Context: an optimization exercise on an open-source flow, tuned for small area, a short achievable clock period and few clock cycles per item. The choices shown serve that exercise and are no tape-out recipe.
RTL that was checked went through simulation tests only; none was proved equivalent to the original.
The series may have gaps, and a smaller design here may also do less where the tests do not look.
Function not checked in runs 5 and 8 to 11: the RTL went through the layout flow alone.

Figure 1. Nets reached from selected ports (run 1).
Drawn at 1.5 px/um.
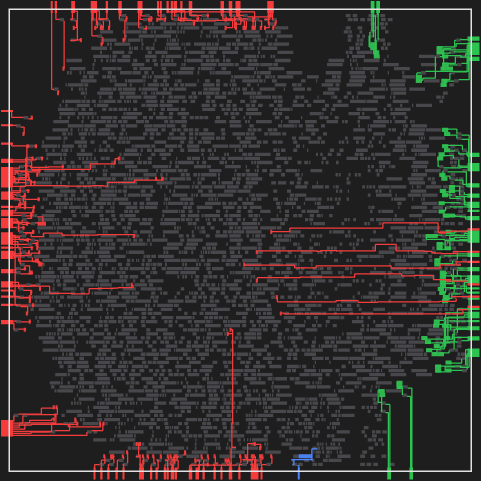
Figure 2. Routed metal, one colour a layer (run 1).
Drawn at 2 px/um.
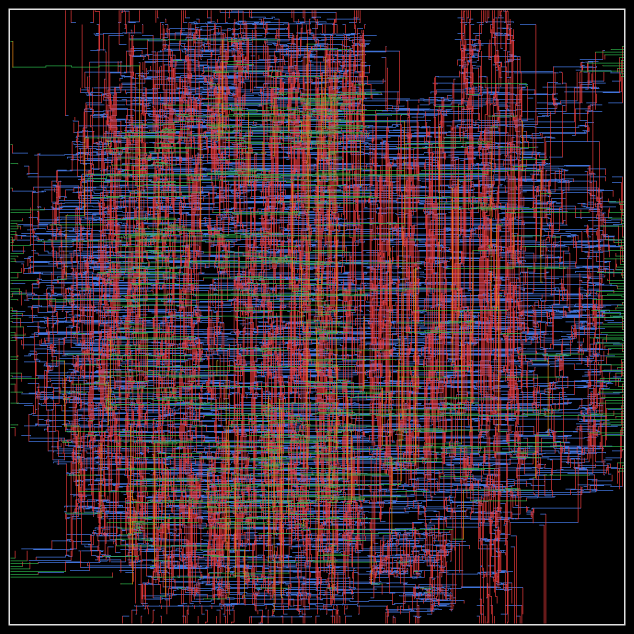
Figure 3. Gate families picked out (run 1).
Drawn at 1.5 px/um.
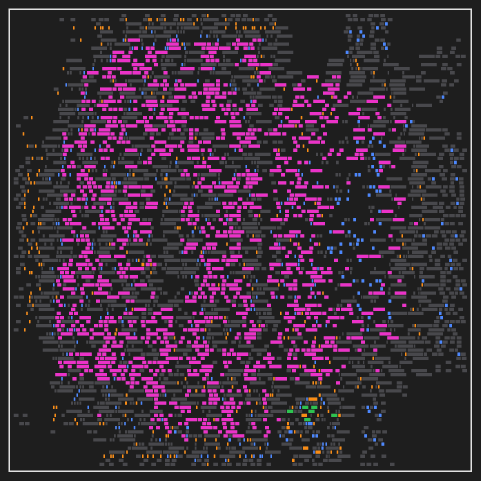
Figure 4. The metal 3 layer (run 1).
Drawn at 2 px/um.
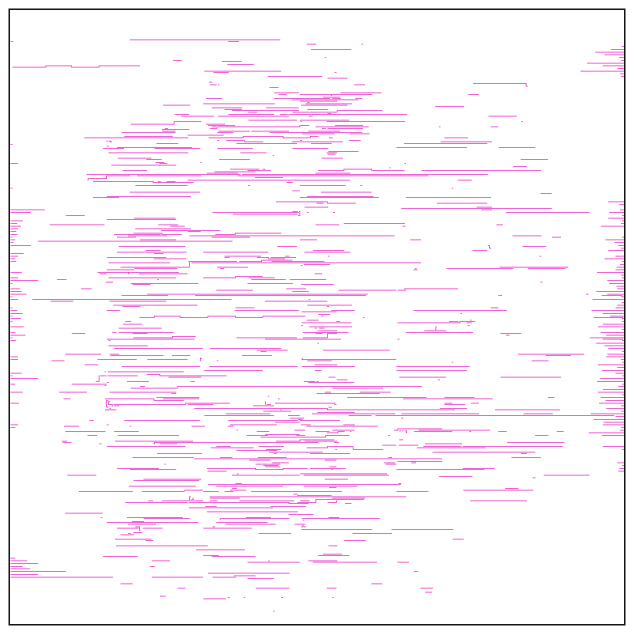
## design.v

```verilog
module SIMON_function
#(	parameter N = 32		)
 (	input logic [N-1:0] in,
	output logic [N-1:0] out	);
always_comb
begin
	out = ({in[N-2:0], in[N-1]} & {in[N-9:0], in[N-1:N-8]}) ^ {in[N-3:0], in[N-1:N-2]};
end
endmodule
module SIMON_round
#(	parameter N = 32		)
 (	input logic [2*N-1:0] block,
	input logic [N-1:0] key,
	output logic [2*N-1:0] out	);
logic [N-1:0] f;
SIMON_function #(N) func(.in(block[2*N-1:N]), .out(f));
always_comb
begin
	out[N-1:0] = block[2*N-1:N];
	out[2*N-1:N] = block[N-1:0] ^ key ^ f;
end
endmodule
module SIMON_keyexpansion
#(	parameter N = 32		)
 (	input logic [N-1:0] far, k1, k3,
	input logic zb,
	output logic [N-1:0] out		);
logic [N-1:0] t;
always_comb
begin
	t = {k1[2:0], k1[N-1:3]} ^ k3;
	t = t ^ {t[0], t[N-1:1]};
	out = ~far ^ t ^ {{(N-1){1'b0}}, zb} ^ 'd3;
end
endmodule
module SIMON_control
#(	parameter N = 32	)
 (	input logic clk, nR,
	input logic newData, newKey,
	input logic enc_dec, readData,
	input logic [2*N-1:0] plain,
	input logic [4*N-1:0] key,
	output logic ldData, ldKey,
	output logic doneData, doneKey,
	output logic [2*N-1:0] cipher	);
localparam logic [61:0] z = 62'b11110000101100111001010001001000000111101001100011010111011011;
localparam int LAST = 10;
logic [3:0] cnt;
logic busy;		 
logic kpass;	 
logic kvalid;	 
logic enc;		 
logic cdec;		 
logic [2*N-1:0] P, C;
logic [3:0][N-1:0] A, B;
logic last, cfree, step, fin, goKey, goData;
assign last = (cnt == LAST);
assign cfree = ~doneData;
assign fin = busy && last && !kpass && cfree;
assign step = busy && !(last && !kpass && !cfree);
assign ldKey = !busy || fin;
assign ldData = doneKey && ldKey;
assign goKey = newKey && ldKey;
assign goData = newData && ldData;
logic [3:0][N-1:0] rk;
always_comb
	for(int i=0; i<4; i++)
		rk[i] = enc ? A[i] : B[3-i];
logic [4:0][2*N-1:0] r;
assign r[0] = P;
genvar g;
generate
	for(g=0; g<4; g++)
	begin : rounds
		SIMON_round #(N) rd(.block(r[g]), .key(rk[g]), .out(r[g+1]));
	end
endgenerate
logic [7:0][N-1:0] af;	 
logic [7:0][N-1:0] bb;	 
logic [3:0] za, zbk;
always_comb
	for(int i=0; i<4; i++)
	begin
		za[i] = (cnt < 4'd10) ? z[4*cnt + i] : 1'b0;
		zbk[i] = (cnt < 4'd10) ? z[39 - 4*cnt - i] : 1'b0;
	end
assign af[3:0] = A;
assign bb[7:4] = B;
generate
	for(g=0; g<4; g++)
	begin : ksteps
		SIMON_keyexpansion #(N) kf(.far(af[g]), .k1(af[g+3]), .k3(af[g+1]), .zb(za[g]), .out(af[g+4]));
		SIMON_keyexpansion #(N) kb(.far(bb[7-g]), .k1(bb[6-g]), .k3(bb[4-g]), .zb(zbk[g]), .out(bb[3-g]));
	end
endgenerate
always_ff @(posedge clk, negedge nR)
begin
	if(~nR)
	begin
		cnt <= 'b0;
		busy <= 1'b0;
		kpass <= 1'b0;
		kvalid <= 1'b0;
		enc <= 1'b0;
		cdec <= 1'b0;
		doneKey <= 1'b0;
		doneData <= 1'b0;
	end
	else
	begin
		if(goKey)	doneKey <= 1'b1;
		if(doneData && readData)	doneData <= 1'b0;
		if(fin)
		begin
			doneData <= 1'b1;
			cdec <= ~enc;
		end
		if(step)
		begin
			cnt <= last ? 4'd0 : cnt + 4'd1;
			if(last)
			begin
				kvalid <= 1'b1;
				kpass <= 1'b0;
				if(!kpass)	busy <= 1'b0;
			end
		end
		if(goKey)	kvalid <= 1'b0;
		if(goData)
		begin
			busy <= 1'b1;
			cnt <= 'b0;
			enc <= enc_dec;
			kpass <= ~enc_dec && (goKey || !(kvalid || (busy && last)));
		end
	end
end
always_ff @(posedge clk)
begin
	if(goData)	P <= enc_dec ? plain : {plain[N-1:0], plain[2*N-1:N]};
	else if(step && !kpass)	P <= r[4];
	if(fin)	C <= r[4];
end
assign cipher = cdec ? {C[N-1:0], C[2*N-1:N]} : C;
always_ff @(posedge clk)
begin
	if(goKey)
	begin
		A <= key;
		B <= key;
	end
	else if(step)
	begin
		if(last)
		begin
			A <= B;
			B <= A;
		end
		else
		begin
			A <= af[7:4];
			if(kvalid)	B <= bb[3:0];
		end
	end
end
endmodule
module SIMON_64128
#(	parameter N = 32,
	parameter M = 4		)
 (	input logic clk, nR,
	input logic newData, newKey,
	input logic enc_dec, readData,
	input logic [2*N-1:0] plain,
	input logic [M-1:0][N-1:0] key,
	output logic ldData, ldKey,
	output logic doneData, doneKey,
	output logic [2*N-1:0] cipher	);
SIMON_control #(N) control(.*);
endmodule
```

## run.sh

```bash
#!/bin/bash
# synth_recipe.tcl (not shown) runs the flow's synth.tcl, then flattens the netlist and writes it again
# the make line also repeats each setting of config.mk as NAME=value (left out here)
make -C /OpenROAD-flow-scripts/flow DESIGN_CONFIG=/design/flow/config.mk WORK_HOME=/design/flow/orfs CLKGATE_MAP_FILE= SYNTH_SCRIPT=/design/flow/synth_recipe.tcl finish
```

## config.mk

```make
export PLATFORM = sky130hd
export DESIGN_NAME = SIMON_64128
export DESIGN_NICKNAME = SIMON_64128
export VERILOG_FILES = /design/flow/design.v
export SDC_FILE = /design/flow/constraint.sdc
export NUM_CORES = 4
export LEC_CHECK = 0
export CAP_MARGIN = 20
export CORE_MARGIN = 2
export CORE_UTILIZATION = 40
export SLEW_MARGIN = 20
```

## constraint.sdc

```tcl
create_clock -name core_clock -period 6.0 [get_ports {clk}]
set_input_delay 1.2000 -clock core_clock [delete_from_list [all_inputs] [get_ports {clk}]]
set_output_delay 1.2000 -clock core_clock [all_outputs]
set_load 0.01 [all_outputs]
```

==> impl_metrics.yaml, run 1 <==
critical_path:
  critPathRequiredTime_ps: 6460
  crit_cells: 9
  r2r_setup_slack_ps: 1070
  reg2reg_depth: 9
  critPathSlowestCell: "nor4_1"
  worstSetupStartpoint: "control.enc"
  reg2reg_from: "control.enc"
  endpoint: "control.P[48]"
logic_synthesis:
  synth_mux_area_share_pct: 7.55
  ys_types: 68
  synth-compound-area-share_pct: 9.11
  yosys.area_share.xor_xnor_pct: 39.3
  synth_fa_ha_area_share_pct: 0.204
  synthSimpleGateAreaFrac_pct: 8.09
  synth-edff-count: 384
  synth.net_count: 3611
  ys.flop_type: "edfxtp_1"
  yosysMostFrequentCell: "xnor2_1"
  ys_warn_count: 4
finish:
  fin_area_um2: 41700
  fill_cells: 8627
  sh_seq_area_pct: 28.3
  inverters: 47
  final_cell_mix: "xnor2_1 (559), edfxtp_1 (384), o21ai_0 (309)"
  multi_input_area_um2: 23700
  drive_above_1_share_pct: 7.22
  syn2layout_area_growth_pct: 13.6
  nFlopsAndLatches: 395
sta:
  slew_headroom_pct: 20.2
  worst_pin_slew_ps: 1200
  drv_slew: 0
  whs_ps: 525
  hold_viol_final: 0
detailed_routing:
  viasPerCell: 5.73
  met1_length_um: 60700
floorplan:
  start_util_pct: 40.2
  dieArea_um2: 94300
cts:
  htreeDepth: 2
  cts_buffer_depth: 3
  clk_pin_slew_ps: 60
  post-cts-setup-buffer-count: 0
  cts_tree: "done"
global_route:
  use_met1_pct: 41.8
  antenna_found_initial: 0
  first_global_vias: 26000
  gr-usage-all-layers_pct: 29.4
  grt_first_pass_wirelength_um: 198000
outcome:
  status: "complete, no violations"
placed_design:
  dp.cells: 4633
  io_buffers: 265
hold_path:
  holdPathStages: 1
Testbench counts for the RTL of run 1, summed over its fixed seeds: cycles 5,458, blocks 480.
Notes on Figure 1 above:
Key: blue = doneKey [bits 1, direction output, end cells 1, buffers 1, wire 33.3 um]; green = cipher [bits 64, direction output, end cells 64, buffers 64, wire 1,830 um]; red = key [bits 128, direction input, end cells 135, buffers 128, wire 3,550 um]

Notes on Figure 2 above:
Key: blue = met1 [wire length 60.7 mm]; red = met2 [wire length 63.6 mm]; green = met3 [wire length 12,600 um]; orange = met4 [wire length 4,090 um]

Notes on Figure 3 above:
Key: green = adder and majority cells [cells 6, most used ha_1]; magenta = XOR/XNOR gates [cells 1,141, most used xnor2_1]; orange = NAND gates [cells 276, most used nand2_1, where spread over the die]; blue = NOR gates [cells 326, most used nor2_1, where spread over the die]

Notes on Figure 4 above:
The layer holds 8.9% of the routed length. The wires run mostly horizontal. 561 nets have wire on it. The longest straight run is 124 um.

==> run 2, diff against run 1 <==
--- a/config.mk
+++ b/config.mk
@@ -9,3 +9,4 @@
 export CORE_MARGIN = 2
 export CORE_UTILIZATION = 40
+export SETUP_SLACK_MARGIN = 2.5
 export SLEW_MARGIN = 20
==> run 2 against run 1 <==
Against the previous run:
- sequential share of layout area is 2.4 points lower
- die area unchanged
- non-clock buffer count up 159
- critical path depth rose by 1
- fmax rose by 34%
- synthesized area did not move
- final area grew 9.5%
- synthesized cell count unchanged
- largest cell class unchanged
==> impl_metrics.yaml, run 2 <==
global_route:
  use_met1_pct: 42.7
  first_global_vias: 26900
  grt_first_pass_wirelength_um: 203000
  antenna_found_initial: 2
  met2_usage_pct: 48.0
logic_synthesis:
  avgSynthCellArea_um2: 10.8
  synthSimpleGateAreaFrac_pct: 8.09
  synth-edff-count: 384
  syn_area_um2: 36700
  ys_types: 68
  yosys.area_share.xor_xnor_pct: 39.3
  synth.net_count: 3611
  synth_fa_ha_area_share_pct: 0.204
  ys.flop_type: "edfxtp_1"
  synth-compound-area-share_pct: 9.11
  synth_mux_area_share_pct: 7.55
  yosysMostFrequentCell: "xnor2_1"
  ys_warn_count: 4
  synthArstFlopShare_pct: 2.78
placed_design:
  dp.cells: 4632
  io_buffers: 265
finish:
  multi_input_area_um2: 26200
  sh_seq_area_pct: 25.9
  fill_cells: 8281
  final_cells: 4882
  syn2layout_area_growth_pct: 24.4
  drive_above_1_share_pct: 20.6
  final_cell_mix: "xnor2_1 (499), edfxtp_1 (384), o21ai_0 (309)"
  inverters: 47
  nFlopsAndLatches: 395
  fin_area_um2: 45700
critical_path:
  crit_cells: 10
  r2r_setup_slack_ps: 2320
  path_buf_inv: 3
  cpLargestDelayFamily: "XOR/XNOR gates"
  critPathRequiredTime_ps: 6490
  reg2reg_depth: 10
  critPathSlowestCell: "edfxtp_1"
  worstPathMaxFanout: 4
  worstSetupStartpoint: "control.P[37]"
  reg2reg_from: "control.P[37]"
  endpoint: "control.C[47]"
sta:
  whs_ps: 541
  rsz0062_at_grt: "yes"
  final.setup.worst_slack_ps: 2320
  hold_viol_final: 0
  fmax_ghz: 0.272
  fin_crit_ps: 3680
  slew_headroom_pct: 27.8
  drv_slew: 0
  worst_pin_slew_ps: 1080
cts:
  cts_buffer_depth: 3
  cts_tree: "done"
  clk_pin_slew_ps: 70
  htreeDepth: 2
  post-cts-setup-buffer-count: 77
hold_path:
  worstHoldPathType: "flop to flop"
  holdPathStages: 1
floorplan:
  dieArea_um2: 94300
  start_util_pct: 40.2
detailed_routing:
  met1_length_um: 61500
  met2_length_um: 66600
  viasPerCell: 5.79
  first_iter_violations: 3566
outcome:
  status: "complete, no violations"
Figure 5. Gate families picked out (run 2).
Drawn at 1.5 px/um.
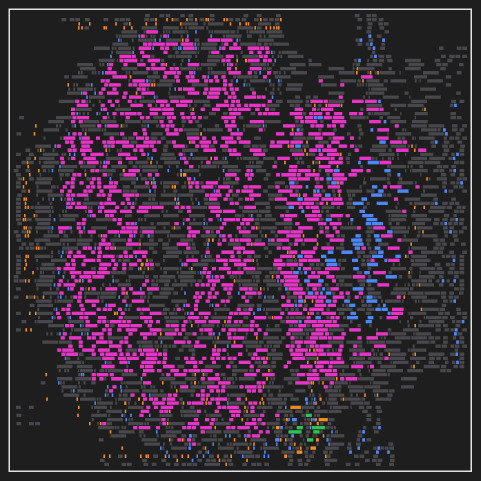
Key: blue = NOR gates [cells 326, most used nor2_1, where spread over the die]; green = adder and majority cells [cells 6, most used ha_1]; magenta = XOR/XNOR gates [cells 1,141, most used xnor2_1]; orange = NAND gates [cells 276, most used nand2_1, where spread over the die]

Figure 6. Routed metal, one colour a layer (run 2).
Drawn at 2 px/um.
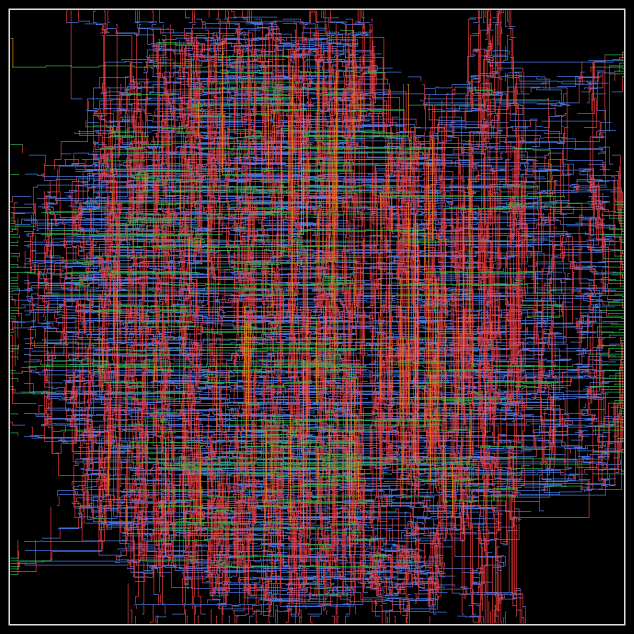
routed via count: 28,300
final WL: 146,000 um
WL/cell: 30.0 um
total global-route track usage: 30.1%

Figure 7. The metal 3 layer (run 2).
Drawn at 2 px/um.
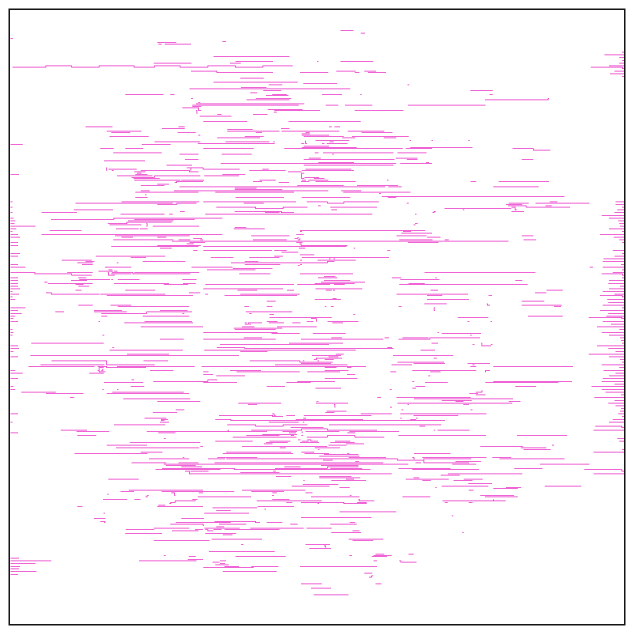
GRT met3 Usage: 4.77%

Figure 8. Nets reached from selected ports (run 2).
Drawn at 1.5 px/um.
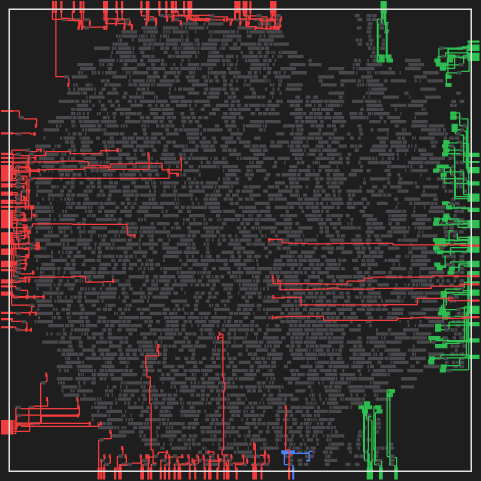
Key: red = key [bits 128, direction input, end cells 135, buffers 128, wire 3,650 um]; blue = doneKey [bits 1, direction output, end cells 1, buffers 1, wire 40.6 um]; green = cipher [bits 64, direction output, end cells 64, buffers 64, wire 1,990 um]

==> run 3, diff against run 2 <==
--- a/config.mk
+++ b/config.mk
@@ -6,7 +6,8 @@
 export NUM_CORES = 4
 export LEC_CHECK = 0
+export ABC_CLOCK_PERIOD_IN_PS = 3000
 export CAP_MARGIN = 20
 export CORE_MARGIN = 2
 export CORE_UTILIZATION = 40
-export SETUP_SLACK_MARGIN = 2.5
+export SETUP_SLACK_MARGIN = 3.0
 export SLEW_MARGIN = 20
==> run 3 against run 2 <==
Against the previous run:
- global-route usage up 2.3 points
- critical path type unchanged
- sequential cell count unchanged
- final cell count up 13%
- highest routed layer is now met5
- critical endpoint is now control.P[42]
- die area unchanged
- still clean
- sequential share of layout area down 4.3 points
- largest cell class unchanged
- synthesized cell count unchanged
==> impl_metrics.yaml, run 3 <==
logic_synthesis:
  yosysMostFrequentCell: "xnor2_1"
  yosys.area_share.xor_xnor_pct: 39.3
  yosys.area.top_type: "edfxtp_1"
  syn_area_um2: 36700
  synthSimpleGateAreaFrac_pct: 8.09
  synth_common_cells: "xnor2_1 (559), edfxtp_1 (384), o21ai_0 (311)"
  ys_seq_elements: 395
  synth-edff-count: 384
  synth.net_count: 3611
  synth_fa_ha_area_share_pct: 0.204
  synth_mux_area_share_pct: 7.55
  ys_warn_count: 4
  synth-seq-area-share_pct: 32.1
  synthArstFlopShare_pct: 2.78
  avgSynthCellArea_um2: 10.8
  ys_types: 68
  synth-compound-area-share_pct: 9.11
  ys.flop_type: "edfxtp_1"
  yosysTopAreaCellShare_pct: 31.4
finish:
  final_cells: 5515
  buffer_area_share_pct: 18.7
  non_clock_buffer_count: 1088
  final_cell_mix: "buf_4 (650), edfxtp_1 (384), xnor2_1 (367)"
  syn2layout_area_growth_pct: 49.5
  multi_input_area_um2: 29400
  fill_cells: 7295
  sh_seq_area_pct: 21.5
  fin_area_um2: 54900
  drive_above_1_share_pct: 41.9
  nFlopsAndLatches: 395
  inverters: 48
floorplan:
  row_count: 111
  start_util_pct: 40.2
  dieArea_um2: 94300
  fp.dieW_um: 307
outcome:
  status: "complete, no violations"
global_route:
  grt_first_pass_wirelength_um: 218000
  gr-usage-all-layers_pct: 32.4
  use_met1_pct: 45.1
  first_global_vias: 29200
  grt.overflow.total: 0
  met2_usage_pct: 50.9
  antenna_found_initial: 2
critical_path:
  worstSetupStartpoint: "control.enc"
  critPathRequiredTime_ps: 6450
  r2r_setup_slack_ps: 2470
  reg2reg_depth: 11
  end_kind: "flop"
  arrival_ps: 3980
  reg2reg_from: "control.enc"
  endpoint: "control.P[42]"
  critPathSlowestCell: "dfrtp_4"
  worstPathMaxFanout: 6
  crit_cells: 11
  path_buf_inv: 3
  cpLargestDelayFamily: "XOR/XNOR gates"
sta:
  fmax_ghz: 0.283
  fin_crit_ps: 3530
  rsz0062_at_grt: "yes"
  slew_headroom_pct: 19.8
  whs_ps: 546
  worst_pin_slew_ps: 1200
  fin_crit_sh_pct: 58.8
  hold_viol_final: 0
  final.setup.worst_slack_ps: 2470
  drv_slew: 0
placed_design:
  io_buffers: 265
  dp_hpwl_um: 110000
  dp.cells: 4628
detailed_routing:
  route.met3.wl_um: 17500
  met1_length_um: 63700
  first_iter_violations: 4029
  met2_length_um: 73200
  viasPerCell: 5.74
  highest_layer: "met5"
cts:
  post-cts-setup-buffer-count: 455
  cts_buffers: 49
  htreeDepth: 2
  cts_hold_buf: 0
  cts_root_buf: "clkbuf_16"
  clk_pin_slew_ps: 70
  cts_buffer_depth: 3
  cts_tree: "done"
  worstSkewPairLatency_ps: 640
flow_run:
  maxCapViolCount: 0
hold_path:
  min_from: "control.doneKey"
  worstHoldPathType: "flop to flop"
  holdPathStages: 1
Figure 9. Routed metal, one colour a layer (run 3).
Drawn at 2 px/um.
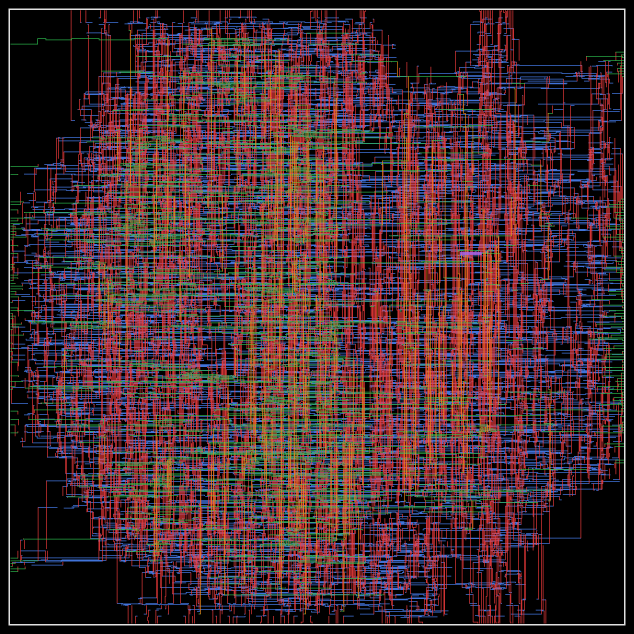
final WL: 162,000 um
WL/cell: 29.4 um
routed via count: 31,700

Figure 10. The metal 3 layer (run 3).
Drawn at 2 px/um.
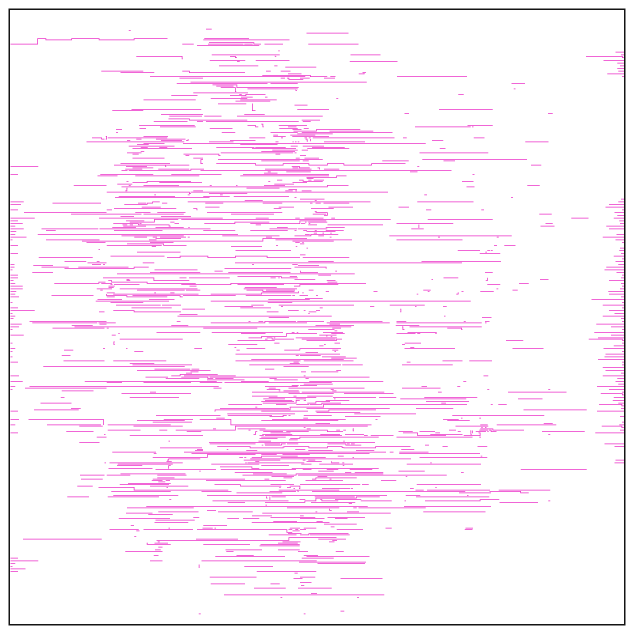
GRT met3 Usage: 5.57%

Figure 11. Gate families picked out (run 3).
Drawn at 1.5 px/um.
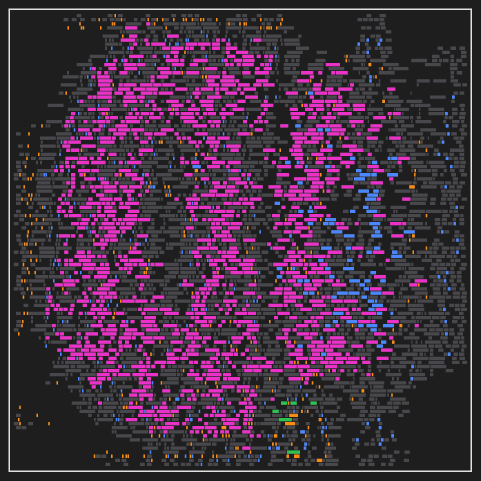
Key: orange = NAND gates [cells 277, most used nand2_1, where spread over the die]; blue = NOR gates [cells 326, most used nor2_1, where spread over the die]; magenta = XOR/XNOR gates [cells 1,141, most used xnor2_1]; green = adder and majority cells [cells 6, most used ha_1, where south]

Figure 12. Nets reached from selected ports (run 3).
Drawn at 1.5 px/um.
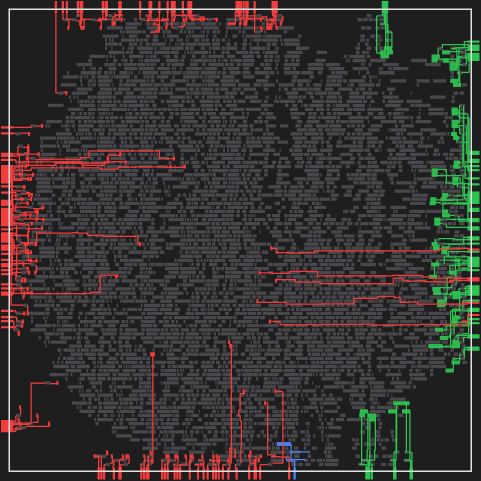
Key: blue = doneKey [bits 1, direction output, end cells 1, buffers 1, wire 45.1 um]; red = key [bits 128, direction input, end cells 135, buffers 128, wire 3,400 um]; green = cipher [bits 64, direction output, end cells 64, buffers 64, wire 1,800 um]

==> run 4, diff against run 3 <==
--- a/design.v
+++ b/design.v
@@ -51,14 +51,12 @@
 logic kvalid;	 
 logic enc;		 
-logic cdec;		 
-logic [2*N-1:0] P, C;
+logic [2*N-1:0] P;
 logic [3:0][N-1:0] A, B;
 logic last, cfree, step, fin, goKey, goData;
 assign last = (cnt == LAST);
-assign cfree = ~doneData;
-assign fin = busy && last && !kpass && cfree;
-assign step = busy && !(last && !kpass && !cfree);
-assign ldKey = !busy || fin;
-assign ldData = doneKey && ldKey;
+assign fin = busy && last && !kpass;
+assign step = busy;
+assign ldKey = !busy;
+assign ldData = doneKey && !busy && (!doneData || readData);
 assign goKey = newKey && ldKey;
 assign goData = newData && ldData;
@@ -103,5 +101,4 @@
 		kvalid <= 1'b0;
 		enc <= 1'b0;
-		cdec <= 1'b0;
 		doneKey <= 1'b0;
 		doneData <= 1'b0;
@@ -111,9 +108,5 @@
 		if(goKey)	doneKey <= 1'b1;
 		if(doneData && readData)	doneData <= 1'b0;
-		if(fin)
-		begin
-			doneData <= 1'b1;
-			cdec <= ~enc;
-		end
+		if(fin)	doneData <= 1'b1;
 		if(step)
 		begin
@@ -132,5 +125,5 @@
 			cnt <= 'b0;
 			enc <= enc_dec;
-			kpass <= ~enc_dec && (goKey || !(kvalid || (busy && last)));
+			kpass <= ~enc_dec && (goKey || !kvalid);
 		end
 	end
@@ -140,7 +133,6 @@
 	if(goData)	P <= enc_dec ? plain : {plain[N-1:0], plain[2*N-1:N]};
 	else if(step && !kpass)	P <= r[4];
-	if(fin)	C <= r[4];
 end
-assign cipher = cdec ? {C[N-1:0], C[2*N-1:N]} : C;
+assign cipher = enc ? P : {P[N-1:0], P[2*N-1:N]};
 always_ff @(posedge clk)
 begin
--- a/config.mk
+++ b/config.mk
@@ -6,8 +6,6 @@
 export NUM_CORES = 4
 export LEC_CHECK = 0
-export ABC_CLOCK_PERIOD_IN_PS = 3000
 export CAP_MARGIN = 20
 export CORE_MARGIN = 2
 export CORE_UTILIZATION = 40
-export SETUP_SLACK_MARGIN = 3.0
 export SLEW_MARGIN = 20
==> run 4 against run 3 <==
Against the previous run:
- via count is 23% lower
- count of clock-buffer cells in the layout down 4
- sequential cell count decreased by 65
- critical path depth fell by 1
- final area down 31%
- largest cell class unchanged
- still clean
==> impl_metrics.yaml, run 4 <==
outcome:
  status: "complete, no violations"
critical_path:
  end_kind: "flop"
  worstSetupStartpoint: "control.enc"
  endpoint: "control.P[54]"
  worstPathMaxFanout: 31
  setup.worst_path.start_class: "flop"
  path_buf_inv: 1
  critPathSlowestCell: "dfrtp_4"
  r2r_setup_slack_ps: 1100
  reg2reg_depth: 10
  critPathRequiredTime_ps: 6310
  crit_cells: 10
  cpLargestDelayFamily: "XOR/XNOR gates"
  arrival_ps: 5210
logic_synthesis:
  ys.flop_type: "edfxtp_1"
  yosysMostFrequentCell: "xnor2_1"
  synth-edff-count: 320
  ys_warn_count: 4
  synthSimpleGateAreaFrac_pct: 6.46
  yosys.area_share.xor_xnor_pct: 41.3
  ys_seq_elements: 330
  synth-compound-area-share_pct: 8.00
  avgSynthCellArea_um2: 10.5
  yosysTopAreaCellShare_pct: 29.0
  synthArstFlopShare_pct: 3.03
  yosys.area.top_type: "edfxtp_1"
  synth_mux_area_share_pct: 11.0
  synth.net_count: 3351
  synth_fa_ha_area_share_pct: 0.227
  synth-seq-area-share_pct: 29.8
  syn_area_um2: 33100
  ys_types: 53
  synth_common_cells: "xnor2_1 (639), edfxtp_1 (320), o21ai_0 (300)"
cts:
  cts_hold_buf: 0
  cts_root_buf: "clkbuf_16"
  post-cts-setup-buffer-count: 0
  clk_pin_slew_ps: 70
  cts_tree: "done"
  htreeDepth: 2
  worstSkewPairLatency_ps: 600
  cts_buffers: 42
  cts_sinks: 330
  cts_buffer_depth: 3
finish:
  fin_area_um2: 37800
  inverters: 12
  final_cell_mix: "xnor2_1 (639), edfxtp_1 (320), o21ai_0 (299)"
  drive_above_1_share_pct: 7.07
  syn2layout_area_growth_pct: 14.3
  buffer_area_share_pct: 7.83
  non_clock_buffer_count: 295
  sh_seq_area_pct: 26.1
  nFlopsAndLatches: 330
  multi_input_area_um2: 22200
  fill_cells: 7844
detailed_routing:
  wl_um: 126000
  met2_length_um: 56100
  detail_route.wl_per_cell_um: 29.0
  highest_layer: "met4"
  vias: 24500
  viasPerCell: 5.64
  first_iter_violations: 2969
  route.met3.wl_um: 11100
  met1_length_um: 54700
global_route:
  gr-usage-all-layers_pct: 29.0
  use_met1_pct: 41.6
  first_global_vias: 23800
  grt.overflow.total: 0
  grt_util_met3_pct: 4.51
  grt_first_pass_wirelength_um: 178000
  met2_usage_pct: 45.1
  antenna_found_initial: 0
floorplan:
  start_util_pct: 40.4
  dieArea_um2: 85000
  die_h_um: 292
  fp.dieW_um: 292
  row_count: 105
  coreArea_um2: 82000
hold_path:
  worstHoldPathType: "flop to flop"
  min_from: "control.doneKey"
  holdPathStages: 1
placed_design:
  dp_hpwl_um: 98100
  dp.cells: 4274
  io_buffers: 265
sta:
  worst_pin_slew_ps: 1260
  drv_slew: 0
  final.setup.worst_slack_ps: 1100
  fin_crit_ps: 4900
  fmax_ghz: 0.204
  hold_viol_final: 0
  rsz0062_at_grt: "no"
  slew_headroom_pct: 15.8
  whs_ps: 496
  fin_crit_sh_pct: 81.6
flow_run:
  maxCapViolCount: 0
Testbench counts for the RTL of run 4, summed over its fixed seeds: cycles 5,930, blocks 480.
Figure 13. Nets reached from selected ports (run 4).
Drawn at 1.5 px/um.
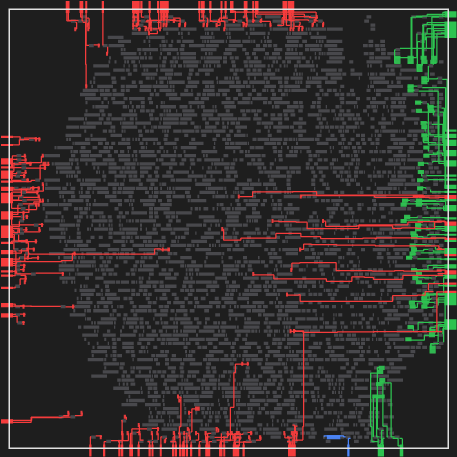
Key: green = cipher [bits 64, direction output, end cells 64, buffers 64, wire 2,030 um]; red = key [bits 128, direction input, end cells 133, buffers 128, wire 3,650 um]; blue = doneKey [bits 1, direction output, end cells 1, buffers 1, wire 22.3 um]

Figure 14. Routed metal, one colour a layer (run 4).
Drawn at 2 px/um.
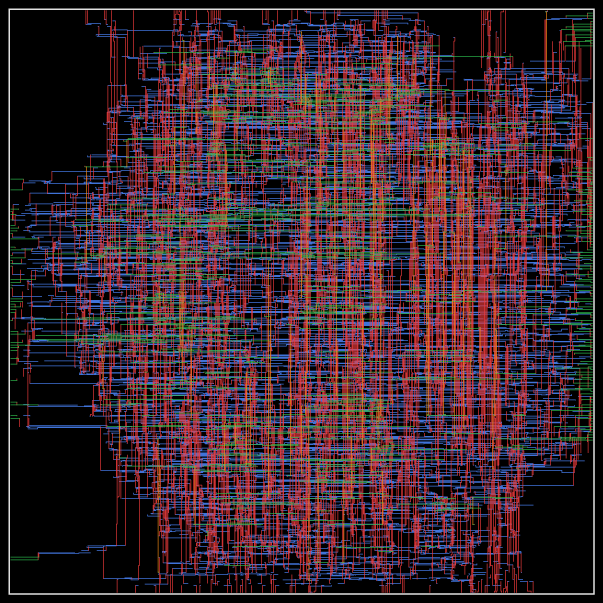
Key: orange = met4 [wire length 4,110 um]; red = met2 [wire length 56.1 mm]; green = met3 [wire length 11,100 um]; blue = met1 [wire length 54.7 mm]

Figure 15. The metal 3 layer (run 4).
Drawn at 2 px/um.
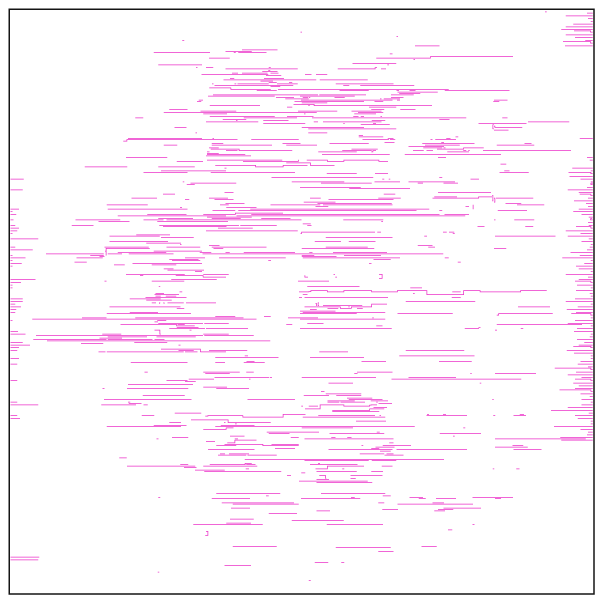
525 nets have wire on it. The longest straight run is 120 um. The wires run mostly horizontal.

Figure 16. Gate families picked out (run 4).
Drawn at 1.5 px/um.
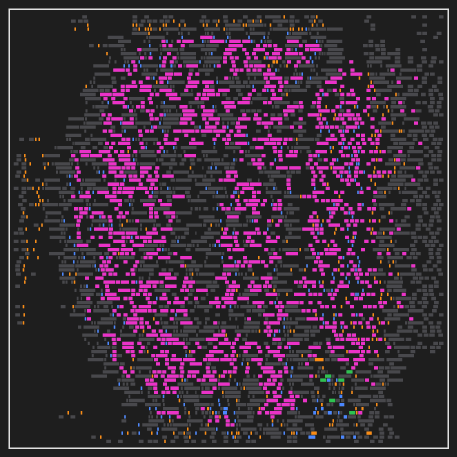
Non-Filler Instances: 4,351
multi-input combinational area share: 58.8%
most common cell after layout, fill and taps aside: xnor2_1

==> run 5, diff against run 4 <==
--- a/design.v
+++ b/design.v
@@ -51,12 +51,11 @@
 logic kvalid;	 
 logic enc;		 
-logic [2*N-1:0] P;
+logic [2*N-1:0] P, C;
 logic [3:0][N-1:0] A, B;
-logic last, cfree, step, fin, goKey, goData;
-assign last = (cnt == LAST);
-assign fin = busy && last && !kpass;
-assign step = busy;
-assign ldKey = !busy;
-assign ldData = doneKey && !busy && (!doneData || readData);
+logic last, step, fin, goKey, goData;
+logic [3:0] cnt_n;
+logic busy_n, kpass_n, kvalid_n, doneKey_n, doneData_n, last_n;
+assign fin = busy && last && !kpass && !doneData;
+assign step = busy && !(last && !kpass && doneData);
 assign goKey = newKey && ldKey;
 assign goData = newData && ldData;
@@ -76,10 +75,10 @@
 logic [7:0][N-1:0] af;	 
 logic [7:0][N-1:0] bb;	 
-logic [3:0] za, zbk;
+logic [3:0] za, zbk, za_n, zbk_n;
 always_comb
 	for(int i=0; i<4; i++)
 	begin
-		za[i] = (cnt < 4'd10) ? z[4*cnt + i] : 1'b0;
-		zbk[i] = (cnt < 4'd10) ? z[39 - 4*cnt - i] : 1'b0;
+		za_n[i] = (cnt_n < 4'd10) ? z[4*cnt_n + i] : 1'b0;
+		zbk_n[i] = (cnt_n < 4'd10) ? z[39 - 4*cnt_n - i] : 1'b0;
 	end
 assign af[3:0] = A;
@@ -92,4 +91,31 @@
 	end
 endgenerate
+always_comb
+begin
+	cnt_n = cnt;
+	busy_n = busy;
+	kpass_n = kpass;
+	kvalid_n = kvalid;
+	doneKey_n = doneKey || goKey;
+	doneData_n = (doneData && !readData) || fin;
+	if(step)
+	begin
+		cnt_n = last ? 4'd0 : cnt + 4'd1;
+		if(last)
+		begin
+			kvalid_n = 1'b1;
+			kpass_n = 1'b0;
+			if(!kpass)	busy_n = 1'b0;
+		end
+	end
+	if(goKey)	kvalid_n = 1'b0;
+	if(goData)
+	begin
+		busy_n = 1'b1;
+		cnt_n = 'b0;
+		kpass_n = ~enc_dec && !kvalid_n;
+	end
+	last_n = (cnt_n == LAST);
+end
 always_ff @(posedge clk, negedge nR)
 begin
@@ -103,28 +129,24 @@
 		doneKey <= 1'b0;
 		doneData <= 1'b0;
+		last <= 1'b0;
+		ldKey <= 1'b0;
+		ldData <= 1'b0;
+		za <= 'b0;
+		zbk <= 'b0;
 	end
 	else
 	begin
-		if(goKey)	doneKey <= 1'b1;
-		if(doneData && readData)	doneData <= 1'b0;
-		if(fin)	doneData <= 1'b1;
-		if(step)
-		begin
-			cnt <= last ? 4'd0 : cnt + 4'd1;
-			if(last)
-			begin
-				kvalid <= 1'b1;
-				kpass <= 1'b0;
-				if(!kpass)	busy <= 1'b0;
-			end
-		end
-		if(goKey)	kvalid <= 1'b0;
-		if(goData)
-		begin
-			busy <= 1'b1;
-			cnt <= 'b0;
-			enc <= enc_dec;
-			kpass <= ~enc_dec && (goKey || !kvalid);
-		end
+		cnt <= cnt_n;
+		busy <= busy_n;
+		kpass <= kpass_n;
+		kvalid <= kvalid_n;
+		doneKey <= doneKey_n;
+		doneData <= doneData_n;
+		last <= last_n;
+		ldKey <= !busy_n || (last_n && !kpass_n && !doneData_n);
+		ldData <= doneKey_n && (!busy_n || (last_n && !kpass_n && !doneData_n));
+		za <= za_n;
+		zbk <= zbk_n;
+		if(goData)	enc <= enc_dec;
 	end
 end
@@ -133,6 +155,7 @@
 	if(goData)	P <= enc_dec ? plain : {plain[N-1:0], plain[2*N-1:N]};
 	else if(step && !kpass)	P <= r[4];
+	if(fin)	C <= enc ? r[4] : {r[4][N-1:0], r[4][2*N-1:N]};
 end
-assign cipher = enc ? P : {P[N-1:0], P[2*N-1:N]};
+assign cipher = C;
 always_ff @(posedge clk)
 begin
--- a/config.mk
+++ b/config.mk
@@ -9,3 +9,4 @@
 export CORE_MARGIN = 2
 export CORE_UTILIZATION = 40
+export SETUP_SLACK_MARGIN = 2.5
 export SLEW_MARGIN = 20
==> run 5 against run 4 <==
Against the previous run:
- register-to-register slack better by 1200 ps
- final area increased by 27%
- sequential cell count is 75 higher
- non-clock buffer count is 285 higher
- hold slack better by 8.9 ps
- critical endpoint is now control.C[9]
==> impl_metrics.yaml, run 5 <==
sta:
  fin_crit_ps: 3730
  final.setup.worst_slack_ps: 2270
  whs_ps: 505
  fin_crit_sh_pct: 62.2
  hold_viol_final: 0
critical_path:
  crit_cells: 14
  worstSetupStartpoint: "control.enc"
  cpLargestDelayFamily: "XOR/XNOR gates"
  critPathRequiredTime_ps: 6420
  worstPathMaxFanout: 8
  r2r_setup_slack_ps: 2270
  reg2reg_depth: 14
  setup.worst_path.start_class: "flop"
  endpoint: "control.C[9]"
  end_kind: "flop"
logic_synthesis:
  synth_mux_area_share_pct: 8.44
  synth-compound-area-share_pct: 8.63
  synthSimpleGateAreaFrac_pct: 7.16
  yosysTopAreaCellShare_pct: 31.5
  syn_area_um2: 36700
  ys_warn_count: 4
  avgSynthCellArea_um2: 11.3
  synth_fa_ha_area_share_pct: 0.205
  synth-seq-area-share_pct: 32.9
  ys_seq_elements: 405
global_route:
  grt.overflow.total: 0
  grt_first_pass_wirelength_um: 202000
  met2_usage_pct: 46.8
finish:
  drive_above_1_share_pct: 24.6
  fin_area_um2: 47900
  syn2layout_area_growth_pct: 30.6
  buffer_area_share_pct: 12.1
cts:
  post-cts-setup-buffer-count: 154
  cts_buffers: 49
  cts_root_buf: "clkbuf_16"
  cts_hold_buf: 0
  cts_sinks: 405
  cts_buffer_depth: 3
  htreeDepth: 2
detailed_routing:
  viasPerCell: 5.75
  first_iter_violations: 2962
  route.met3.wl_um: 12200
outcome:
  status: "complete, no violations"
placed_design:
  io_buffers: 265
  dp.cells: 4487
hold_path:
  worstHoldPathType: "flop to flop"
floorplan:
  coreArea_um2: 91200
  die_h_um: 307
flow_run:
  maxCapViolCount: 0
Figure 17. Gate families picked out (run 5).
Drawn at 1.5 px/um.
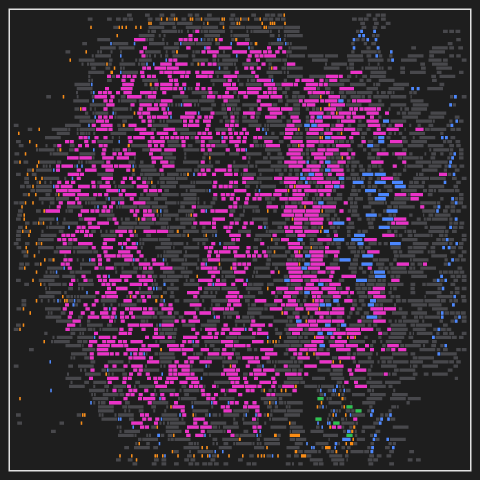
Key: orange = NAND gates [cells 220, most used nand2_1, where spread over the die]; blue = NOR gates [cells 265, most used nor2_1, where spread over the die]; green = adder and majority cells [cells 6, most used ha_1, where south-east]; magenta = XOR/XNOR gates [cells 1,148, most used xnor2_1]

Figure 18. Routed metal, one colour a layer (run 5).
Drawn at 2 px/um.
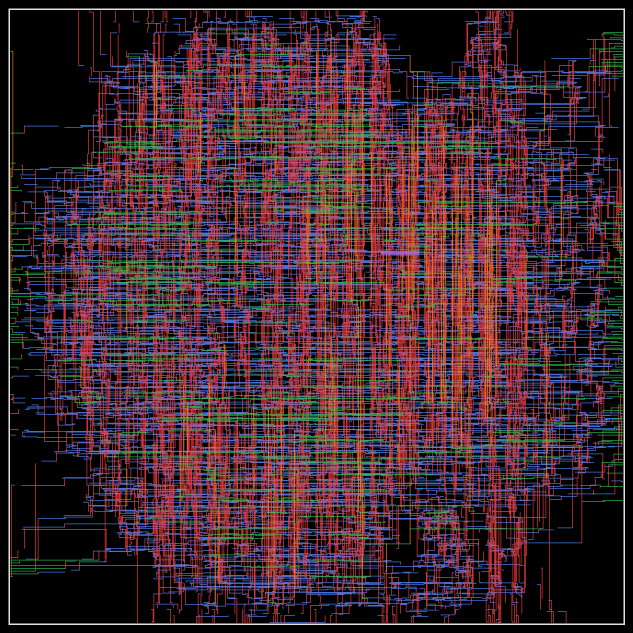
routed via count: 28,000
final WL: 146,000 um
WL/cell: 29.9 um
total global-route track usage: 30.0%

Figure 19. The metal 3 layer (run 5).
Drawn at 2 px/um.
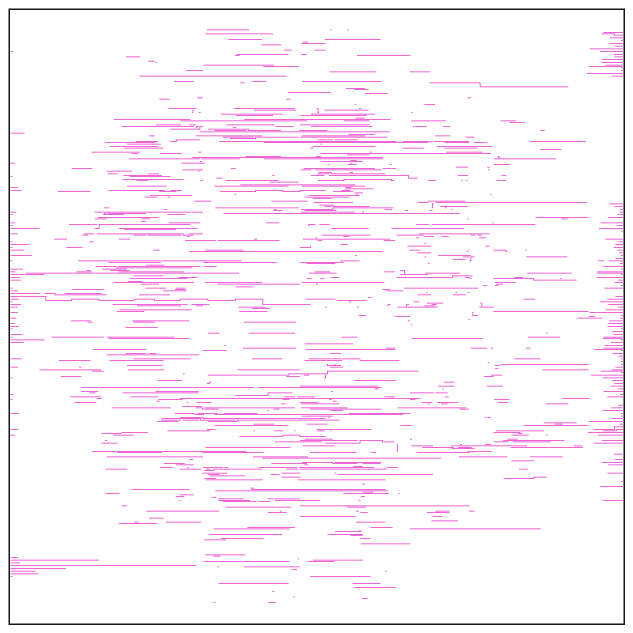
GRT met3 Usage: 4.11%

Figure 20. Nets reached from selected ports (run 5).
Drawn at 1.5 px/um.
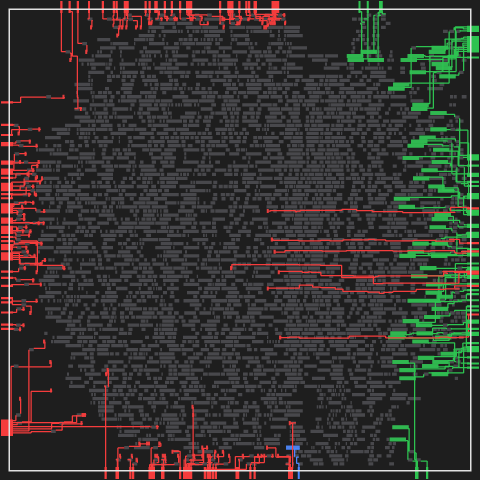
Key: blue = doneKey [bits 1, direction output, end cells 1, buffers 1, wire 19.5 um]; red = key [bits 128, direction input, end cells 131, buffers 128, wire 3,470 um]; green = cipher [bits 64, direction output, end cells 64, buffers 64, wire 2,140 um]

==> run 6: a larger rewrite; changed files in full <==
==> design.v <==
module SIMON_function
#(	parameter N = 32		)
 (	input logic [N-1:0] in,
	output logic [N-1:0] out	);
always_comb
begin
	out = ({in[N-2:0], in[N-1]} & {in[N-9:0], in[N-1:N-8]}) ^ {in[N-3:0], in[N-1:N-2]};
end
endmodule
module SIMON_round
#(	parameter N = 32		)
 (	input logic [2*N-1:0] block,
	input logic [N-1:0] key,
	output logic [2*N-1:0] out	);
logic [N-1:0] f;
SIMON_function #(N) func(.in(block[2*N-1:N]), .out(f));
always_comb
begin
	out[N-1:0] = block[2*N-1:N];
	out[2*N-1:N] = block[N-1:0] ^ key ^ f;
end
endmodule
module SIMON_keyexpansion
#(	parameter N = 32		)
 (	input logic [N-1:0] far, k1, k3,
	input logic zb,
	output logic [N-1:0] out		);
logic [N-1:0] t;
always_comb
begin
	t = {k1[2:0], k1[N-1:3]} ^ k3;
	t = t ^ {t[0], t[N-1:1]};
	out = ~far ^ t ^ {{(N-1){1'b0}}, zb} ^ 'd3;
end
endmodule
module SIMON_control
#(	parameter N = 32	)
 (	input logic clk, nR,
	input logic newData, newKey,
	input logic enc_dec, readData,
	input logic [2*N-1:0] plain,
	input logic [4*N-1:0] key,
	output logic ldData, ldKey,
	output logic doneData, doneKey,
	output logic [2*N-1:0] cipher	);
localparam logic [61:0] z = 62'b11110000101100111001010001001000000111101001100011010111011011;
localparam int LAST = 21;
typedef enum logic [2:0] {IDLE, S1, S2, KPASS, PASS} state;
state st;
logic [4:0] cnt;
logic hasblk;	 
logic kvalid;	 
logic enc;		 
logic [2*N-1:0] P;
logic [3:0][N-1:0] A, B;
logic last, run, goKey, goData;
assign last = (cnt == LAST);
assign run = (st == KPASS) || (st == PASS);
assign ldKey = (st == IDLE);
assign ldData = doneKey && (st == IDLE) && (!doneData || readData);
assign goKey = newKey && ldKey;
assign goData = newData && ldData;
logic [2:0][2*N-1:0] r;
logic [1:0][N-1:0] rk;
assign rk[0] = enc ? A[2] : B[3];
assign rk[1] = enc ? A[3] : B[2];
assign r[0] = P;
genvar g;
generate
	for(g=0; g<2; g++)
	begin : rounds
		SIMON_round #(N) rd(.block(r[g]), .key(rk[g]), .out(r[g+1]));
	end
endgenerate
logic [5:0][N-1:0] af, bb;
logic [1:0] za, zbk;
logic [4:0] cb;
function automatic logic zc(input int i);
	zc = (i >= 0 && i < 62) ? z[i] : 1'b0;
endfunction
assign cb = (st == S1) ? 5'd20 : cnt;
always_comb
	for(int i=0; i<2; i++)
	begin
		za[i] = zc(2*cnt - 2 + i);
		zbk[i] = zc(39 - 2*cb - i);
	end
assign af[3:0] = A;
assign bb[5:2] = B;
generate
	for(g=0; g<2; g++)
	begin : ksteps
		SIMON_keyexpansion #(N) kf(.far(af[g]), .k1(af[g+3]), .k3(af[g+1]), .zb(za[g]), .out(af[g+4]));
		SIMON_keyexpansion #(N) kb(.far(bb[5-g]), .k1(bb[4-g]), .k3(bb[2-g]), .zb(zbk[g]), .out(bb[1-g]));
	end
endgenerate
always_ff @(posedge clk, negedge nR)
begin
	if(~nR)
	begin
		st <= IDLE;
		cnt <= 'b0;
		hasblk <= 1'b0;
		kvalid <= 1'b0;
		enc <= 1'b0;
		doneKey <= 1'b0;
		doneData <= 1'b0;
	end
	else
	begin
		if(doneData && readData)	doneData <= 1'b0;
		unique case(st)
		IDLE:
		begin
			cnt <= 'b0;
			if(goKey)
			begin
				doneKey <= 1'b1;
				kvalid <= 1'b0;
				hasblk <= goData;
				st <= S1;
			end
			else if(goData)
				st <= (!enc_dec && !kvalid) ? KPASS : PASS;
			if(goData)	enc <= enc_dec;
		end
		S1:	st <= S2;
		S2:	st <= !hasblk ? IDLE : (!enc ? KPASS : PASS);
		KPASS, PASS:
		begin
			cnt <= last ? 5'd0 : cnt + 5'd1;
			if(last)
			begin
				kvalid <= 1'b1;
				st <= (st == KPASS) ? PASS : IDLE;
				if(st == PASS)	doneData <= 1'b1;
			end
		end
		default:	st <= IDLE;
		endcase
	end
end
always_ff @(posedge clk)
begin
	if(goData)	P <= enc_dec ? plain : {plain[N-1:0], plain[2*N-1:N]};
	else if(st == PASS)	P <= r[2];
end
assign cipher = enc ? P : {P[N-1:0], P[2*N-1:N]};
always_ff @(posedge clk)
begin
	if(goKey)	B <= key;
	else if(st == S1)	B <= {B[1:0], bb[1:0]};
	else if(run)
	begin
		if(last)	B <= A;
		else if(kvalid)	B <= {B[1:0], bb[1:0]};
	end
end
always_ff @(posedge clk)
begin
	if(st == S2)	A <= B;
	else if(run)
	begin
		if(last)	A <= B;
		else	A <= af[5:2];
	end
end
endmodule
module SIMON_64128
#(	parameter N = 32,
	parameter M = 4		)
 (	input logic clk, nR,
	input logic newData, newKey,
	input logic enc_dec, readData,
	input logic [2*N-1:0] plain,
	input logic [M-1:0][N-1:0] key,
	output logic ldData, ldKey,
	output logic doneData, doneKey,
	output logic [2*N-1:0] cipher	);
SIMON_control #(N) control(.*);
endmodule
==> config.mk <==
export PLATFORM = sky130hd
export DESIGN_NAME = SIMON_64128
export DESIGN_NICKNAME = SIMON_64128
export VERILOG_FILES = /design/flow/design.v
export SDC_FILE = /design/flow/constraint.sdc
export NUM_CORES = 4
export LEC_CHECK = 0
export CAP_MARGIN = 20
export CORE_MARGIN = 2
export CORE_UTILIZATION = 40
export SETUP_SLACK_MARGIN = 3.6
export SLEW_MARGIN = 20
==> run 6 against run 5 <==
Against the previous run:
- synthesized area fell by 38%
- highest routed layer is now met4
- count of clock-buffer cells in the layout did not move
- critical path depth fell by 9
- non-clock buffer count fell by 197
==> impl_metrics.yaml, run 6 <==
outcome:
  status: "complete, no violations"
finish:
  nFlopsAndLatches: 333
  drive_above_1_share_pct: 16.6
  sh_seq_area_pct: 32.7
  syn2layout_area_growth_pct: 33.4
  fill_cells: 5015
  multi_input_area_um2: 13900
critical_path:
  cpLargestDelayFamily: "buffers and inverters"
  crit_cells: 5
  worstSetupStartpoint: "control.enc"
sta:
  final.setup.worst_slack_ps: 2820
  worst_pin_slew_ps: 988
  rsz0062_at_grt: "yes"
  drv_slew: 0
  whs_ps: 513
  fin_crit_ps: 3180
cts:
  worstSkewPairLatency_ps: 570
  cts_root_buf: "clkbuf_16"
logic_synthesis:
  synthArstFlopShare_pct: 3.90
  synth_mux_area_share_pct: 7.51
  ys_warn_count: 4
  synth_common_cells: "nand2_1 (567), xnor2_1 (481), edfxtp_1 (320)"
  ys.flop_type: "edfxtp_1"
  synth-edff-count: 320
  yosysTopAreaCellShare_pct: 42.1
  synth_fa_ha_area_share_pct: 0.329
  ys_types: 56
  avgSynthCellArea_um2: 9.52
  ys_seq_elements: 333
  yosysMostFrequentCell: "nand2_1"
  synthSimpleGateAreaFrac_pct: 13.8
detailed_routing:
  met1_length_um: 36100
  detail_route.wl_per_cell_um: 25.0
  vias: 19800
  first_iter_violations: 2476
global_route:
  gr-usage-all-layers_pct: 27.6
  use_met1_pct: 39.1
floorplan:
  row_count: 87
  fp.dieW_um: 243
hold_path:
  worstHoldPathType: "flop to flop"
Testbench counts for the RTL of run 6, summed over its fixed seeds: cycles 11,422, blocks 480.
Figure 21. Routed metal, one colour a layer (run 6).
Drawn at 2 px/um.
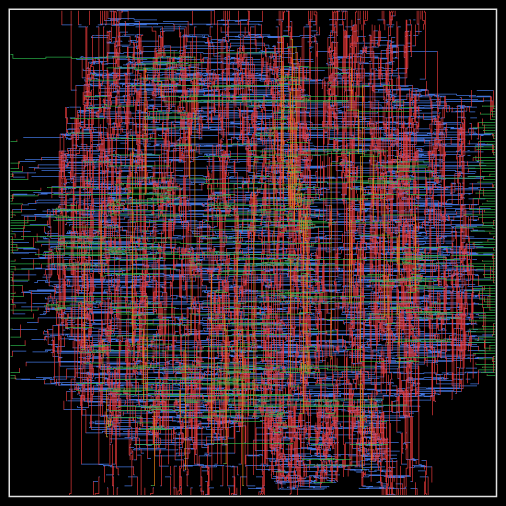
Key: orange = met4 [wire length 2,670 um]; blue = met1 [wire length 36.1 mm]; red = met2 [wire length 39.7 mm]; green = met3 [wire length 8,410 um]

Figure 22. Gate families picked out (run 6).
Drawn at 2 px/um.
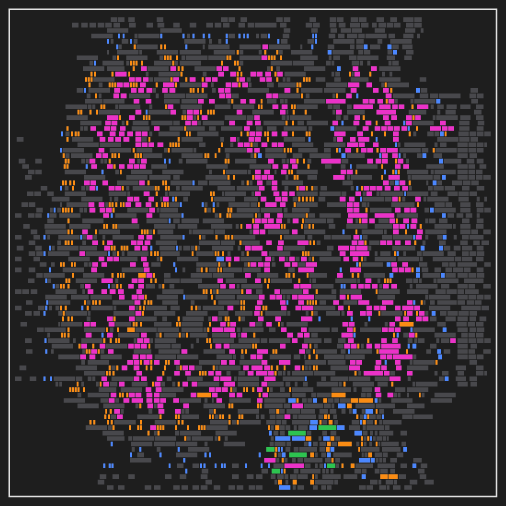
multi-input combinational area share: 45.6%
most common cell after layout, fill and taps aside: nand2_1
Non-Filler Instances: 3,477

Figure 23. Nets reached from selected ports (run 6).
Drawn at 2 px/um.
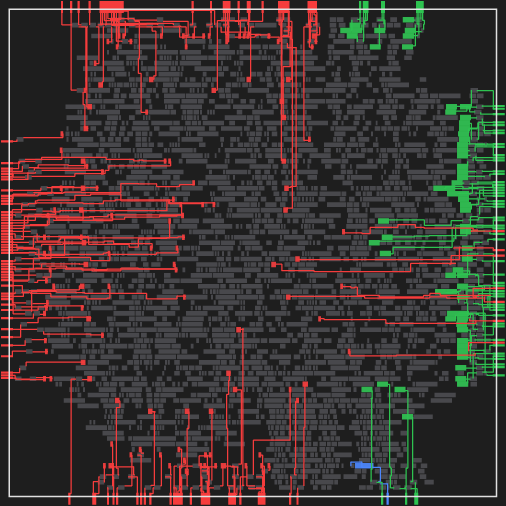
# IOs: 266
port buffer count: 265

Figure 24. The metal 3 layer (run 6).
Drawn at 3 px/um.
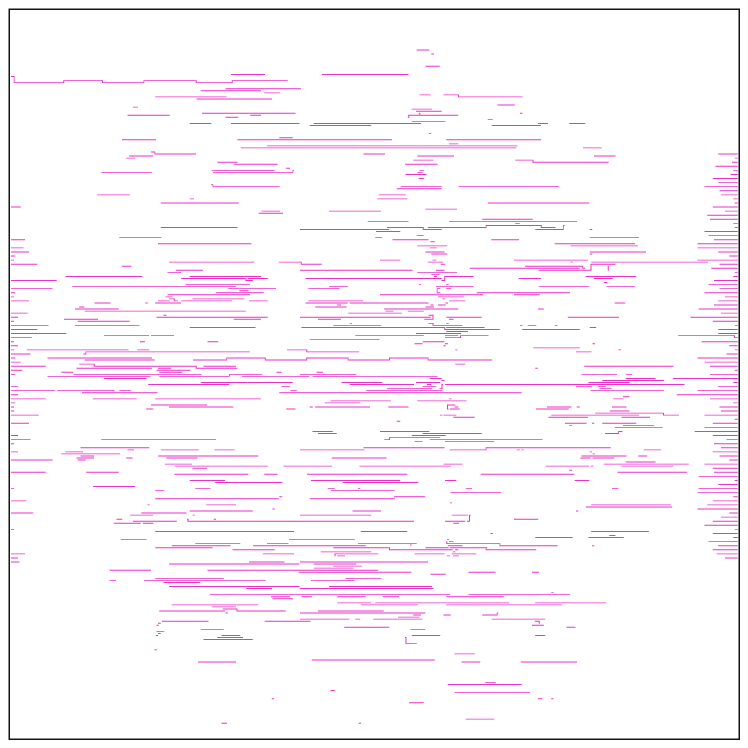
The longest straight run is 91.5 um. The layer carries 8,410 um of wire.

==> run 7, diff against run 6 <==
--- a/config.mk
+++ b/config.mk
@@ -9,4 +9,3 @@
 export CORE_MARGIN = 2
 export CORE_UTILIZATION = 40
-export SETUP_SLACK_MARGIN = 3.6
 export SLEW_MARGIN = 20
==> run 7 against run 6 <==
Against the previous run:
- critical path depth down 2
- still clean on timing, DRC and antenna
- worst setup slack worse by 790 ps
- critical endpoint is now ldData
==> impl_metrics.yaml, run 7 <==
sta:
  hold_viol_final: 0
  whs_ps: 515
  fin_crit_sh_pct: 66.1
  worst_pin_slew_ps: 1090
finish:
  nFlopsAndLatches: 333
  non_clock_buffer_count: 281
  buffer_area_share_pct: 10.4
  multi_input_area_share_pct: 45.5
  final_cells: 3372
  drive_above_1_share_pct: 5.58
cts:
  cts_sinks: 333
  clk_pin_slew_ps: 60
  worstSkewPairLatency_ps: 560
  htreeDepth: 2
  post-cts-setup-buffer-count: 0
  cts_root_buf: "clkbuf_16"
  cts_buffer_depth: 3
outcome:
  status: "complete, no violations"
global_route:
  met2_usage_pct: 39.2
  first_global_vias: 18000
  antenna_found_initial: 0
logic_synthesis:
  yosysMostFrequentCell: "nand2_1"
  synth-edff-count: 320
  synth-seq-area-share_pct: 43.5
  synth_common_cells: "nand2_1 (567), xnor2_1 (481), edfxtp_1 (320)"
  synthArstFlopShare_pct: 3.90
  syn_area_um2: 22800
  ys.flop_type: "edfxtp_1"
  yosys.area_share.xor_xnor_pct: 22.7
  yosysTopAreaCellShare_pct: 42.1
  ys_warn_count: 4
  synth_fa_ha_area_share_pct: 0.329
  ys_types: 56
critical_path:
  worstPathMaxFanout: 16
  critPathSlowestCell: "nor3_1"
  reg2reg_from: "control.cnt[1]"
  path_buf_inv: 1
  critPathRequiredTime_ps: 4800
  r2r_setup_slack_ps: 2250
  crit_cells: 3
  reg2reg_depth: 7
detailed_routing:
  route.met3.wl_um: 6200
  highest_layer: "met4"
  viasPerCell: 5.46
  met2_length_um: 34200
hold_path:
  worstHoldPathType: "flop to flop"
  holdPathStages: 2
placed_design:
  io_buffers: 265
floorplan:
  start_util_pct: 40.5
Figure 25. Nets reached from selected ports (run 7).
Drawn at 2 px/um.
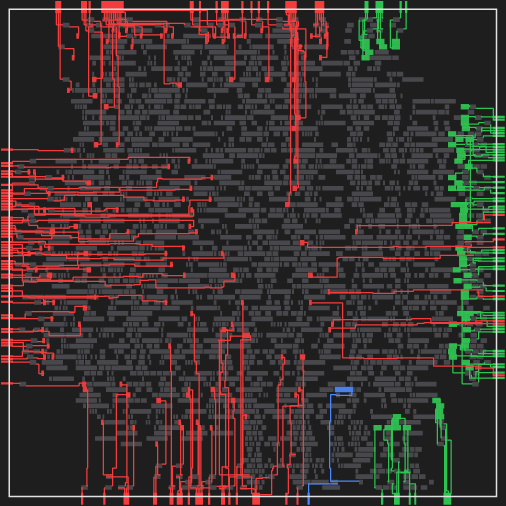
Key: red = key [bits 128, direction input, end cells 128, buffers 128, wire 6,470 um]; green = cipher [bits 64, direction output, end cells 64, buffers 64, wire 1,520 um]; blue = doneKey [bits 1, direction output, end cells 1, buffers 1, wire 92.8 um]

Figure 26. Routed metal, one colour a layer (run 7).
Drawn at 2 px/um.
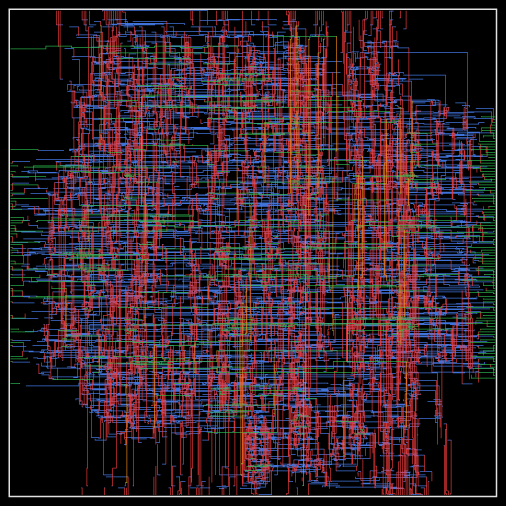
WL/cell: 22.8 um
routed via count: 18,400
total global-route track usage: 25.5%
final WL: 76,800 um

Figure 27. Gate families picked out (run 7).
Drawn at 2 px/um.
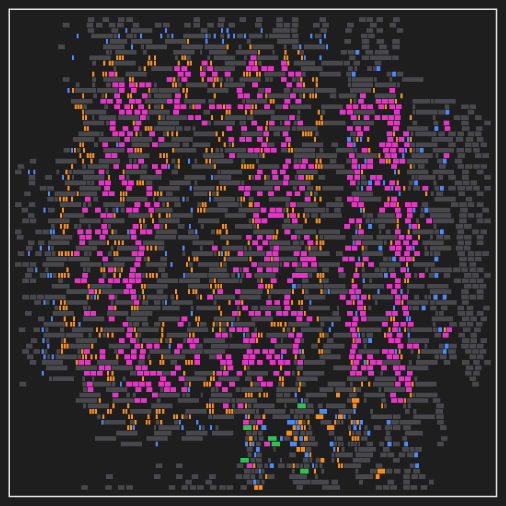
Key: blue = NOR gates [cells 189, most used nor2_1, where spread over the die]; magenta = XOR/XNOR gates [cells 586, most used xnor2_1]; orange = NAND gates [cells 583, most used nand2_1]; green = adder and majority cells [cells 6, most used ha_1, where south]

Figure 28. The metal 3 layer (run 7).
Drawn at 3 px/um.
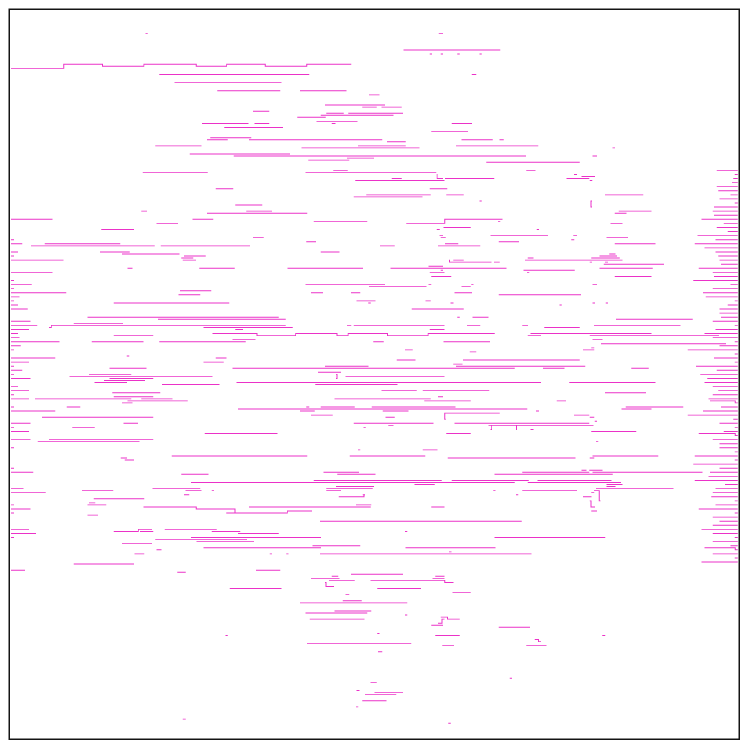
371 nets have wire on it. The longest straight run is 108 um. The layer carries 6,200 um of wire. The wires run mostly horizontal.

==> run 8, diff against run 7 <==
--- a/design.v
+++ b/design.v
@@ -58,5 +58,5 @@
 assign run = (st == KPASS) || (st == PASS);
 assign ldKey = (st == IDLE);
-assign ldData = doneKey && (st == IDLE) && (!doneData || readData);
+assign ldData = doneKey && (st == IDLE) && !doneData;
 assign goKey = newKey && ldKey;
 assign goData = newData && ldData;
--- a/config.mk
+++ b/config.mk
@@ -9,3 +9,4 @@
 export CORE_MARGIN = 2
 export CORE_UTILIZATION = 40
+export SETUP_SLACK_MARGIN = 3.6
 export SLEW_MARGIN = 20
==> run 8 against run 7 <==
Against the previous run:
- sequential cell count is the same
- fmax grew 25%
- still clean on timing, DRC and antenna
- global-route usage grew 2.4 points
- critical path depth grew 2
- critical endpoint is now cipher[33]
- utilization grew 5.7 points
- sequential share of layout area shrank 3.8 points
==> impl_metrics.yaml, run 8 <==
critical_path:
  end_kind: "primary output"
  reg2reg_from: "control.st[2]"
  reg2reg_depth: 11
  critPathRequiredTime_ps: 4800
  worstPathMaxFanout: 5
  cpLargestDelayFamily: "flip-flops"
  endpoint: "cipher[33]"
  setup.worst_path.start_class: "flop"
  arrival_ps: 1980
  worstSetupStartpoint: "control.enc"
  crit_cells: 5
finish:
  inverters: 9
  drive_above_1_share_pct: 18.2
  non_clock_buffer_count: 386
  syn2layout_area_growth_pct: 33.9
  multi_input_area_um2: 14200
  final_cell_mix: "nand2_1 (561), xnor2_1 (414), edfxtp_1 (320)"
  layout_commonest_cell: "nand2_1"
  fill_cells: 4962
  fin_area_um2: 30500
  sh_seq_area_pct: 32.6
sta:
  fin_crit_sh_pct: 53.0
  hold_viol_final: 0
  final.setup.worst_slack_ps: 2820
  fin_crit_ps: 3180
  worst_pin_slew_ps: 781
  drv_slew: 0
  slew_headroom_pct: 47.9
  whs_ps: 523
  rsz0062_at_grt: "yes"
  fmax_ghz: 0.314
logic_synthesis:
  synth_fa_ha_area_share_pct: 0.329
  yosysMostFrequentCell: "nand2_1"
  ys.flop_type: "edfxtp_1"
  synth-seq-area-share_pct: 43.5
  synth_common_cells: "nand2_1 (570), xnor2_1 (483), edfxtp_1 (320)"
  yosys.area.top_type: "edfxtp_1"
  synthSimpleGateAreaFrac_pct: 13.7
  ys_types: 55
  syn_area_um2: 22800
  synth-edff-count: 320
  yosysTopAreaCellShare_pct: 42.1
  synth.net_count: 2607
  synth-compound-area-share_pct: 9.83
  ys_warn_count: 4
global_route:
  antenna_found_initial: 0
  first_global_vias: 19300
  grt_first_pass_wirelength_um: 124000
  grt_util_met3_pct: 5.12
  met2_usage_pct: 43.3
  gr-usage-all-layers_pct: 28.0
floorplan:
  dieArea_um2: 59000
  start_util_pct: 40.5
  coreArea_um2: 56400
  die_h_um: 243
  fp.dieW_um: 243
detailed_routing:
  first_iter_violations: 2338
  highest_layer: "met4"
  vias: 19700
  wl_um: 85300
  met1_length_um: 35200
  route.met3.wl_um: 8460
  detail_route.wl_per_cell_um: 24.4
  viasPerCell: 5.64
flow_run:
  maxCapViolCount: 0
cts:
  cts_root_buf: "clkbuf_16"
  cts_hold_buf: 0
  clk_pin_slew_ps: 60
  cts_sinks: 333
  worstSkewPairLatency_ps: 580
  cts_buffer_depth: 3
  htreeDepth: 2
hold_path:
  min_from: "control.hasblk"
placed_design:
  dp.cells: 3307
  dp_hpwl_um: 54600
outcome:
  status: "complete, no violations"
Figure 29. Gate families picked out (run 8).
Drawn at 2 px/um.
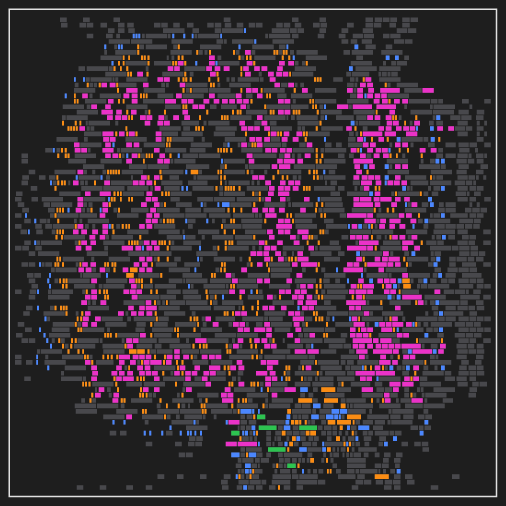
Non-Filler Instances: 3,491
multi-input combinational area share: 46.6%

Figure 30. Nets reached from selected ports (run 8).
Drawn at 2 px/um.
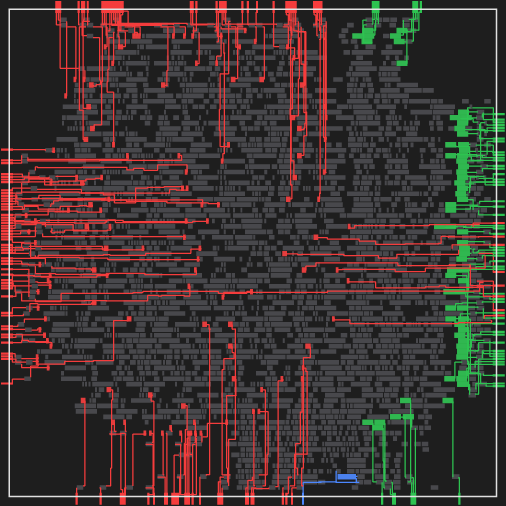

Figure 31. Routed metal, one colour a layer (run 8).
Drawn at 2 px/um.
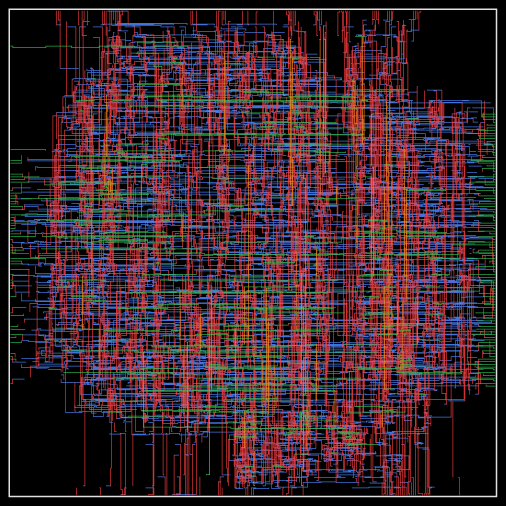
Key: red = met2 [wire length 38.7 mm]; green = met3 [wire length 8,460 um]; blue = met1 [wire length 35.2 mm]; orange = met4 [wire length 2,920 um]

Figure 32. The metal 3 layer (run 8).
Drawn at 3 px/um.
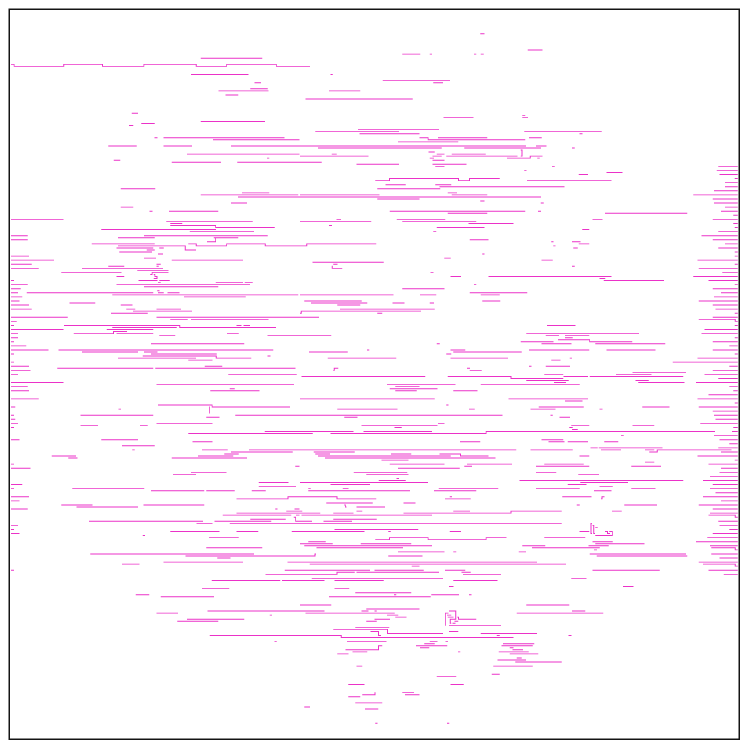
The longest straight run is 110 um. The layer holds 9.9% of the routed length. The wires run mostly horizontal. 460 nets have wire on it.

==> run 9, diff against run 8 <==
--- a/design.v
+++ b/design.v
@@ -55,8 +55,9 @@
 logic [3:0][N-1:0] A, B;
 logic last, run, goKey, goData;
-assign last = (cnt == LAST);
+state st_n;
+logic doneKey_n, doneData_n;
+logic last_n;
+assign last_n = (cnt_n == LAST);
 assign run = (st == KPASS) || (st == PASS);
-assign ldKey = (st == IDLE);
-assign ldData = doneKey && (st == IDLE) && !doneData;
 assign goKey = newKey && ldKey;
 assign goData = newData && ldData;
@@ -74,15 +75,16 @@
 endgenerate
 logic [5:0][N-1:0] af, bb;
-logic [1:0] za, zbk;
-logic [4:0] cb;
+logic [1:0] za, zbk, za_n, zbk_n;
+logic [4:0] cb, cnt_n;
 function automatic logic zc(input int i);
 	zc = (i >= 0 && i < 62) ? z[i] : 1'b0;
 endfunction
-assign cb = (st == S1) ? 5'd20 : cnt;
+assign cnt_n = run ? (last ? 5'd0 : cnt + 5'd1) : 5'd0;
+assign cb = (st_n == S1) ? 5'd20 : cnt_n;
 always_comb
 	for(int i=0; i<2; i++)
 	begin
-		za[i] = zc(2*cnt - 2 + i);
-		zbk[i] = zc(39 - 2*cb - i);
+		za_n[i] = zc(2*cnt_n - 2 + i);
+		zbk_n[i] = zc(39 - 2*cb - i);
 	end
 assign af[3:0] = A;
@@ -95,4 +97,25 @@
 	end
 endgenerate
+always_comb
+begin
+	st_n = st;
+	doneKey_n = doneKey || goKey;
+	doneData_n = doneData && !readData;
+	unique case(st)
+	IDLE:
+		if(goKey)	st_n = S1;
+		else if(goData)	st_n = (!enc_dec && !kvalid) ? KPASS : PASS;
+	S1:	st_n = S2;
+	S2:	st_n = !hasblk ? IDLE : (!enc ? KPASS : PASS);
+	KPASS:	if(last)	st_n = PASS;
+	PASS:
+		if(last)
+		begin
+			st_n = IDLE;
+			doneData_n = 1'b1;
+		end
+	default:	st_n = IDLE;
+	endcase
+end
 always_ff @(posedge clk, negedge nR)
 begin
@@ -106,37 +129,31 @@
 		doneKey <= 1'b0;
 		doneData <= 1'b0;
+		ldKey <= 1'b0;
+		ldData <= 1'b0;
+		last <= 1'b0;
+		za <= 'b0;
+		zbk <= 'b0;
 	end
 	else
 	begin
-		if(doneData && readData)	doneData <= 1'b0;
-		unique case(st)
-		IDLE:
+		st <= st_n;
+		doneKey <= doneKey_n;
+		doneData <= doneData_n;
+		ldKey <= (st_n == IDLE);
+		ldData <= (st_n == IDLE) && doneKey_n && !doneData_n;
+		cnt <= cnt_n;
+		last <= last_n;
+		za <= za_n;
+		zbk <= zbk_n;
+		if(goData)	enc <= enc_dec;
+		if(st == IDLE)
 		begin
-			cnt <= 'b0;
 			if(goKey)
 			begin
-				doneKey <= 1'b1;
 				kvalid <= 1'b0;
 				hasblk <= goData;
-				st <= S1;
-			end
-			else if(goData)
-				st <= (!enc_dec && !kvalid) ? KPASS : PASS;
-			if(goData)	enc <= enc_dec;
-		end
-		S1:	st <= S2;
-		S2:	st <= !hasblk ? IDLE : (!enc ? KPASS : PASS);
-		KPASS, PASS:
-		begin
-			cnt <= last ? 5'd0 : cnt + 5'd1;
-			if(last)
-			begin
-				kvalid <= 1'b1;
-				st <= (st == KPASS) ? PASS : IDLE;
-				if(st == PASS)	doneData <= 1'b1;
 			end
 		end
-		default:	st <= IDLE;
-		endcase
+		if(run && last)	kvalid <= 1'b1;
 	end
 end
@@ -144,7 +161,7 @@
 begin
 	if(goData)	P <= enc_dec ? plain : {plain[N-1:0], plain[2*N-1:N]};
-	else if(st == PASS)	P <= r[2];
+	else if(st == PASS)	P <= (last && !enc) ? {r[2][N-1:0], r[2][2*N-1:N]} : r[2];
 end
-assign cipher = enc ? P : {P[N-1:0], P[2*N-1:N]};
+assign cipher = P;
 always_ff @(posedge clk)
 begin
==> run 9 against run 8 <==
Against the previous run:
- critical path type is now flop to flop
- highest routed layer is now met5
- sequential cell count is 7 higher
- largest cell class unchanged
- first-iteration DRC count fell by 25%
- final area fell by 2.6%
- synthesized area grew 2.3%
- sequential share of layout area rose by 1.4 points
- final cell count is 2.1% lower
- register-to-register slack better by 380 ps
==> impl_metrics.yaml, run 9 <==
finish:
  multi_input_area_um2: 13700
  syn2layout_area_growth_pct: 27.5
  non_clock_buffer_count: 396
  layout_commonest_cell: "xnor2_1"
  fill_cells: 5149
  multi_input_area_share_pct: 46.0
  sh_seq_area_pct: 34.0
  fin_area_um2: 29800
  final_cell_mix: "xnor2_1 (517), nand2_1 (357), edfxtp_1 (320)"
  final_cells: 3419
  inverters: 10
critical_path:
  path_buf_inv: 2
  worstSetupStartpoint: "control.last"
  r2r_setup_slack_ps: 3470
  critPathRequiredTime_ps: 6450
  endpoint: "control.za[0]"
  critPathSlowestCell: "or4b_4"
  crit_cells: 11
  end_kind: "flop"
detailed_routing:
  vias: 19200
  route.met3.wl_um: 6260
  viasPerCell: 5.62
  first_iter_violations: 1750
  met1_length_um: 35100
  detail_route.wl_per_cell_um: 25.3
  wl_um: 86500
  highest_layer: "met5"
floorplan:
  fp.dieW_um: 246
  die_h_um: 246
  row_count: 88
  io_pins: 266
  start_util_pct: 40.5
  coreArea_um2: 57700
  dieArea_um2: 60300
cts:
  cts_hold_buf: 0
  cts_buffers: 42
  cts_tree: "done"
  htreeDepth: 2
  post-cts-setup-buffer-count: 100
  clk_pin_slew_ps: 60
  cts_buffer_depth: 3
  worstSkewPairLatency_ps: 570
logic_synthesis:
  synth_common_cells: "xnor2_1 (555), nand2_1 (363), edfxtp_1 (320)"
  yosys.area_share.xor_xnor_pct: 25.4
  ys_warn_count: 4
  synth_mux_area_share_pct: 9.02
  synth-compound-area-share_pct: 9.85
  yosys.area.top_type: "edfxtp_1"
  ys.flop_type: "edfxtp_1"
  synthSimpleGateAreaFrac_pct: 9.85
  avgSynthCellArea_um2: 10.2
  synth_fa_ha_area_share_pct: 0.375
  ys_types: 62
  synth-edff-count: 320
  ys_seq_elements: 340
  yosysMostFrequentCell: "xnor2_1"
  synth-seq-area-share_pct: 43.3
global_route:
  grt.overflow.total: 0
  first_global_vias: 19000
  gr-usage-all-layers_pct: 27.7
  grt_first_pass_wirelength_um: 124000
  antenna_found_initial: 2
  met2_usage_pct: 45.1
  grt_util_met3_pct: 3.70
  use_met1_pct: 36.7
sta:
  hold_viol_final: 0
  slew_headroom_pct: 35.2
  whs_ps: 538
  final.setup.worst_slack_ps: 3470
  drv_slew: 0
  rsz0062_at_grt: "yes"
  fin_crit_ps: 2530
  fmax_ghz: 0.395
outcome:
  status: "complete, no violations"
hold_path:
  min_from: "control.last"
  holdPathStages: 1
  worstHoldPathType: "flop to flop"
placed_design:
  dp.cells: 3220
  dp_hpwl_um: 57300
  io_buffers: 265
Figure 33. Nets reached from selected ports (run 9).
Drawn at 2 px/um.
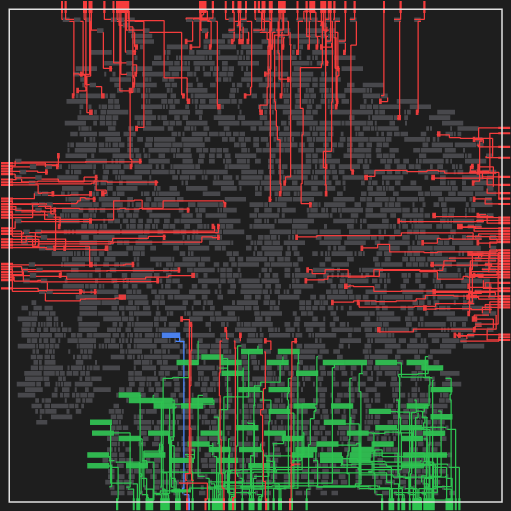

Figure 34. Gate families picked out (run 9).
Drawn at 2 px/um.
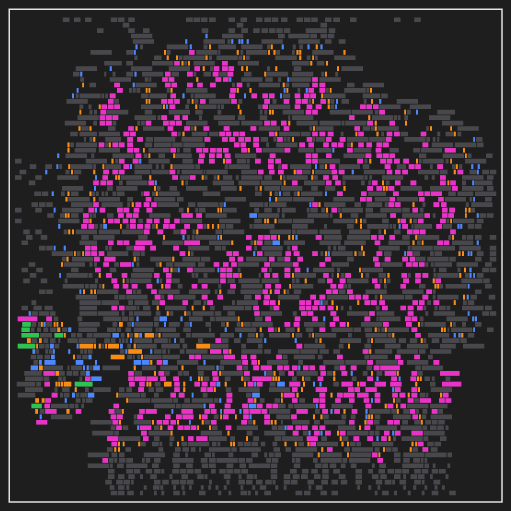
Key: orange = NAND gates [cells 376, most used nand2_1, where spread over the die]; blue = NOR gates [cells 173, most used nor2_1, where spread over the die]; green = adder and majority cells [cells 7]; magenta = XOR/XNOR gates [cells 672, most used xnor2_1]

Figure 35. The metal 3 layer (run 9).
Drawn at 3 px/um.
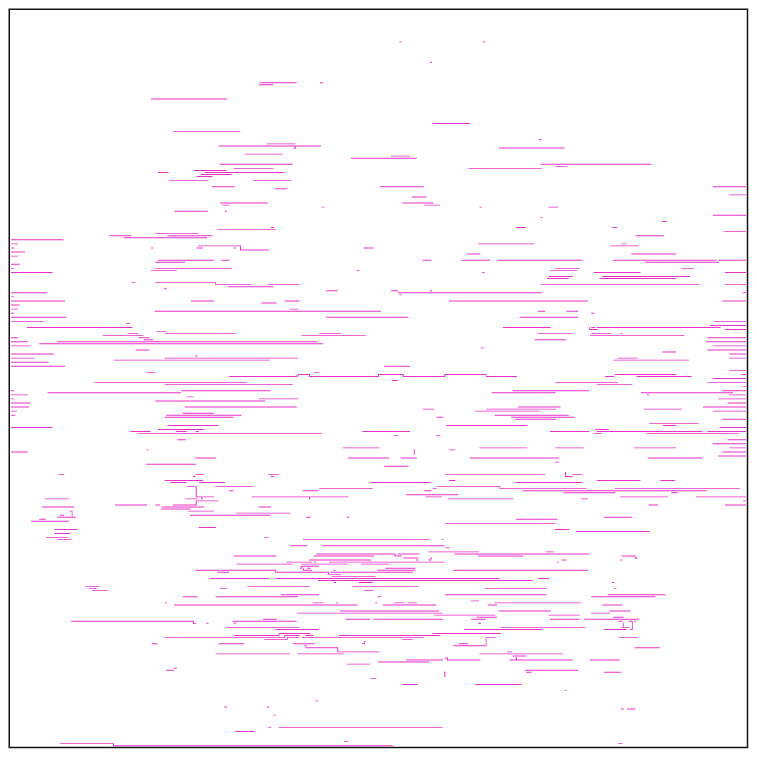
The wires run mostly horizontal. The layer holds 7.2% of the routed length. 311 nets have wire on it.

Figure 36. Routed metal, one colour a layer (run 9).
Drawn at 2 px/um.
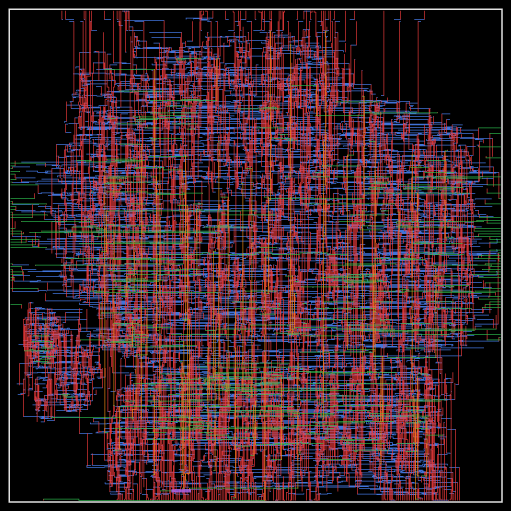
Key: purple = met5 [wire length 8.30 um]; green = met3 [wire length 6,260 um]; orange = met4 [wire length 3,780 um]; red = met2 [wire length 41.3 mm]; blue = met1 [wire length 35.1 mm]

==> run 10, diff against run 9 <==
--- a/config.mk
+++ b/config.mk
@@ -9,4 +9,4 @@
 export CORE_MARGIN = 2
 export CORE_UTILIZATION = 40
-export SETUP_SLACK_MARGIN = 3.6
+export SETUP_SLACK_MARGIN = 3.9
 export SLEW_MARGIN = 20
==> run 10 against run 9 <==
Against the previous run:
- still clean on timing, DRC and antenna
- final area up 13%
- final cell count up 3.9%
- hold slack worse by 2.9 ps
- first-iteration DRC count up 20%
- die area unchanged
- worst setup slack worse by 18 ps
- fmax down 0.71%
- global-route usage up 1.3 points
- critical endpoint is now control.zbk[1]
- largest cell class unchanged
==> impl_metrics.yaml, run 10 <==
detailed_routing:
  highest_layer: "met4"
  met1_length_um: 36200
  met2_length_um: 44200
  wl_um: 95200
logic_synthesis:
  yosysMostFrequentCell: "xnor2_1"
  synth-compound-area-share_pct: 9.85
  synth_common_cells: "xnor2_1 (555), nand2_1 (363), edfxtp_1 (320)"
  synth_fa_ha_area_share_pct: 0.375
  synthSimpleGateAreaFrac_pct: 9.85
  avgSynthCellArea_um2: 10.2
  ys_types: 62
  synth-edff-count: 320
  ys_seq_elements: 340
sta:
  hold_viol_final: 0
  final.setup.worst_slack_ps: 3450
  fmax_ghz: 0.392
  drv_slew: 0
  whs_ps: 535
placed_design:
  dp.cells: 3221
  dp_hpwl_um: 57000
  io_buffers: 265
global_route:
  gr-usage-all-layers_pct: 29.0
  met2_usage_pct: 46.6
  grt_util_met3_pct: 4.01
  grt_first_pass_wirelength_um: 130000
  use_met1_pct: 38.3
  first_global_vias: 19700
  grt.overflow.total: 0
finish:
  buffer_area_share_pct: 16.2
  fill_cells: 4678
  nFlopsAndLatches: 340
  multi_input_area_um2: 15800
  non_clock_buffer_count: 539
  multi_input_area_share_pct: 46.9
  inverters: 10
  layout_commonest_cell: "xnor2_1"
  final_cell_mix: "xnor2_1 (409), nand2_1 (353), edfxtp_1 (320)"
  sh_seq_area_pct: 30.1
  syn2layout_area_growth_pct: 44.0
critical_path:
  reg2reg_depth: 9
  path_buf_inv: 1
  crit_cells: 9
  reg2reg_from: "control.st[1]"
  arrival_ps: 3030
  cpLargestDelayFamily: "simple AND/OR/NAND/NOR gates"
  worstPathMaxFanout: 6
  critPathRequiredTime_ps: 6480
floorplan:
  start_util_pct: 40.5
  dieArea_um2: 60300
  row_count: 88
  fp.dieW_um: 246
  coreArea_um2: 57700
  io_pins: 266
  die_h_um: 246
cts:
  cts_hold_buf: 0
  cts_buffers: 41
  cts_root_buf: "clkbuf_16"
  cts_buffer_depth: 3
  clk_pin_slew_ps: 60
hold_path:
  min_from: "control.hasblk"
  holdPathStages: 2
  worstHoldPathType: "flop to flop"
outcome:
  status: "complete, no violations"
Figure 37. Routed metal, one colour a layer (run 10).
Drawn at 2 px/um.
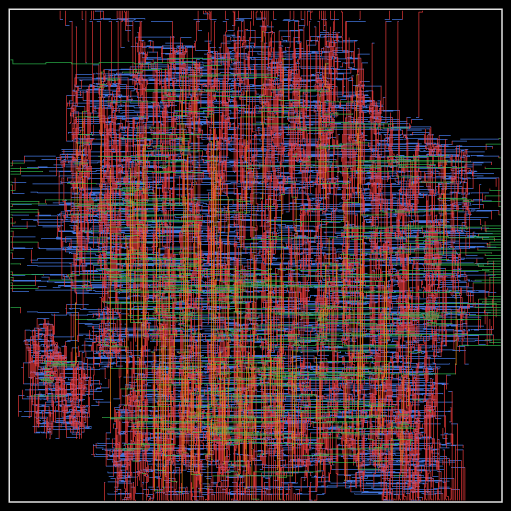
routed via count: 20,700
WL/cell: 26.8 um

Figure 38. Nets reached from selected ports (run 10).
Drawn at 2 px/um.
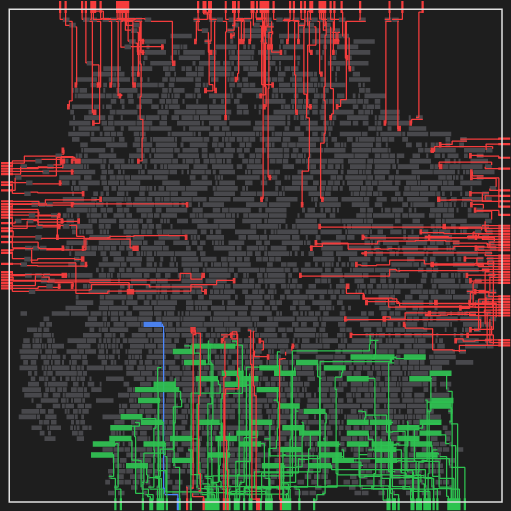
Key: red = key [bits 128, direction input, end cells 128, buffers 128, wire 6,320 um]; green = cipher [bits 64, direction output, end cells 64, buffers 65, wire 4,150 um]; blue = doneKey [bits 1, direction output, end cells 1, buffers 1, wire 95.8 um]

Figure 39. Gate families picked out (run 10).
Drawn at 2 px/um.
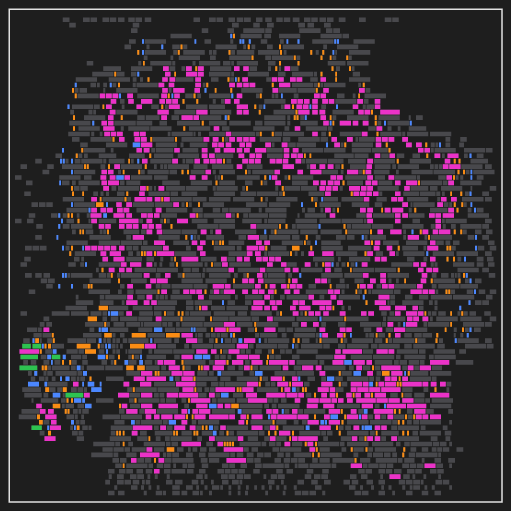
Key: orange = NAND gates [cells 378, most used nand2_1, where spread over the die]; green = adder and majority cells [cells 7]; blue = NOR gates [cells 170, most used nor2_1, where spread over the die]; magenta = XOR/XNOR gates [cells 672, most used xnor2_1]

Figure 40. The metal 3 layer (run 10).
Drawn at 3 px/um.
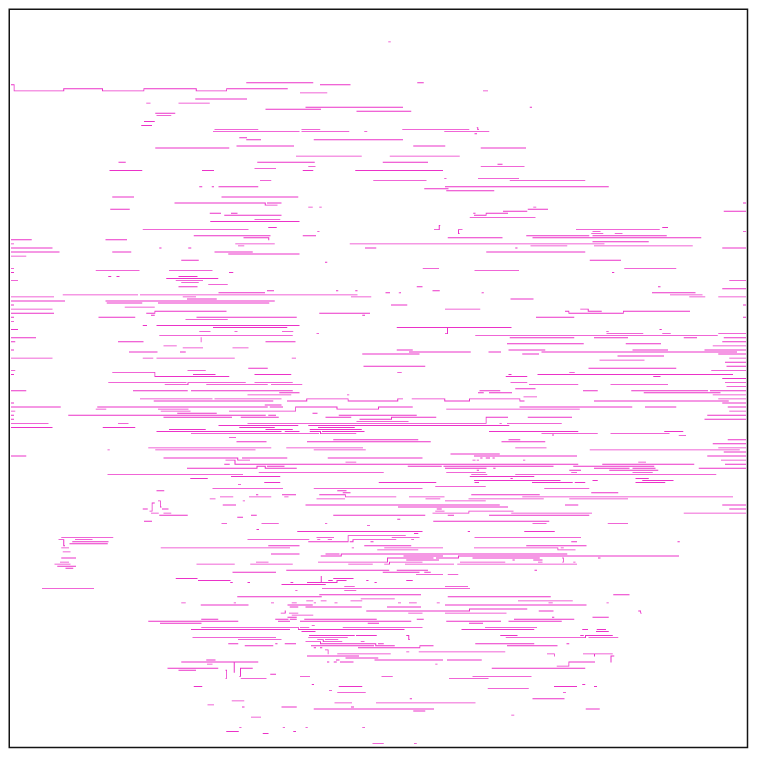
The wires run mostly horizontal. The layer carries 8,940 um of wire. The longest straight run is 114 um. 408 nets have wire on it. The layer holds 9.4% of the routed length.

==> run 11, diff against run 10 <==
--- a/config.mk
+++ b/config.mk
@@ -9,4 +9,5 @@
 export CORE_MARGIN = 2
 export CORE_UTILIZATION = 40
-export SETUP_SLACK_MARGIN = 3.9
+export SETUP_SLACK_MARGIN = 3.6
 export SLEW_MARGIN = 20
+export SYNTH_HIERARCHICAL = 1
==> run 11 against run 10 <==
Against the previous run:
- still clean
- worst setup slack got worse by 45 ps
- fmax is 1.7% lower
- count of clock-buffer cells in the layout rose by 7
- final cell count is 7.9% lower
- global-route usage shrank 3.8 points
- sequential cell count stayed put
- utilization fell by 6.5 points
- critical path type unchanged
==> impl_metrics.yaml, run 11 <==
outcome:
  status: "complete, no violations"
detailed_routing:
  met2_length_um: 40600
  first_iter_violations: 1835
  met1_length_um: 36200
  route.met3.wl_um: 6720
  detail_route.wl_per_cell_um: 26.2
global_route:
  grt_first_pass_wirelength_um: 122000
  grt_util_met3_pct: 3.10
  gr-usage-all-layers_pct: 25.3
  antenna_found_initial: 1
  grt.overflow.total: 0
  first_global_vias: 17900
critical_path:
  cpLargestDelayFamily: "XOR/XNOR gates"
  reg2reg_from: "control.enc"
  crit_cells: 10
  worstSetupStartpoint: "control.enc"
  critPathRequiredTime_ps: 6280
  endpoint: "control.P[41]"
  reg2reg_depth: 10
  r2r_setup_slack_ps: 3410
  worstPathMaxFanout: 5
  end_kind: "flop"
  setup.worst_path.start_class: "flop"
logic_synthesis:
  synth-compound-area-share_pct: 7.75
  synth_mux_area_share_pct: 13.6
  syn_area_um2: 25400
  synth-edff-count: 320
  ys_seq_elements: 340
  avgSynthCellArea_um2: 12.0
  yosys.area_share.xor_xnor_pct: 24.6
  ys_types: 60
  yosys.area.top_type: "edfxtp_1"
  yosysMostFrequentCell: "nand2_1"
  ys.flop_type: "edfxtp_1"
  synth.net_count: 2319
  synth_fa_ha_area_share_pct: 0.434
  yosysTopAreaCellShare_pct: 37.8
finish:
  drive_above_1_share_pct: 33.2
  multi_input_area_um2: 15600
  final_cells: 3272
  fin_area_um2: 32600
  non_clock_buffer_count: 482
  multi_input_area_share_pct: 47.7
  fill_cells: 5327
  syn2layout_area_growth_pct: 28.4
sta:
  hold_viol_final: 0
  slew_headroom_pct: 51.4
  fin_crit_sh_pct: 43.2
  fin_crit_ps: 2590
  final.setup.worst_slack_ps: 3410
floorplan:
  fp.dieW_um: 256
  row_count: 92
  start_util_pct: 40.3
  die_h_um: 256
cts:
  cts_root_buf: "clkbuf_16"
  htreeDepth: 2
  cts_hold_buf: 0
hold_path:
  worstHoldPathType: "flop to flop"
flow_run:
  maxCapViolCount: 0
placed_design:
  io_buffers: 265
Figure 41. Nets reached from selected ports (run 11).
Drawn at 2 px/um.
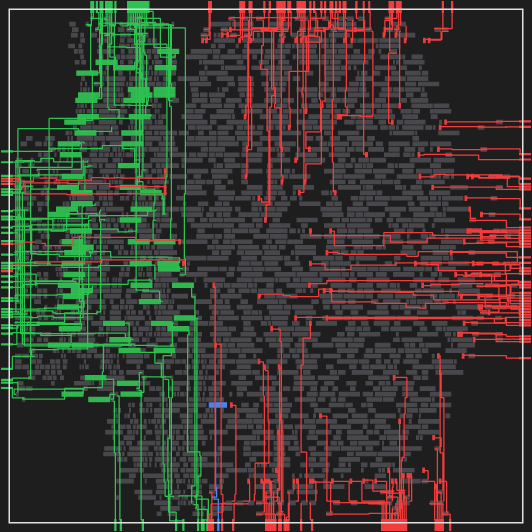
Key: green = cipher [bits 64, direction output, end cells 64, buffers 74, wire 5,420 um]; red = key [bits 128, direction input, end cells 128, buffers 128, wire 6,800 um]; blue = doneKey [bits 1, direction output, end cells 1, buffers 1, wire 68.5 um]

Figure 42. Routed metal, one colour a layer (run 11).
Drawn at 2 px/um.
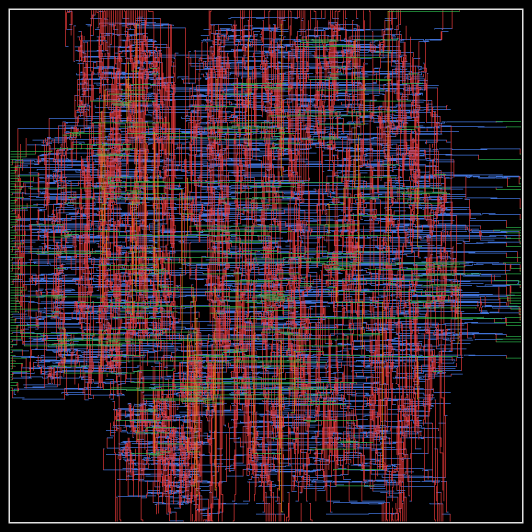
Key: green = met3 [wire length 6,720 um]; red = met2 [wire length 40.6 mm]; blue = met1 [wire length 36.2 mm]; orange = met4 [wire length 2,240 um]

Figure 43. The metal 3 layer (run 11).
Drawn at 2 px/um.
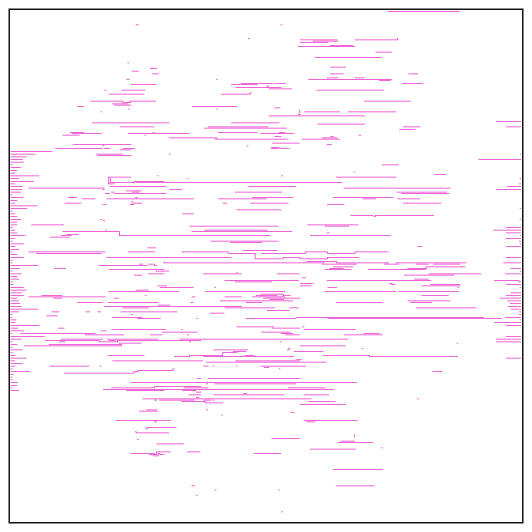
The wires run mostly horizontal. The longest straight run is 116 um. The layer holds 7.8% of the routed length. The layer carries 6,720 um of wire.

Figure 44. Gate families picked out (run 11).
Drawn at 2 px/um.
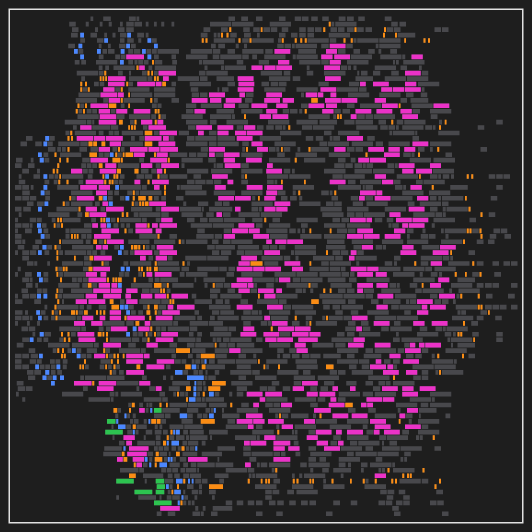
Key: blue = NOR gates [cells 100, most used nor2b_1]; green = adder and majority cells [cells 9]; orange = NAND gates [cells 362, most used nand2_1, where spread over the die]; magenta = XOR/XNOR gates [cells 399, most used xnor3_1]

==> run 12: a larger rewrite; changed files in full <==
==> design.v <==
module SIMON_function
#(	parameter N = 32		)
 (	input logic [N-1:0] in,
	output logic [N-1:0] out	);
always_comb
begin
	out = ({in[N-2:0], in[N-1]} & {in[N-9:0], in[N-1:N-8]}) ^ {in[N-3:0], in[N-1:N-2]};
end
endmodule
module SIMON_round
#(	parameter N = 32		)
 (	input logic [2*N-1:0] block,
	input logic [N-1:0] key,
	output logic [2*N-1:0] out	);
logic [N-1:0] f;
SIMON_function #(N) func(.in(block[2*N-1:N]), .out(f));
always_comb
begin
	out[N-1:0] = block[2*N-1:N];
	out[2*N-1:N] = block[N-1:0] ^ key ^ f;
end
endmodule
module SIMON_keyexpansion
#(	parameter N = 32		)
 (	input logic [N-1:0] far, k1, k3,
	input logic zb,
	output logic [N-1:0] out		);
logic [N-1:0] t;
always_comb
begin
	t = {k1[2:0], k1[N-1:3]} ^ k3;
	t = t ^ {t[0], t[N-1:1]};
	out = ~far ^ t ^ {{(N-1){1'b0}}, zb} ^ 'd3;
end
endmodule
module SIMON_control
#(	parameter N = 32	)
 (	input logic clk, nR,
	input logic newData, newKey,
	input logic enc_dec, readData,
	input logic [2*N-1:0] plain,
	input logic [4*N-1:0] key,
	output logic ldData, ldKey,
	output logic doneData, doneKey,
	output logic [2*N-1:0] cipher	);
localparam logic [61:0] z = 62'b11110000101100111001010001001000000111101001100011010111011011;
localparam int LAST = 21;
logic run;		 
logic [4:0] cnt;	 
logic last;		 
logic par;		 
logic ks1, ks2;	 
logic act;		 
logic pend;		 
logic kvalid;	 
logic enc;		 
logic [2*N-1:0] P;
logic [3:0][N-1:0] A, B;
logic goKey, goData, start;
logic run_n, last_n, par_n, ks1_n, ks2_n, act_n, pend_n, kvalid_n;
logic doneKey_n, doneData_n;
logic [4:0] cnt_n;
assign goKey = newKey && ldKey;
assign goData = newData && ldData;
logic [2:0][2*N-1:0] r;
logic [1:0][N-1:0] rk;
assign rk[0] = enc ? A[2] : B[3];
assign rk[1] = enc ? A[3] : B[2];
assign r[0] = P;
genvar g;
generate
	for(g=0; g<2; g++)
	begin : rounds
		SIMON_round #(N) rd(.block(r[g]), .key(rk[g]), .out(r[g+1]));
	end
endgenerate
logic [5:0][N-1:0] af, bb;
logic [1:0] za, zbk;
function automatic logic zc(input int i);
	zc = (i >= 0 && i < 62) ? z[i] : 1'b0;
endfunction
always_comb
	for(int i=0; i<2; i++)
	begin
		za[i] = zc(2*cnt - 2 + i);
		zbk[i] = ks1 ? 1'b0 : zc(39 - 2*cnt - i);
	end
assign af[3:0] = A;
assign bb[5:2] = B;
generate
	for(g=0; g<2; g++)
	begin : ksteps
		SIMON_keyexpansion #(N) kf(.far(af[g]), .k1(af[g+3]), .k3(af[g+1]), .zb(za[g]), .out(af[g+4]));
		SIMON_keyexpansion #(N) kb(.far(bb[5-g]), .k1(bb[4-g]), .k3(bb[2-g]), .zb(zbk[g]), .out(bb[1-g]));
	end
endgenerate
always_comb
begin
	run_n = run;
	cnt_n = cnt;
	par_n = par;
	ks1_n = 1'b0;
	ks2_n = 1'b0;
	act_n = act;
	pend_n = pend;
	kvalid_n = kvalid;
	doneKey_n = doneKey || goKey;
	doneData_n = doneData && !readData;
	start = 1'b0;		 
	if(run)
	begin
		cnt_n = cnt + 5'd1;
		if(last)
		begin
			run_n = 1'b0;
			par_n = 1'b0;
			kvalid_n = 1'b1;
			act_n = 1'b0;
			if(act)	doneData_n = 1'b1;
			start = 1'b1;
		end
	end
	else if(ks1)	ks2_n = 1'b1;
	else if(ks2)
	begin
		par_n = 1'b0;
		start = 1'b1;
	end
	else
	begin
		par_n = !par;
		start = par;
	end
	if(goKey)
	begin
		kvalid_n = 1'b0;
		ks1_n = 1'b1;
		start = 1'b0;
	end
	if(goData)	pend_n = 1'b1;
	if(start && pend_n)
	begin
		run_n = 1'b1;
		cnt_n = 'b0;
		act_n = (goData ? enc_dec : enc) || kvalid_n;
		pend_n = !act_n;
	end
	last_n = run_n && (cnt_n == LAST);
end
always_ff @(posedge clk, negedge nR)
begin
	if(~nR)
	begin
		run <= 1'b0;
		cnt <= 'b0;
		last <= 1'b0;
		par <= 1'b0;
		ks1 <= 1'b0;
		ks2 <= 1'b0;
		act <= 1'b0;
		pend <= 1'b0;
		kvalid <= 1'b0;
		enc <= 1'b0;
		doneKey <= 1'b0;
		doneData <= 1'b0;
		ldKey <= 1'b0;
		ldData <= 1'b0;
	end
	else
	begin
		run <= run_n;
		cnt <= cnt_n;
		last <= last_n;
		par <= par_n;
		ks1 <= ks1_n;
		ks2 <= ks2_n;
		act <= act_n;
		pend <= pend_n;
		kvalid <= kvalid_n;
		doneKey <= doneKey_n;
		doneData <= doneData_n;
		ldKey <= !pend_n && !ks1_n && !ks2_n && (!run_n || last_n);
		ldData <= doneKey_n && !doneData_n && !pend_n && !run_n && !ks1_n && (ks2_n || par_n);
		if(goData)	enc <= enc_dec;
	end
end
always_ff @(posedge clk)
begin
	if(goData)	P <= enc_dec ? plain : {plain[N-1:0], plain[2*N-1:N]};
	else if(run && act)	P <= (last && !enc) ? {r[2][N-1:0], r[2][2*N-1:N]} : r[2];
end
assign cipher = P;
always_ff @(posedge clk)
begin
	if(goKey)	B <= key;
	else if(run && !last)
	begin
		if(kvalid)	B <= {B[1:0], bb[1:0]};
	end
	else if(ks1)	B <= {B[1:0], bb[1:0]};
	else if(!ks2)	B <= A;
end
always_ff @(posedge clk)
begin
	if(run && !last)	A <= af[5:2];
	else	A <= B;
end
endmodule
module SIMON_64128
#(	parameter N = 32,
	parameter M = 4		)
 (	input logic clk, nR,
	input logic newData, newKey,
	input logic enc_dec, readData,
	input logic [2*N-1:0] plain,
	input logic [M-1:0][N-1:0] key,
	output logic ldData, ldKey,
	output logic doneData, doneKey,
	output logic [2*N-1:0] cipher	);
SIMON_control #(N) control(.*);
endmodule
==> config.mk <==
export PLATFORM = sky130hd
export DESIGN_NAME = SIMON_64128
export DESIGN_NICKNAME = SIMON_64128
export VERILOG_FILES = /design/flow/design.v
export SDC_FILE = /design/flow/constraint.sdc
export NUM_CORES = 4
export LEC_CHECK = 0
export CAP_MARGIN = 20
export CORE_MARGIN = 2
export CORE_UTILIZATION = 60
export SETUP_SLACK_MARGIN = 3.6
export SLEW_MARGIN = 20
==> run 12 against run 11 <==
Against the previous run:
- synthesized area shrank 13%
- non-clock buffer count fell by 23
- sequential share of layout area decreased by 0.95 points
- worst setup slack better by 20 ps
- critical endpoint is now control.P[37]
==> impl_metrics.yaml, run 12 <==
logic_synthesis:
  yosysTopAreaCellShare_pct: 26.0
  yosys.area.top_type: "edfxtp_1"
  yosysMostFrequentCell: "nand2_1"
  synth_fa_ha_area_share_pct: 0.384
  syn_area_um2: 22200
  yosys.area_share.xor_xnor_pct: 25.3
  ys_types: 54
  ys.flop_type: "edfxtp_1"
  avgSynthCellArea_um2: 8.90
  synth_common_cells: "nand2_1 (528), nor2_1 (330), xnor2_1 (329)"
  synth-edff-count: 192
  synth-seq-area-share_pct: 39.6
critical_path:
  endpoint: "control.P[37]"
  worstSetupStartpoint: "control.enc"
  crit_cells: 8
  end_kind: "flop"
  critPathRequiredTime_ps: 6260
  worstPathMaxFanout: 12
  arrival_ps: 2840
global_route:
  grt.overflow.total: 0
  use_met1_pct: 53.4
  antenna_found_initial: 0
  met2_usage_pct: 62.2
  grt_first_pass_wirelength_um: 114000
cts:
  cts_buffers: 38
  cts_root_buf: "clkbuf_16"
  worstSkewPairLatency_ps: 560
  post-cts-setup-buffer-count: 135
  cts_tree: "done"
  cts_buffer_depth: 3
placed_design:
  io_buffers: 265
  dp_hpwl_um: 48800
sta:
  worst_pin_slew_ps: 1110
  rsz0062_at_grt: "yes"
  fin_crit_ps: 2570
  fmax_ghz: 0.389
  drv_slew: 0
  fin_crit_sh_pct: 42.9
  slew_headroom_pct: 25.4
  hold_viol_final: 0
finish:
  non_clock_buffer_count: 459
  buffer_area_share_pct: 14.3
  drive_above_1_share_pct: 19.6
  fill_cells: 2379
  layout_commonest_cell: "nand2_1"
  inverters: 8
  fin_area_um2: 29200
  multi_input_area_share_pct: 49.2
floorplan:
  die_h_um: 196
  io_pins: 266
  coreArea_um2: 36500
flow_run:
  maxCapViolCount: 0
hold_path:
  holdPathStages: 2
  worstHoldPathType: "flop to flop"
outcome:
  status: "complete, no violations"
detailed_routing:
  met1_length_um: 29800
  met2_length_um: 35400
Testbench counts for the RTL of run 12, summed over its fixed seeds: cycles 11,866, blocks 480.
Figure 45. Nets reached from selected ports (run 12).
Drawn at 2 px/um.
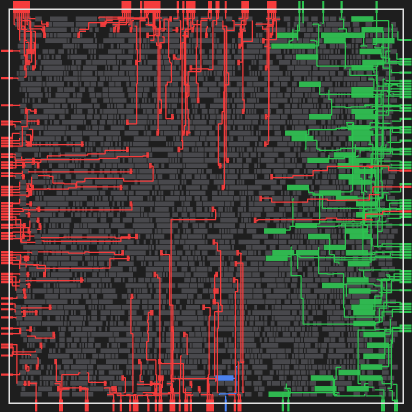
Key: green = cipher [bits 64, direction output, end cells 64, buffers 65, wire 2,610 um]; red = key [bits 128, direction input, end cells 130, buffers 128, wire 4,400 um]; blue = doneKey [bits 1, direction output, end cells 1, buffers 1, wire 26.9 um]

Figure 46. The metal 3 layer (run 12).
Drawn at 3 px/um.
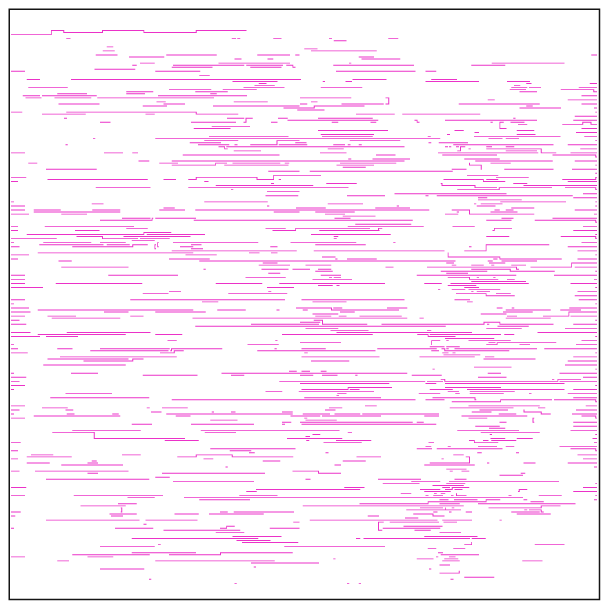
The longest straight run is 113 um. The wires run mostly horizontal. 553 nets have wire on it.

Figure 47. Routed metal, one colour a layer (run 12).
Drawn at 3 px/um.
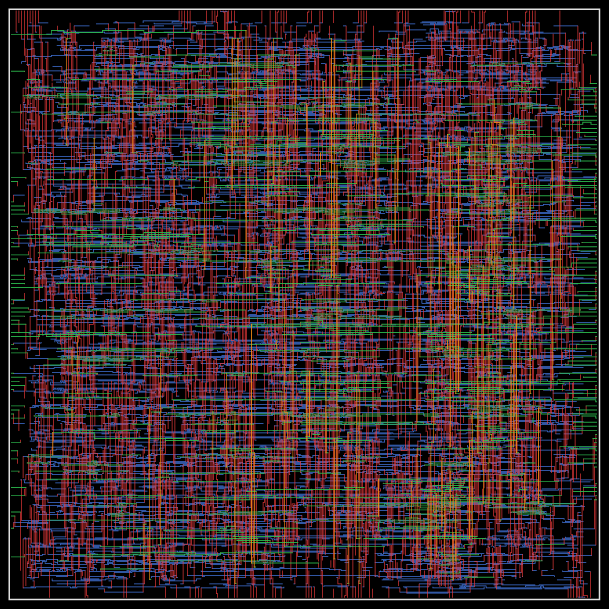
final WL: 78,800 um
WL/cell: 23.5 um
routed via count: 20,400
total global-route track usage: 39.3%

Figure 48. Gate families picked out (run 12).
Drawn at 2 px/um.
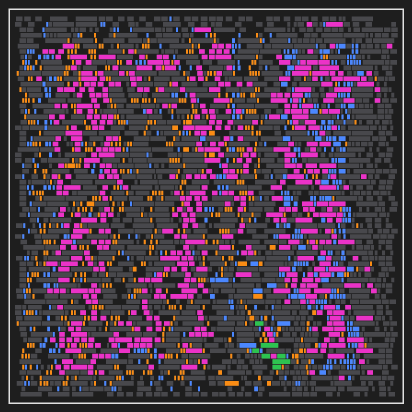
Key: blue = NOR gates [cells 465, most used nor2_1, where spread over the die]; green = adder and majority cells [cells 7, most used ha_1]; orange = NAND gates [cells 554, most used nand2_1]; magenta = XOR/XNOR gates [cells 540, most used xnor2_1, where spread over the die]

==> run 13, diff against run 12 <==
--- a/config.mk
+++ b/config.mk
@@ -8,5 +8,5 @@
 export CAP_MARGIN = 20
 export CORE_MARGIN = 2
-export CORE_UTILIZATION = 60
+export CORE_UTILIZATION = 40
 export SETUP_SLACK_MARGIN = 3.6
 export SLEW_MARGIN = 20
==> run 13 against run 12 <==
Against the previous run:
- still clean
- first-iteration DRC count decreased by 24%
- global-route usage decreased by 12 points
- largest cell class unchanged
==> impl_metrics.yaml, run 13 <==
outcome:
  status: "complete, no violations"
finish:
  final_cell_mix: "nand2_1 (526), nor2_1 (312), xnor2_1 (283)"
  drive_above_1_share_pct: 19.0
  multi_input_area_um2: 14100
  fin_area_um2: 29500
  nFlopsAndLatches: 338
  sh_seq_area_pct: 29.9
  non_clock_buffer_count: 462
  fill_cells: 4936
  inverters: 8
  layout_commonest_cell: "nand2_1"
  buffer_area_share_pct: 14.4
logic_synthesis:
  synth_fa_ha_area_share_pct: 0.384
  yosys.area.top_type: "edfxtp_1"
  ys_warn_count: 4
  yosys.area_share.xor_xnor_pct: 25.3
  yosysTopAreaCellShare_pct: 26.0
  yosysMostFrequentCell: "nand2_1"
  synth.net_count: 2695
  synth-edff-count: 192
  synthArstFlopShare_pct: 5.33
  synth_common_cells: "nand2_1 (528), nor2_1 (330), xnor2_1 (329)"
  ys_seq_elements: 338
  ys_types: 54
  synth-seq-area-share_pct: 39.6
  synthSimpleGateAreaFrac_pct: 18.4
  avgSynthCellArea_um2: 8.90
  ys.flop_type: "edfxtp_1"
  synth-compound-area-share_pct: 7.43
global_route:
  grt_first_pass_wirelength_um: 118000
  grt.overflow.total: 0
  met2_usage_pct: 42.1
  antenna_found_initial: 0
  first_global_vias: 18500
  use_met1_pct: 38.1
sta:
  fin_crit_ps: 2530
  hold_viol_final: 0
  drv_slew: 0
  finalSetupTns_ps: 0
  worst_pin_slew_ps: 988
  whs_ps: 509
  slew_headroom_pct: 34.2
  fmax_ghz: 0.396
  final.setup.worst_slack_ps: 3470
critical_path:
  worstPathMaxFanout: 7
  worstSetupStartpoint: "control.enc"
  critPathSlowestCell: "dfrtp_4"
  crit_cells: 9
  endpoint: "control.P[2]"
  path_buf_inv: 2
  reg2reg_depth: 9
  cpLargestDelayFamily: "XOR/XNOR gates"
  reg2reg_from: "control.enc"
  setup.worst_path.start_class: "flop"
  r2r_setup_slack_ps: 3470
  arrival_ps: 2810
cts:
  clk_pin_slew_ps: 60
  cts_buffer_depth: 3
  cts_sinks: 338
  worstSkewPairLatency_ps: 580
  cts_hold_buf: 0
  cts_tree: "done"
  cts_root_buf: "clkbuf_16"
  post-cts-setup-buffer-count: 127
  htreeDepth: 2
placed_design:
  io_buffers: 265
  dp.cells: 3370
floorplan:
  die_h_um: 239
  dieArea_um2: 57300
  row_count: 86
  start_util_pct: 40.3
  io_pins: 266
  coreArea_um2: 55000
flow_run:
  maxCapViolCount: 0
detailed_routing:
  viasPerCell: 5.43
  route.met3.wl_um: 8740
  met2_length_um: 35800
  met1_length_um: 33300
hold_path:
  holdPathStages: 2
Figure 49. Gate families picked out (run 13).
Drawn at 2 px/um.
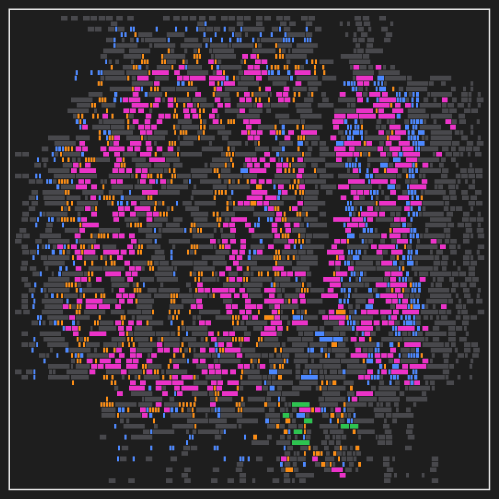
multi-input combinational area share: 48.0%
Non-Filler Instances: 3,632

Figure 50. Routed metal, one colour a layer (run 13).
Drawn at 2 px/um.
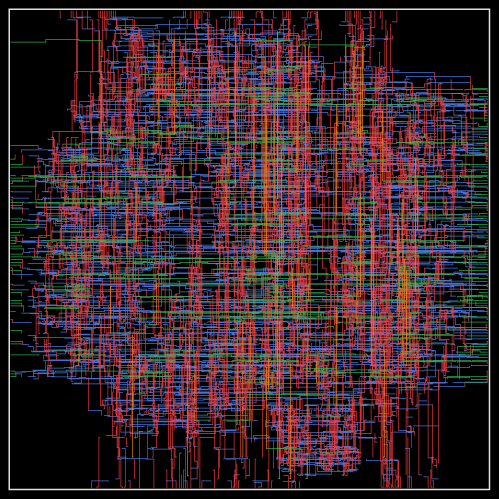
routed via count: 19,700
final WL: 81,200 um
total global-route track usage: 27.6%
WL/cell: 22.3 um

Figure 51. Nets reached from selected ports (run 13).
Drawn at 2 px/um.
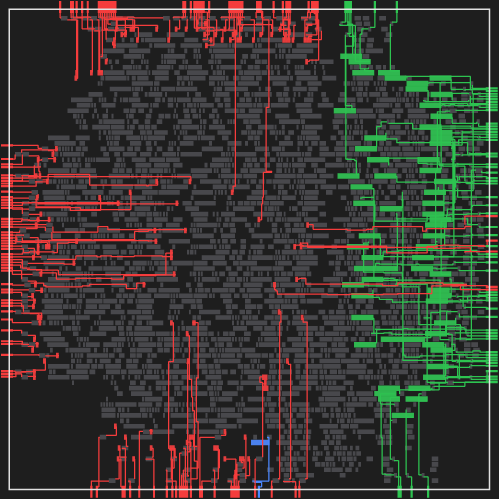
Key: green = cipher [bits 64, direction output, end cells 64, buffers 65, wire 3,370 um]; red = key [bits 128, direction input, end cells 130, buffers 128, wire 4,420 um]; blue = doneKey [bits 1, direction output, end cells 1, buffers 1, wire 38.9 um]

Figure 52. The metal 3 layer (run 13).
Drawn at 3 px/um.
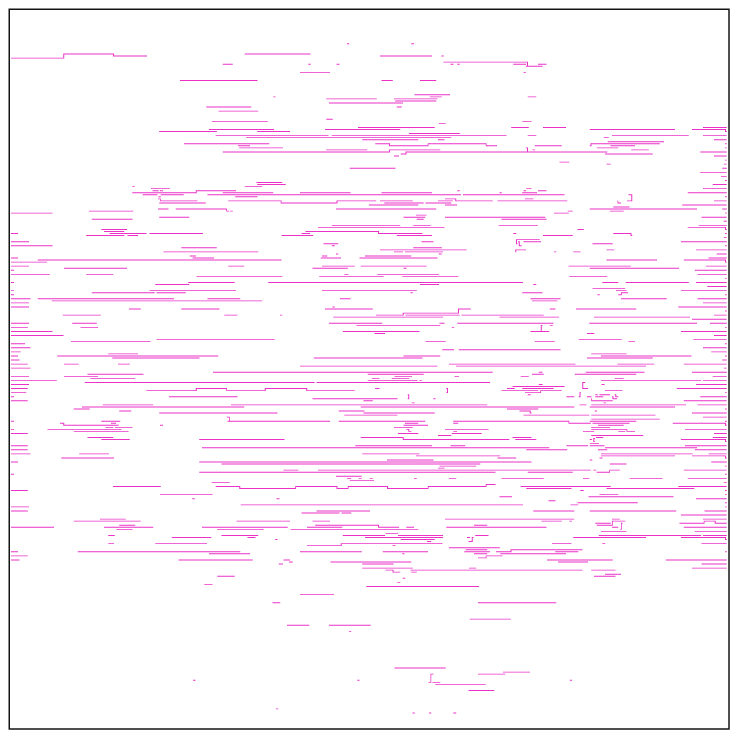
GRT met3 Usage: 6.25%

==> run 14, diff against run 13 <==
==> flow/run.sh (new file) <==
#!/bin/bash
# The standard layout (standard.sh, unchanged synthesis and steps), except that
# the port buffers placement inserts on every input and output are plain
# buffers (buf_2) instead of the delay cells buffer_ports picks by default;
# timing repair may still resize them.
set -euo pipefail
export BUFFER_PORTS_ARGS="-buffer_cell sky130_fd_sc_hd__buf_2"
bash standard.sh > standard.log 2>&1
==> standard.sh (new file) <==
#!/bin/bash
# synth_recipe.tcl (not shown) runs the flow's synth.tcl, then flattens the netlist and writes it again
# the make line also repeats each setting of config.mk as NAME=value (left out here)
make -C /OpenROAD-flow-scripts/flow DESIGN_CONFIG=/design/flow/config.mk WORK_HOME=/design/flow/orfs CLKGATE_MAP_FILE= SYNTH_SCRIPT=/design/flow/synth_recipe.tcl "${@:-finish}"
removed: run.sh
==> run 14 against run 13 <==
Against the previous run:
- critical path type unchanged
- critical path depth is 1 lower
- synthesized area stayed put
- clock skew hardly changed
==> impl_metrics.yaml, run 14 <==
detailed_routing:
  wl_um: 81000
  route.met3.wl_um: 8610
  vias: 19700
  highest_layer: "met4"
  detail_route.wl_per_cell_um: 22.3
  first_iter_violations: 2439
  met1_length_um: 34100
logic_synthesis:
  synth_mux_area_share_pct: 6.06
  synthArstFlopShare_pct: 5.33
  ys_seq_elements: 338
  ys_types: 54
  synth-edff-count: 192
  synth-compound-area-share_pct: 7.43
  synth-seq-area-share_pct: 39.6
  yosys.area.top_type: "edfxtp_1"
sta:
  drv_slew: 0
  whs_ps: 512
  slew_headroom_pct: 27.8
  fmax_ghz: 0.392
  hold_viol_final: 0
critical_path:
  r2r_setup_slack_ps: 3450
  worstSetupStartpoint: "control.B[68]"
  end_kind: "flop"
  path_buf_inv: 1
  reg2reg_depth: 8
finish:
  final_cells: 3628
  nFlopsAndLatches: 338
  sh_seq_area_pct: 30.9
  final_cell_mix: "nand2_1 (527), nor2_1 (307), xnor2_1 (268)"
  inverters: 8
  buffer_area_share_pct: 11.0
  multi_input_area_share_pct: 50.2
cts:
  htreeDepth: 2
  clk_pin_slew_ps: 60
  cts_sinks: 338
  post-cts-setup-buffer-count: 104
  cts_root_buf: "clkbuf_16"
floorplan:
  start_util_pct: 40.3
  fp.dieW_um: 239
flow_run:
  maxCapViolCount: 0
placed_design:
  io_buffers: 265
  dp.cells: 3370
global_route:
  gr-usage-all-layers_pct: 27.1
  antenna_found_initial: 0
outcome:
  status: "complete, no violations"
hold_path:
  min_from: "control.A[114]"
Figure 53. The metal 3 layer (run 14).
Drawn at 3 px/um.
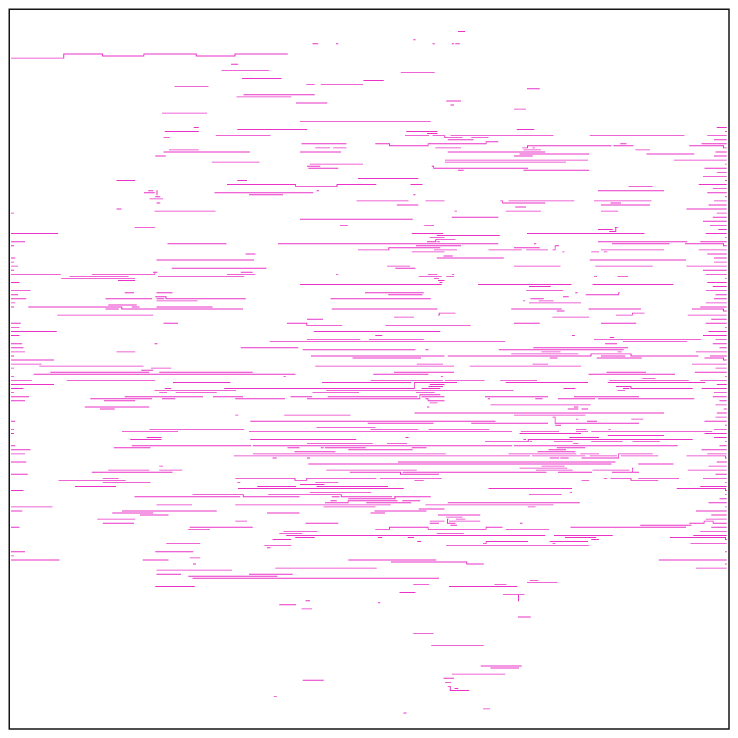
The layer carries 8,610 um of wire. The longest straight run is 101 um. The wires run mostly horizontal. The layer holds 11% of the routed length.

Figure 54. Gate families picked out (run 14).
Drawn at 2 px/um.
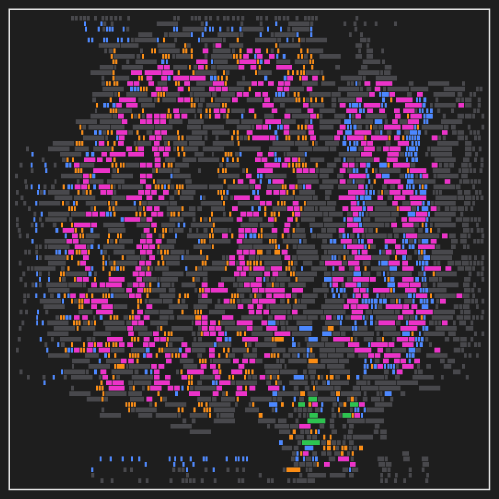
Key: green = adder and majority cells [cells 7, most used ha_1]; blue = NOR gates [cells 465, most used nor2_1, where spread over the die]; orange = NAND gates [cells 551, most used nand2_1]; magenta = XOR/XNOR gates [cells 540, most used xnor2_1]

Figure 55. Nets reached from selected ports (run 14).
Drawn at 2 px/um.
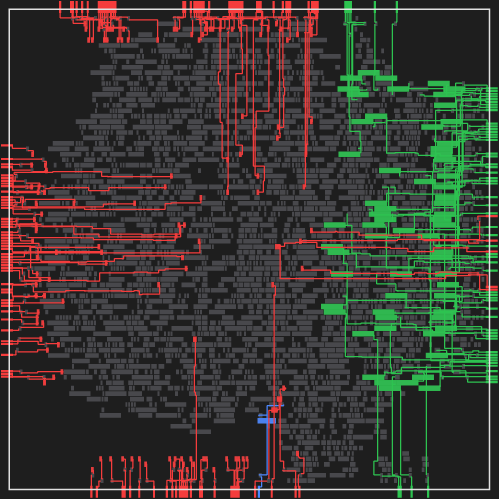
Key: green = cipher [bits 64, direction output, end cells 64, buffers 65, wire 3,630 um]; red = key [bits 128, direction input, end cells 130, buffers 128, wire 4,520 um]; blue = doneKey [bits 1, direction output, end cells 1, buffers 1, wire 63.5 um]

Figure 56. Routed metal, one colour a layer (run 14).
Drawn at 2 px/um.
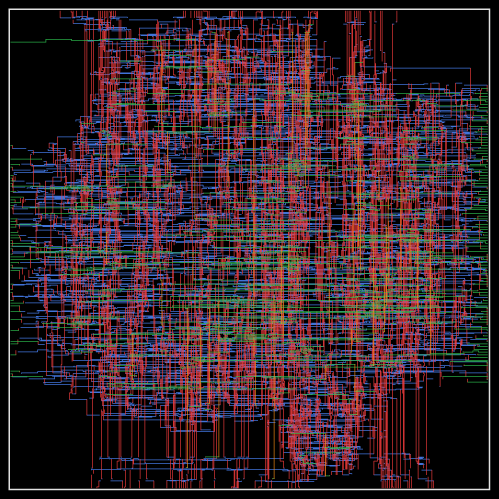
Key: green = met3 [wire length 8,610 um]; blue = met1 [wire length 34.1 mm]; orange = met4 [wire length 2,040 um]; red = met2 [wire length 36.3 mm]

## what the ideal ports hide
How much do the figures lean on ideal ports? The routed layouts below were timed once more, with nothing changed but the port constraints. Step 1, drivers: a clkbuf_16 drives clk and a buf_2 each remaining input, both assumed. Step 2 moves the port delays by t, midway between the first and last clock arrival at a register: inputs arrive t later, outputs are due t later. That takes back most of the time a late clock gives input paths. Three values: ideal ports, drivers, drivers and shift; two values: the first two.
run | shift t [ns] | setup slack, ns | slew at the worst register clock pin (ns) | worst slew at a driven data input, ns
run 1 | 0.700 | 1.070 / 1.070 / 1.070 | 0.07 / 0.07 | 0.06
run 2 | 0.681 | 2.322 / 2.322 / 2.322 | 0.07 / 0.07 | 0.06
run 3 | 0.695 | 2.471 / 2.471 / 2.310 | 0.07 / 0.07 | 0.06
run 4 | 0.659 | 1.102 / 1.102 / 1.102 | 0.07 / 0.07 | 0.06
run 5 | 0.660 | 2.270 / 2.270 / 2.129 | 0.07 / 0.07 | 0.08
run 6 | 0.617 | 2.822 / 2.765 / 3.078 | 0.07 / 0.07 | 0.05
run 7 | 0.607 | 2.034 / 1.977 / 2.089 | 0.06 / 0.06 | 0.06
run 8 | 0.625 | 2.818 / 2.759 / 3.070 | 0.06 / 0.06 | 0.06
run 9 | 0.631 | 3.470 / 3.429 / 2.957 | 0.06 / 0.06 | 0.09
run 10 | 0.628 | 3.452 / 3.452 / 2.952 | 0.07 / 0.07 | 0.10
run 11 | 0.623 | 3.407 / 3.407 / 3.057 | 0.06 / 0.06 | 0.06
run 12 | 0.601 | 3.427 / 3.427 / 3.052 | 0.07 / 0.07 | 0.05
run 13 | 0.630 | 3.473 / 3.449 / 2.956 | 0.06 / 0.06 | 0.05
run 14 | 0.633 | 3.446 / 3.446 / 3.058 | 0.06 / 0.06 | 0.05
After both steps every run listed still meets setup and hold. For run 13, which loses most, drivers alone change the setup slack by -0.024 ns; drivers and shift together by -0.517 ns.
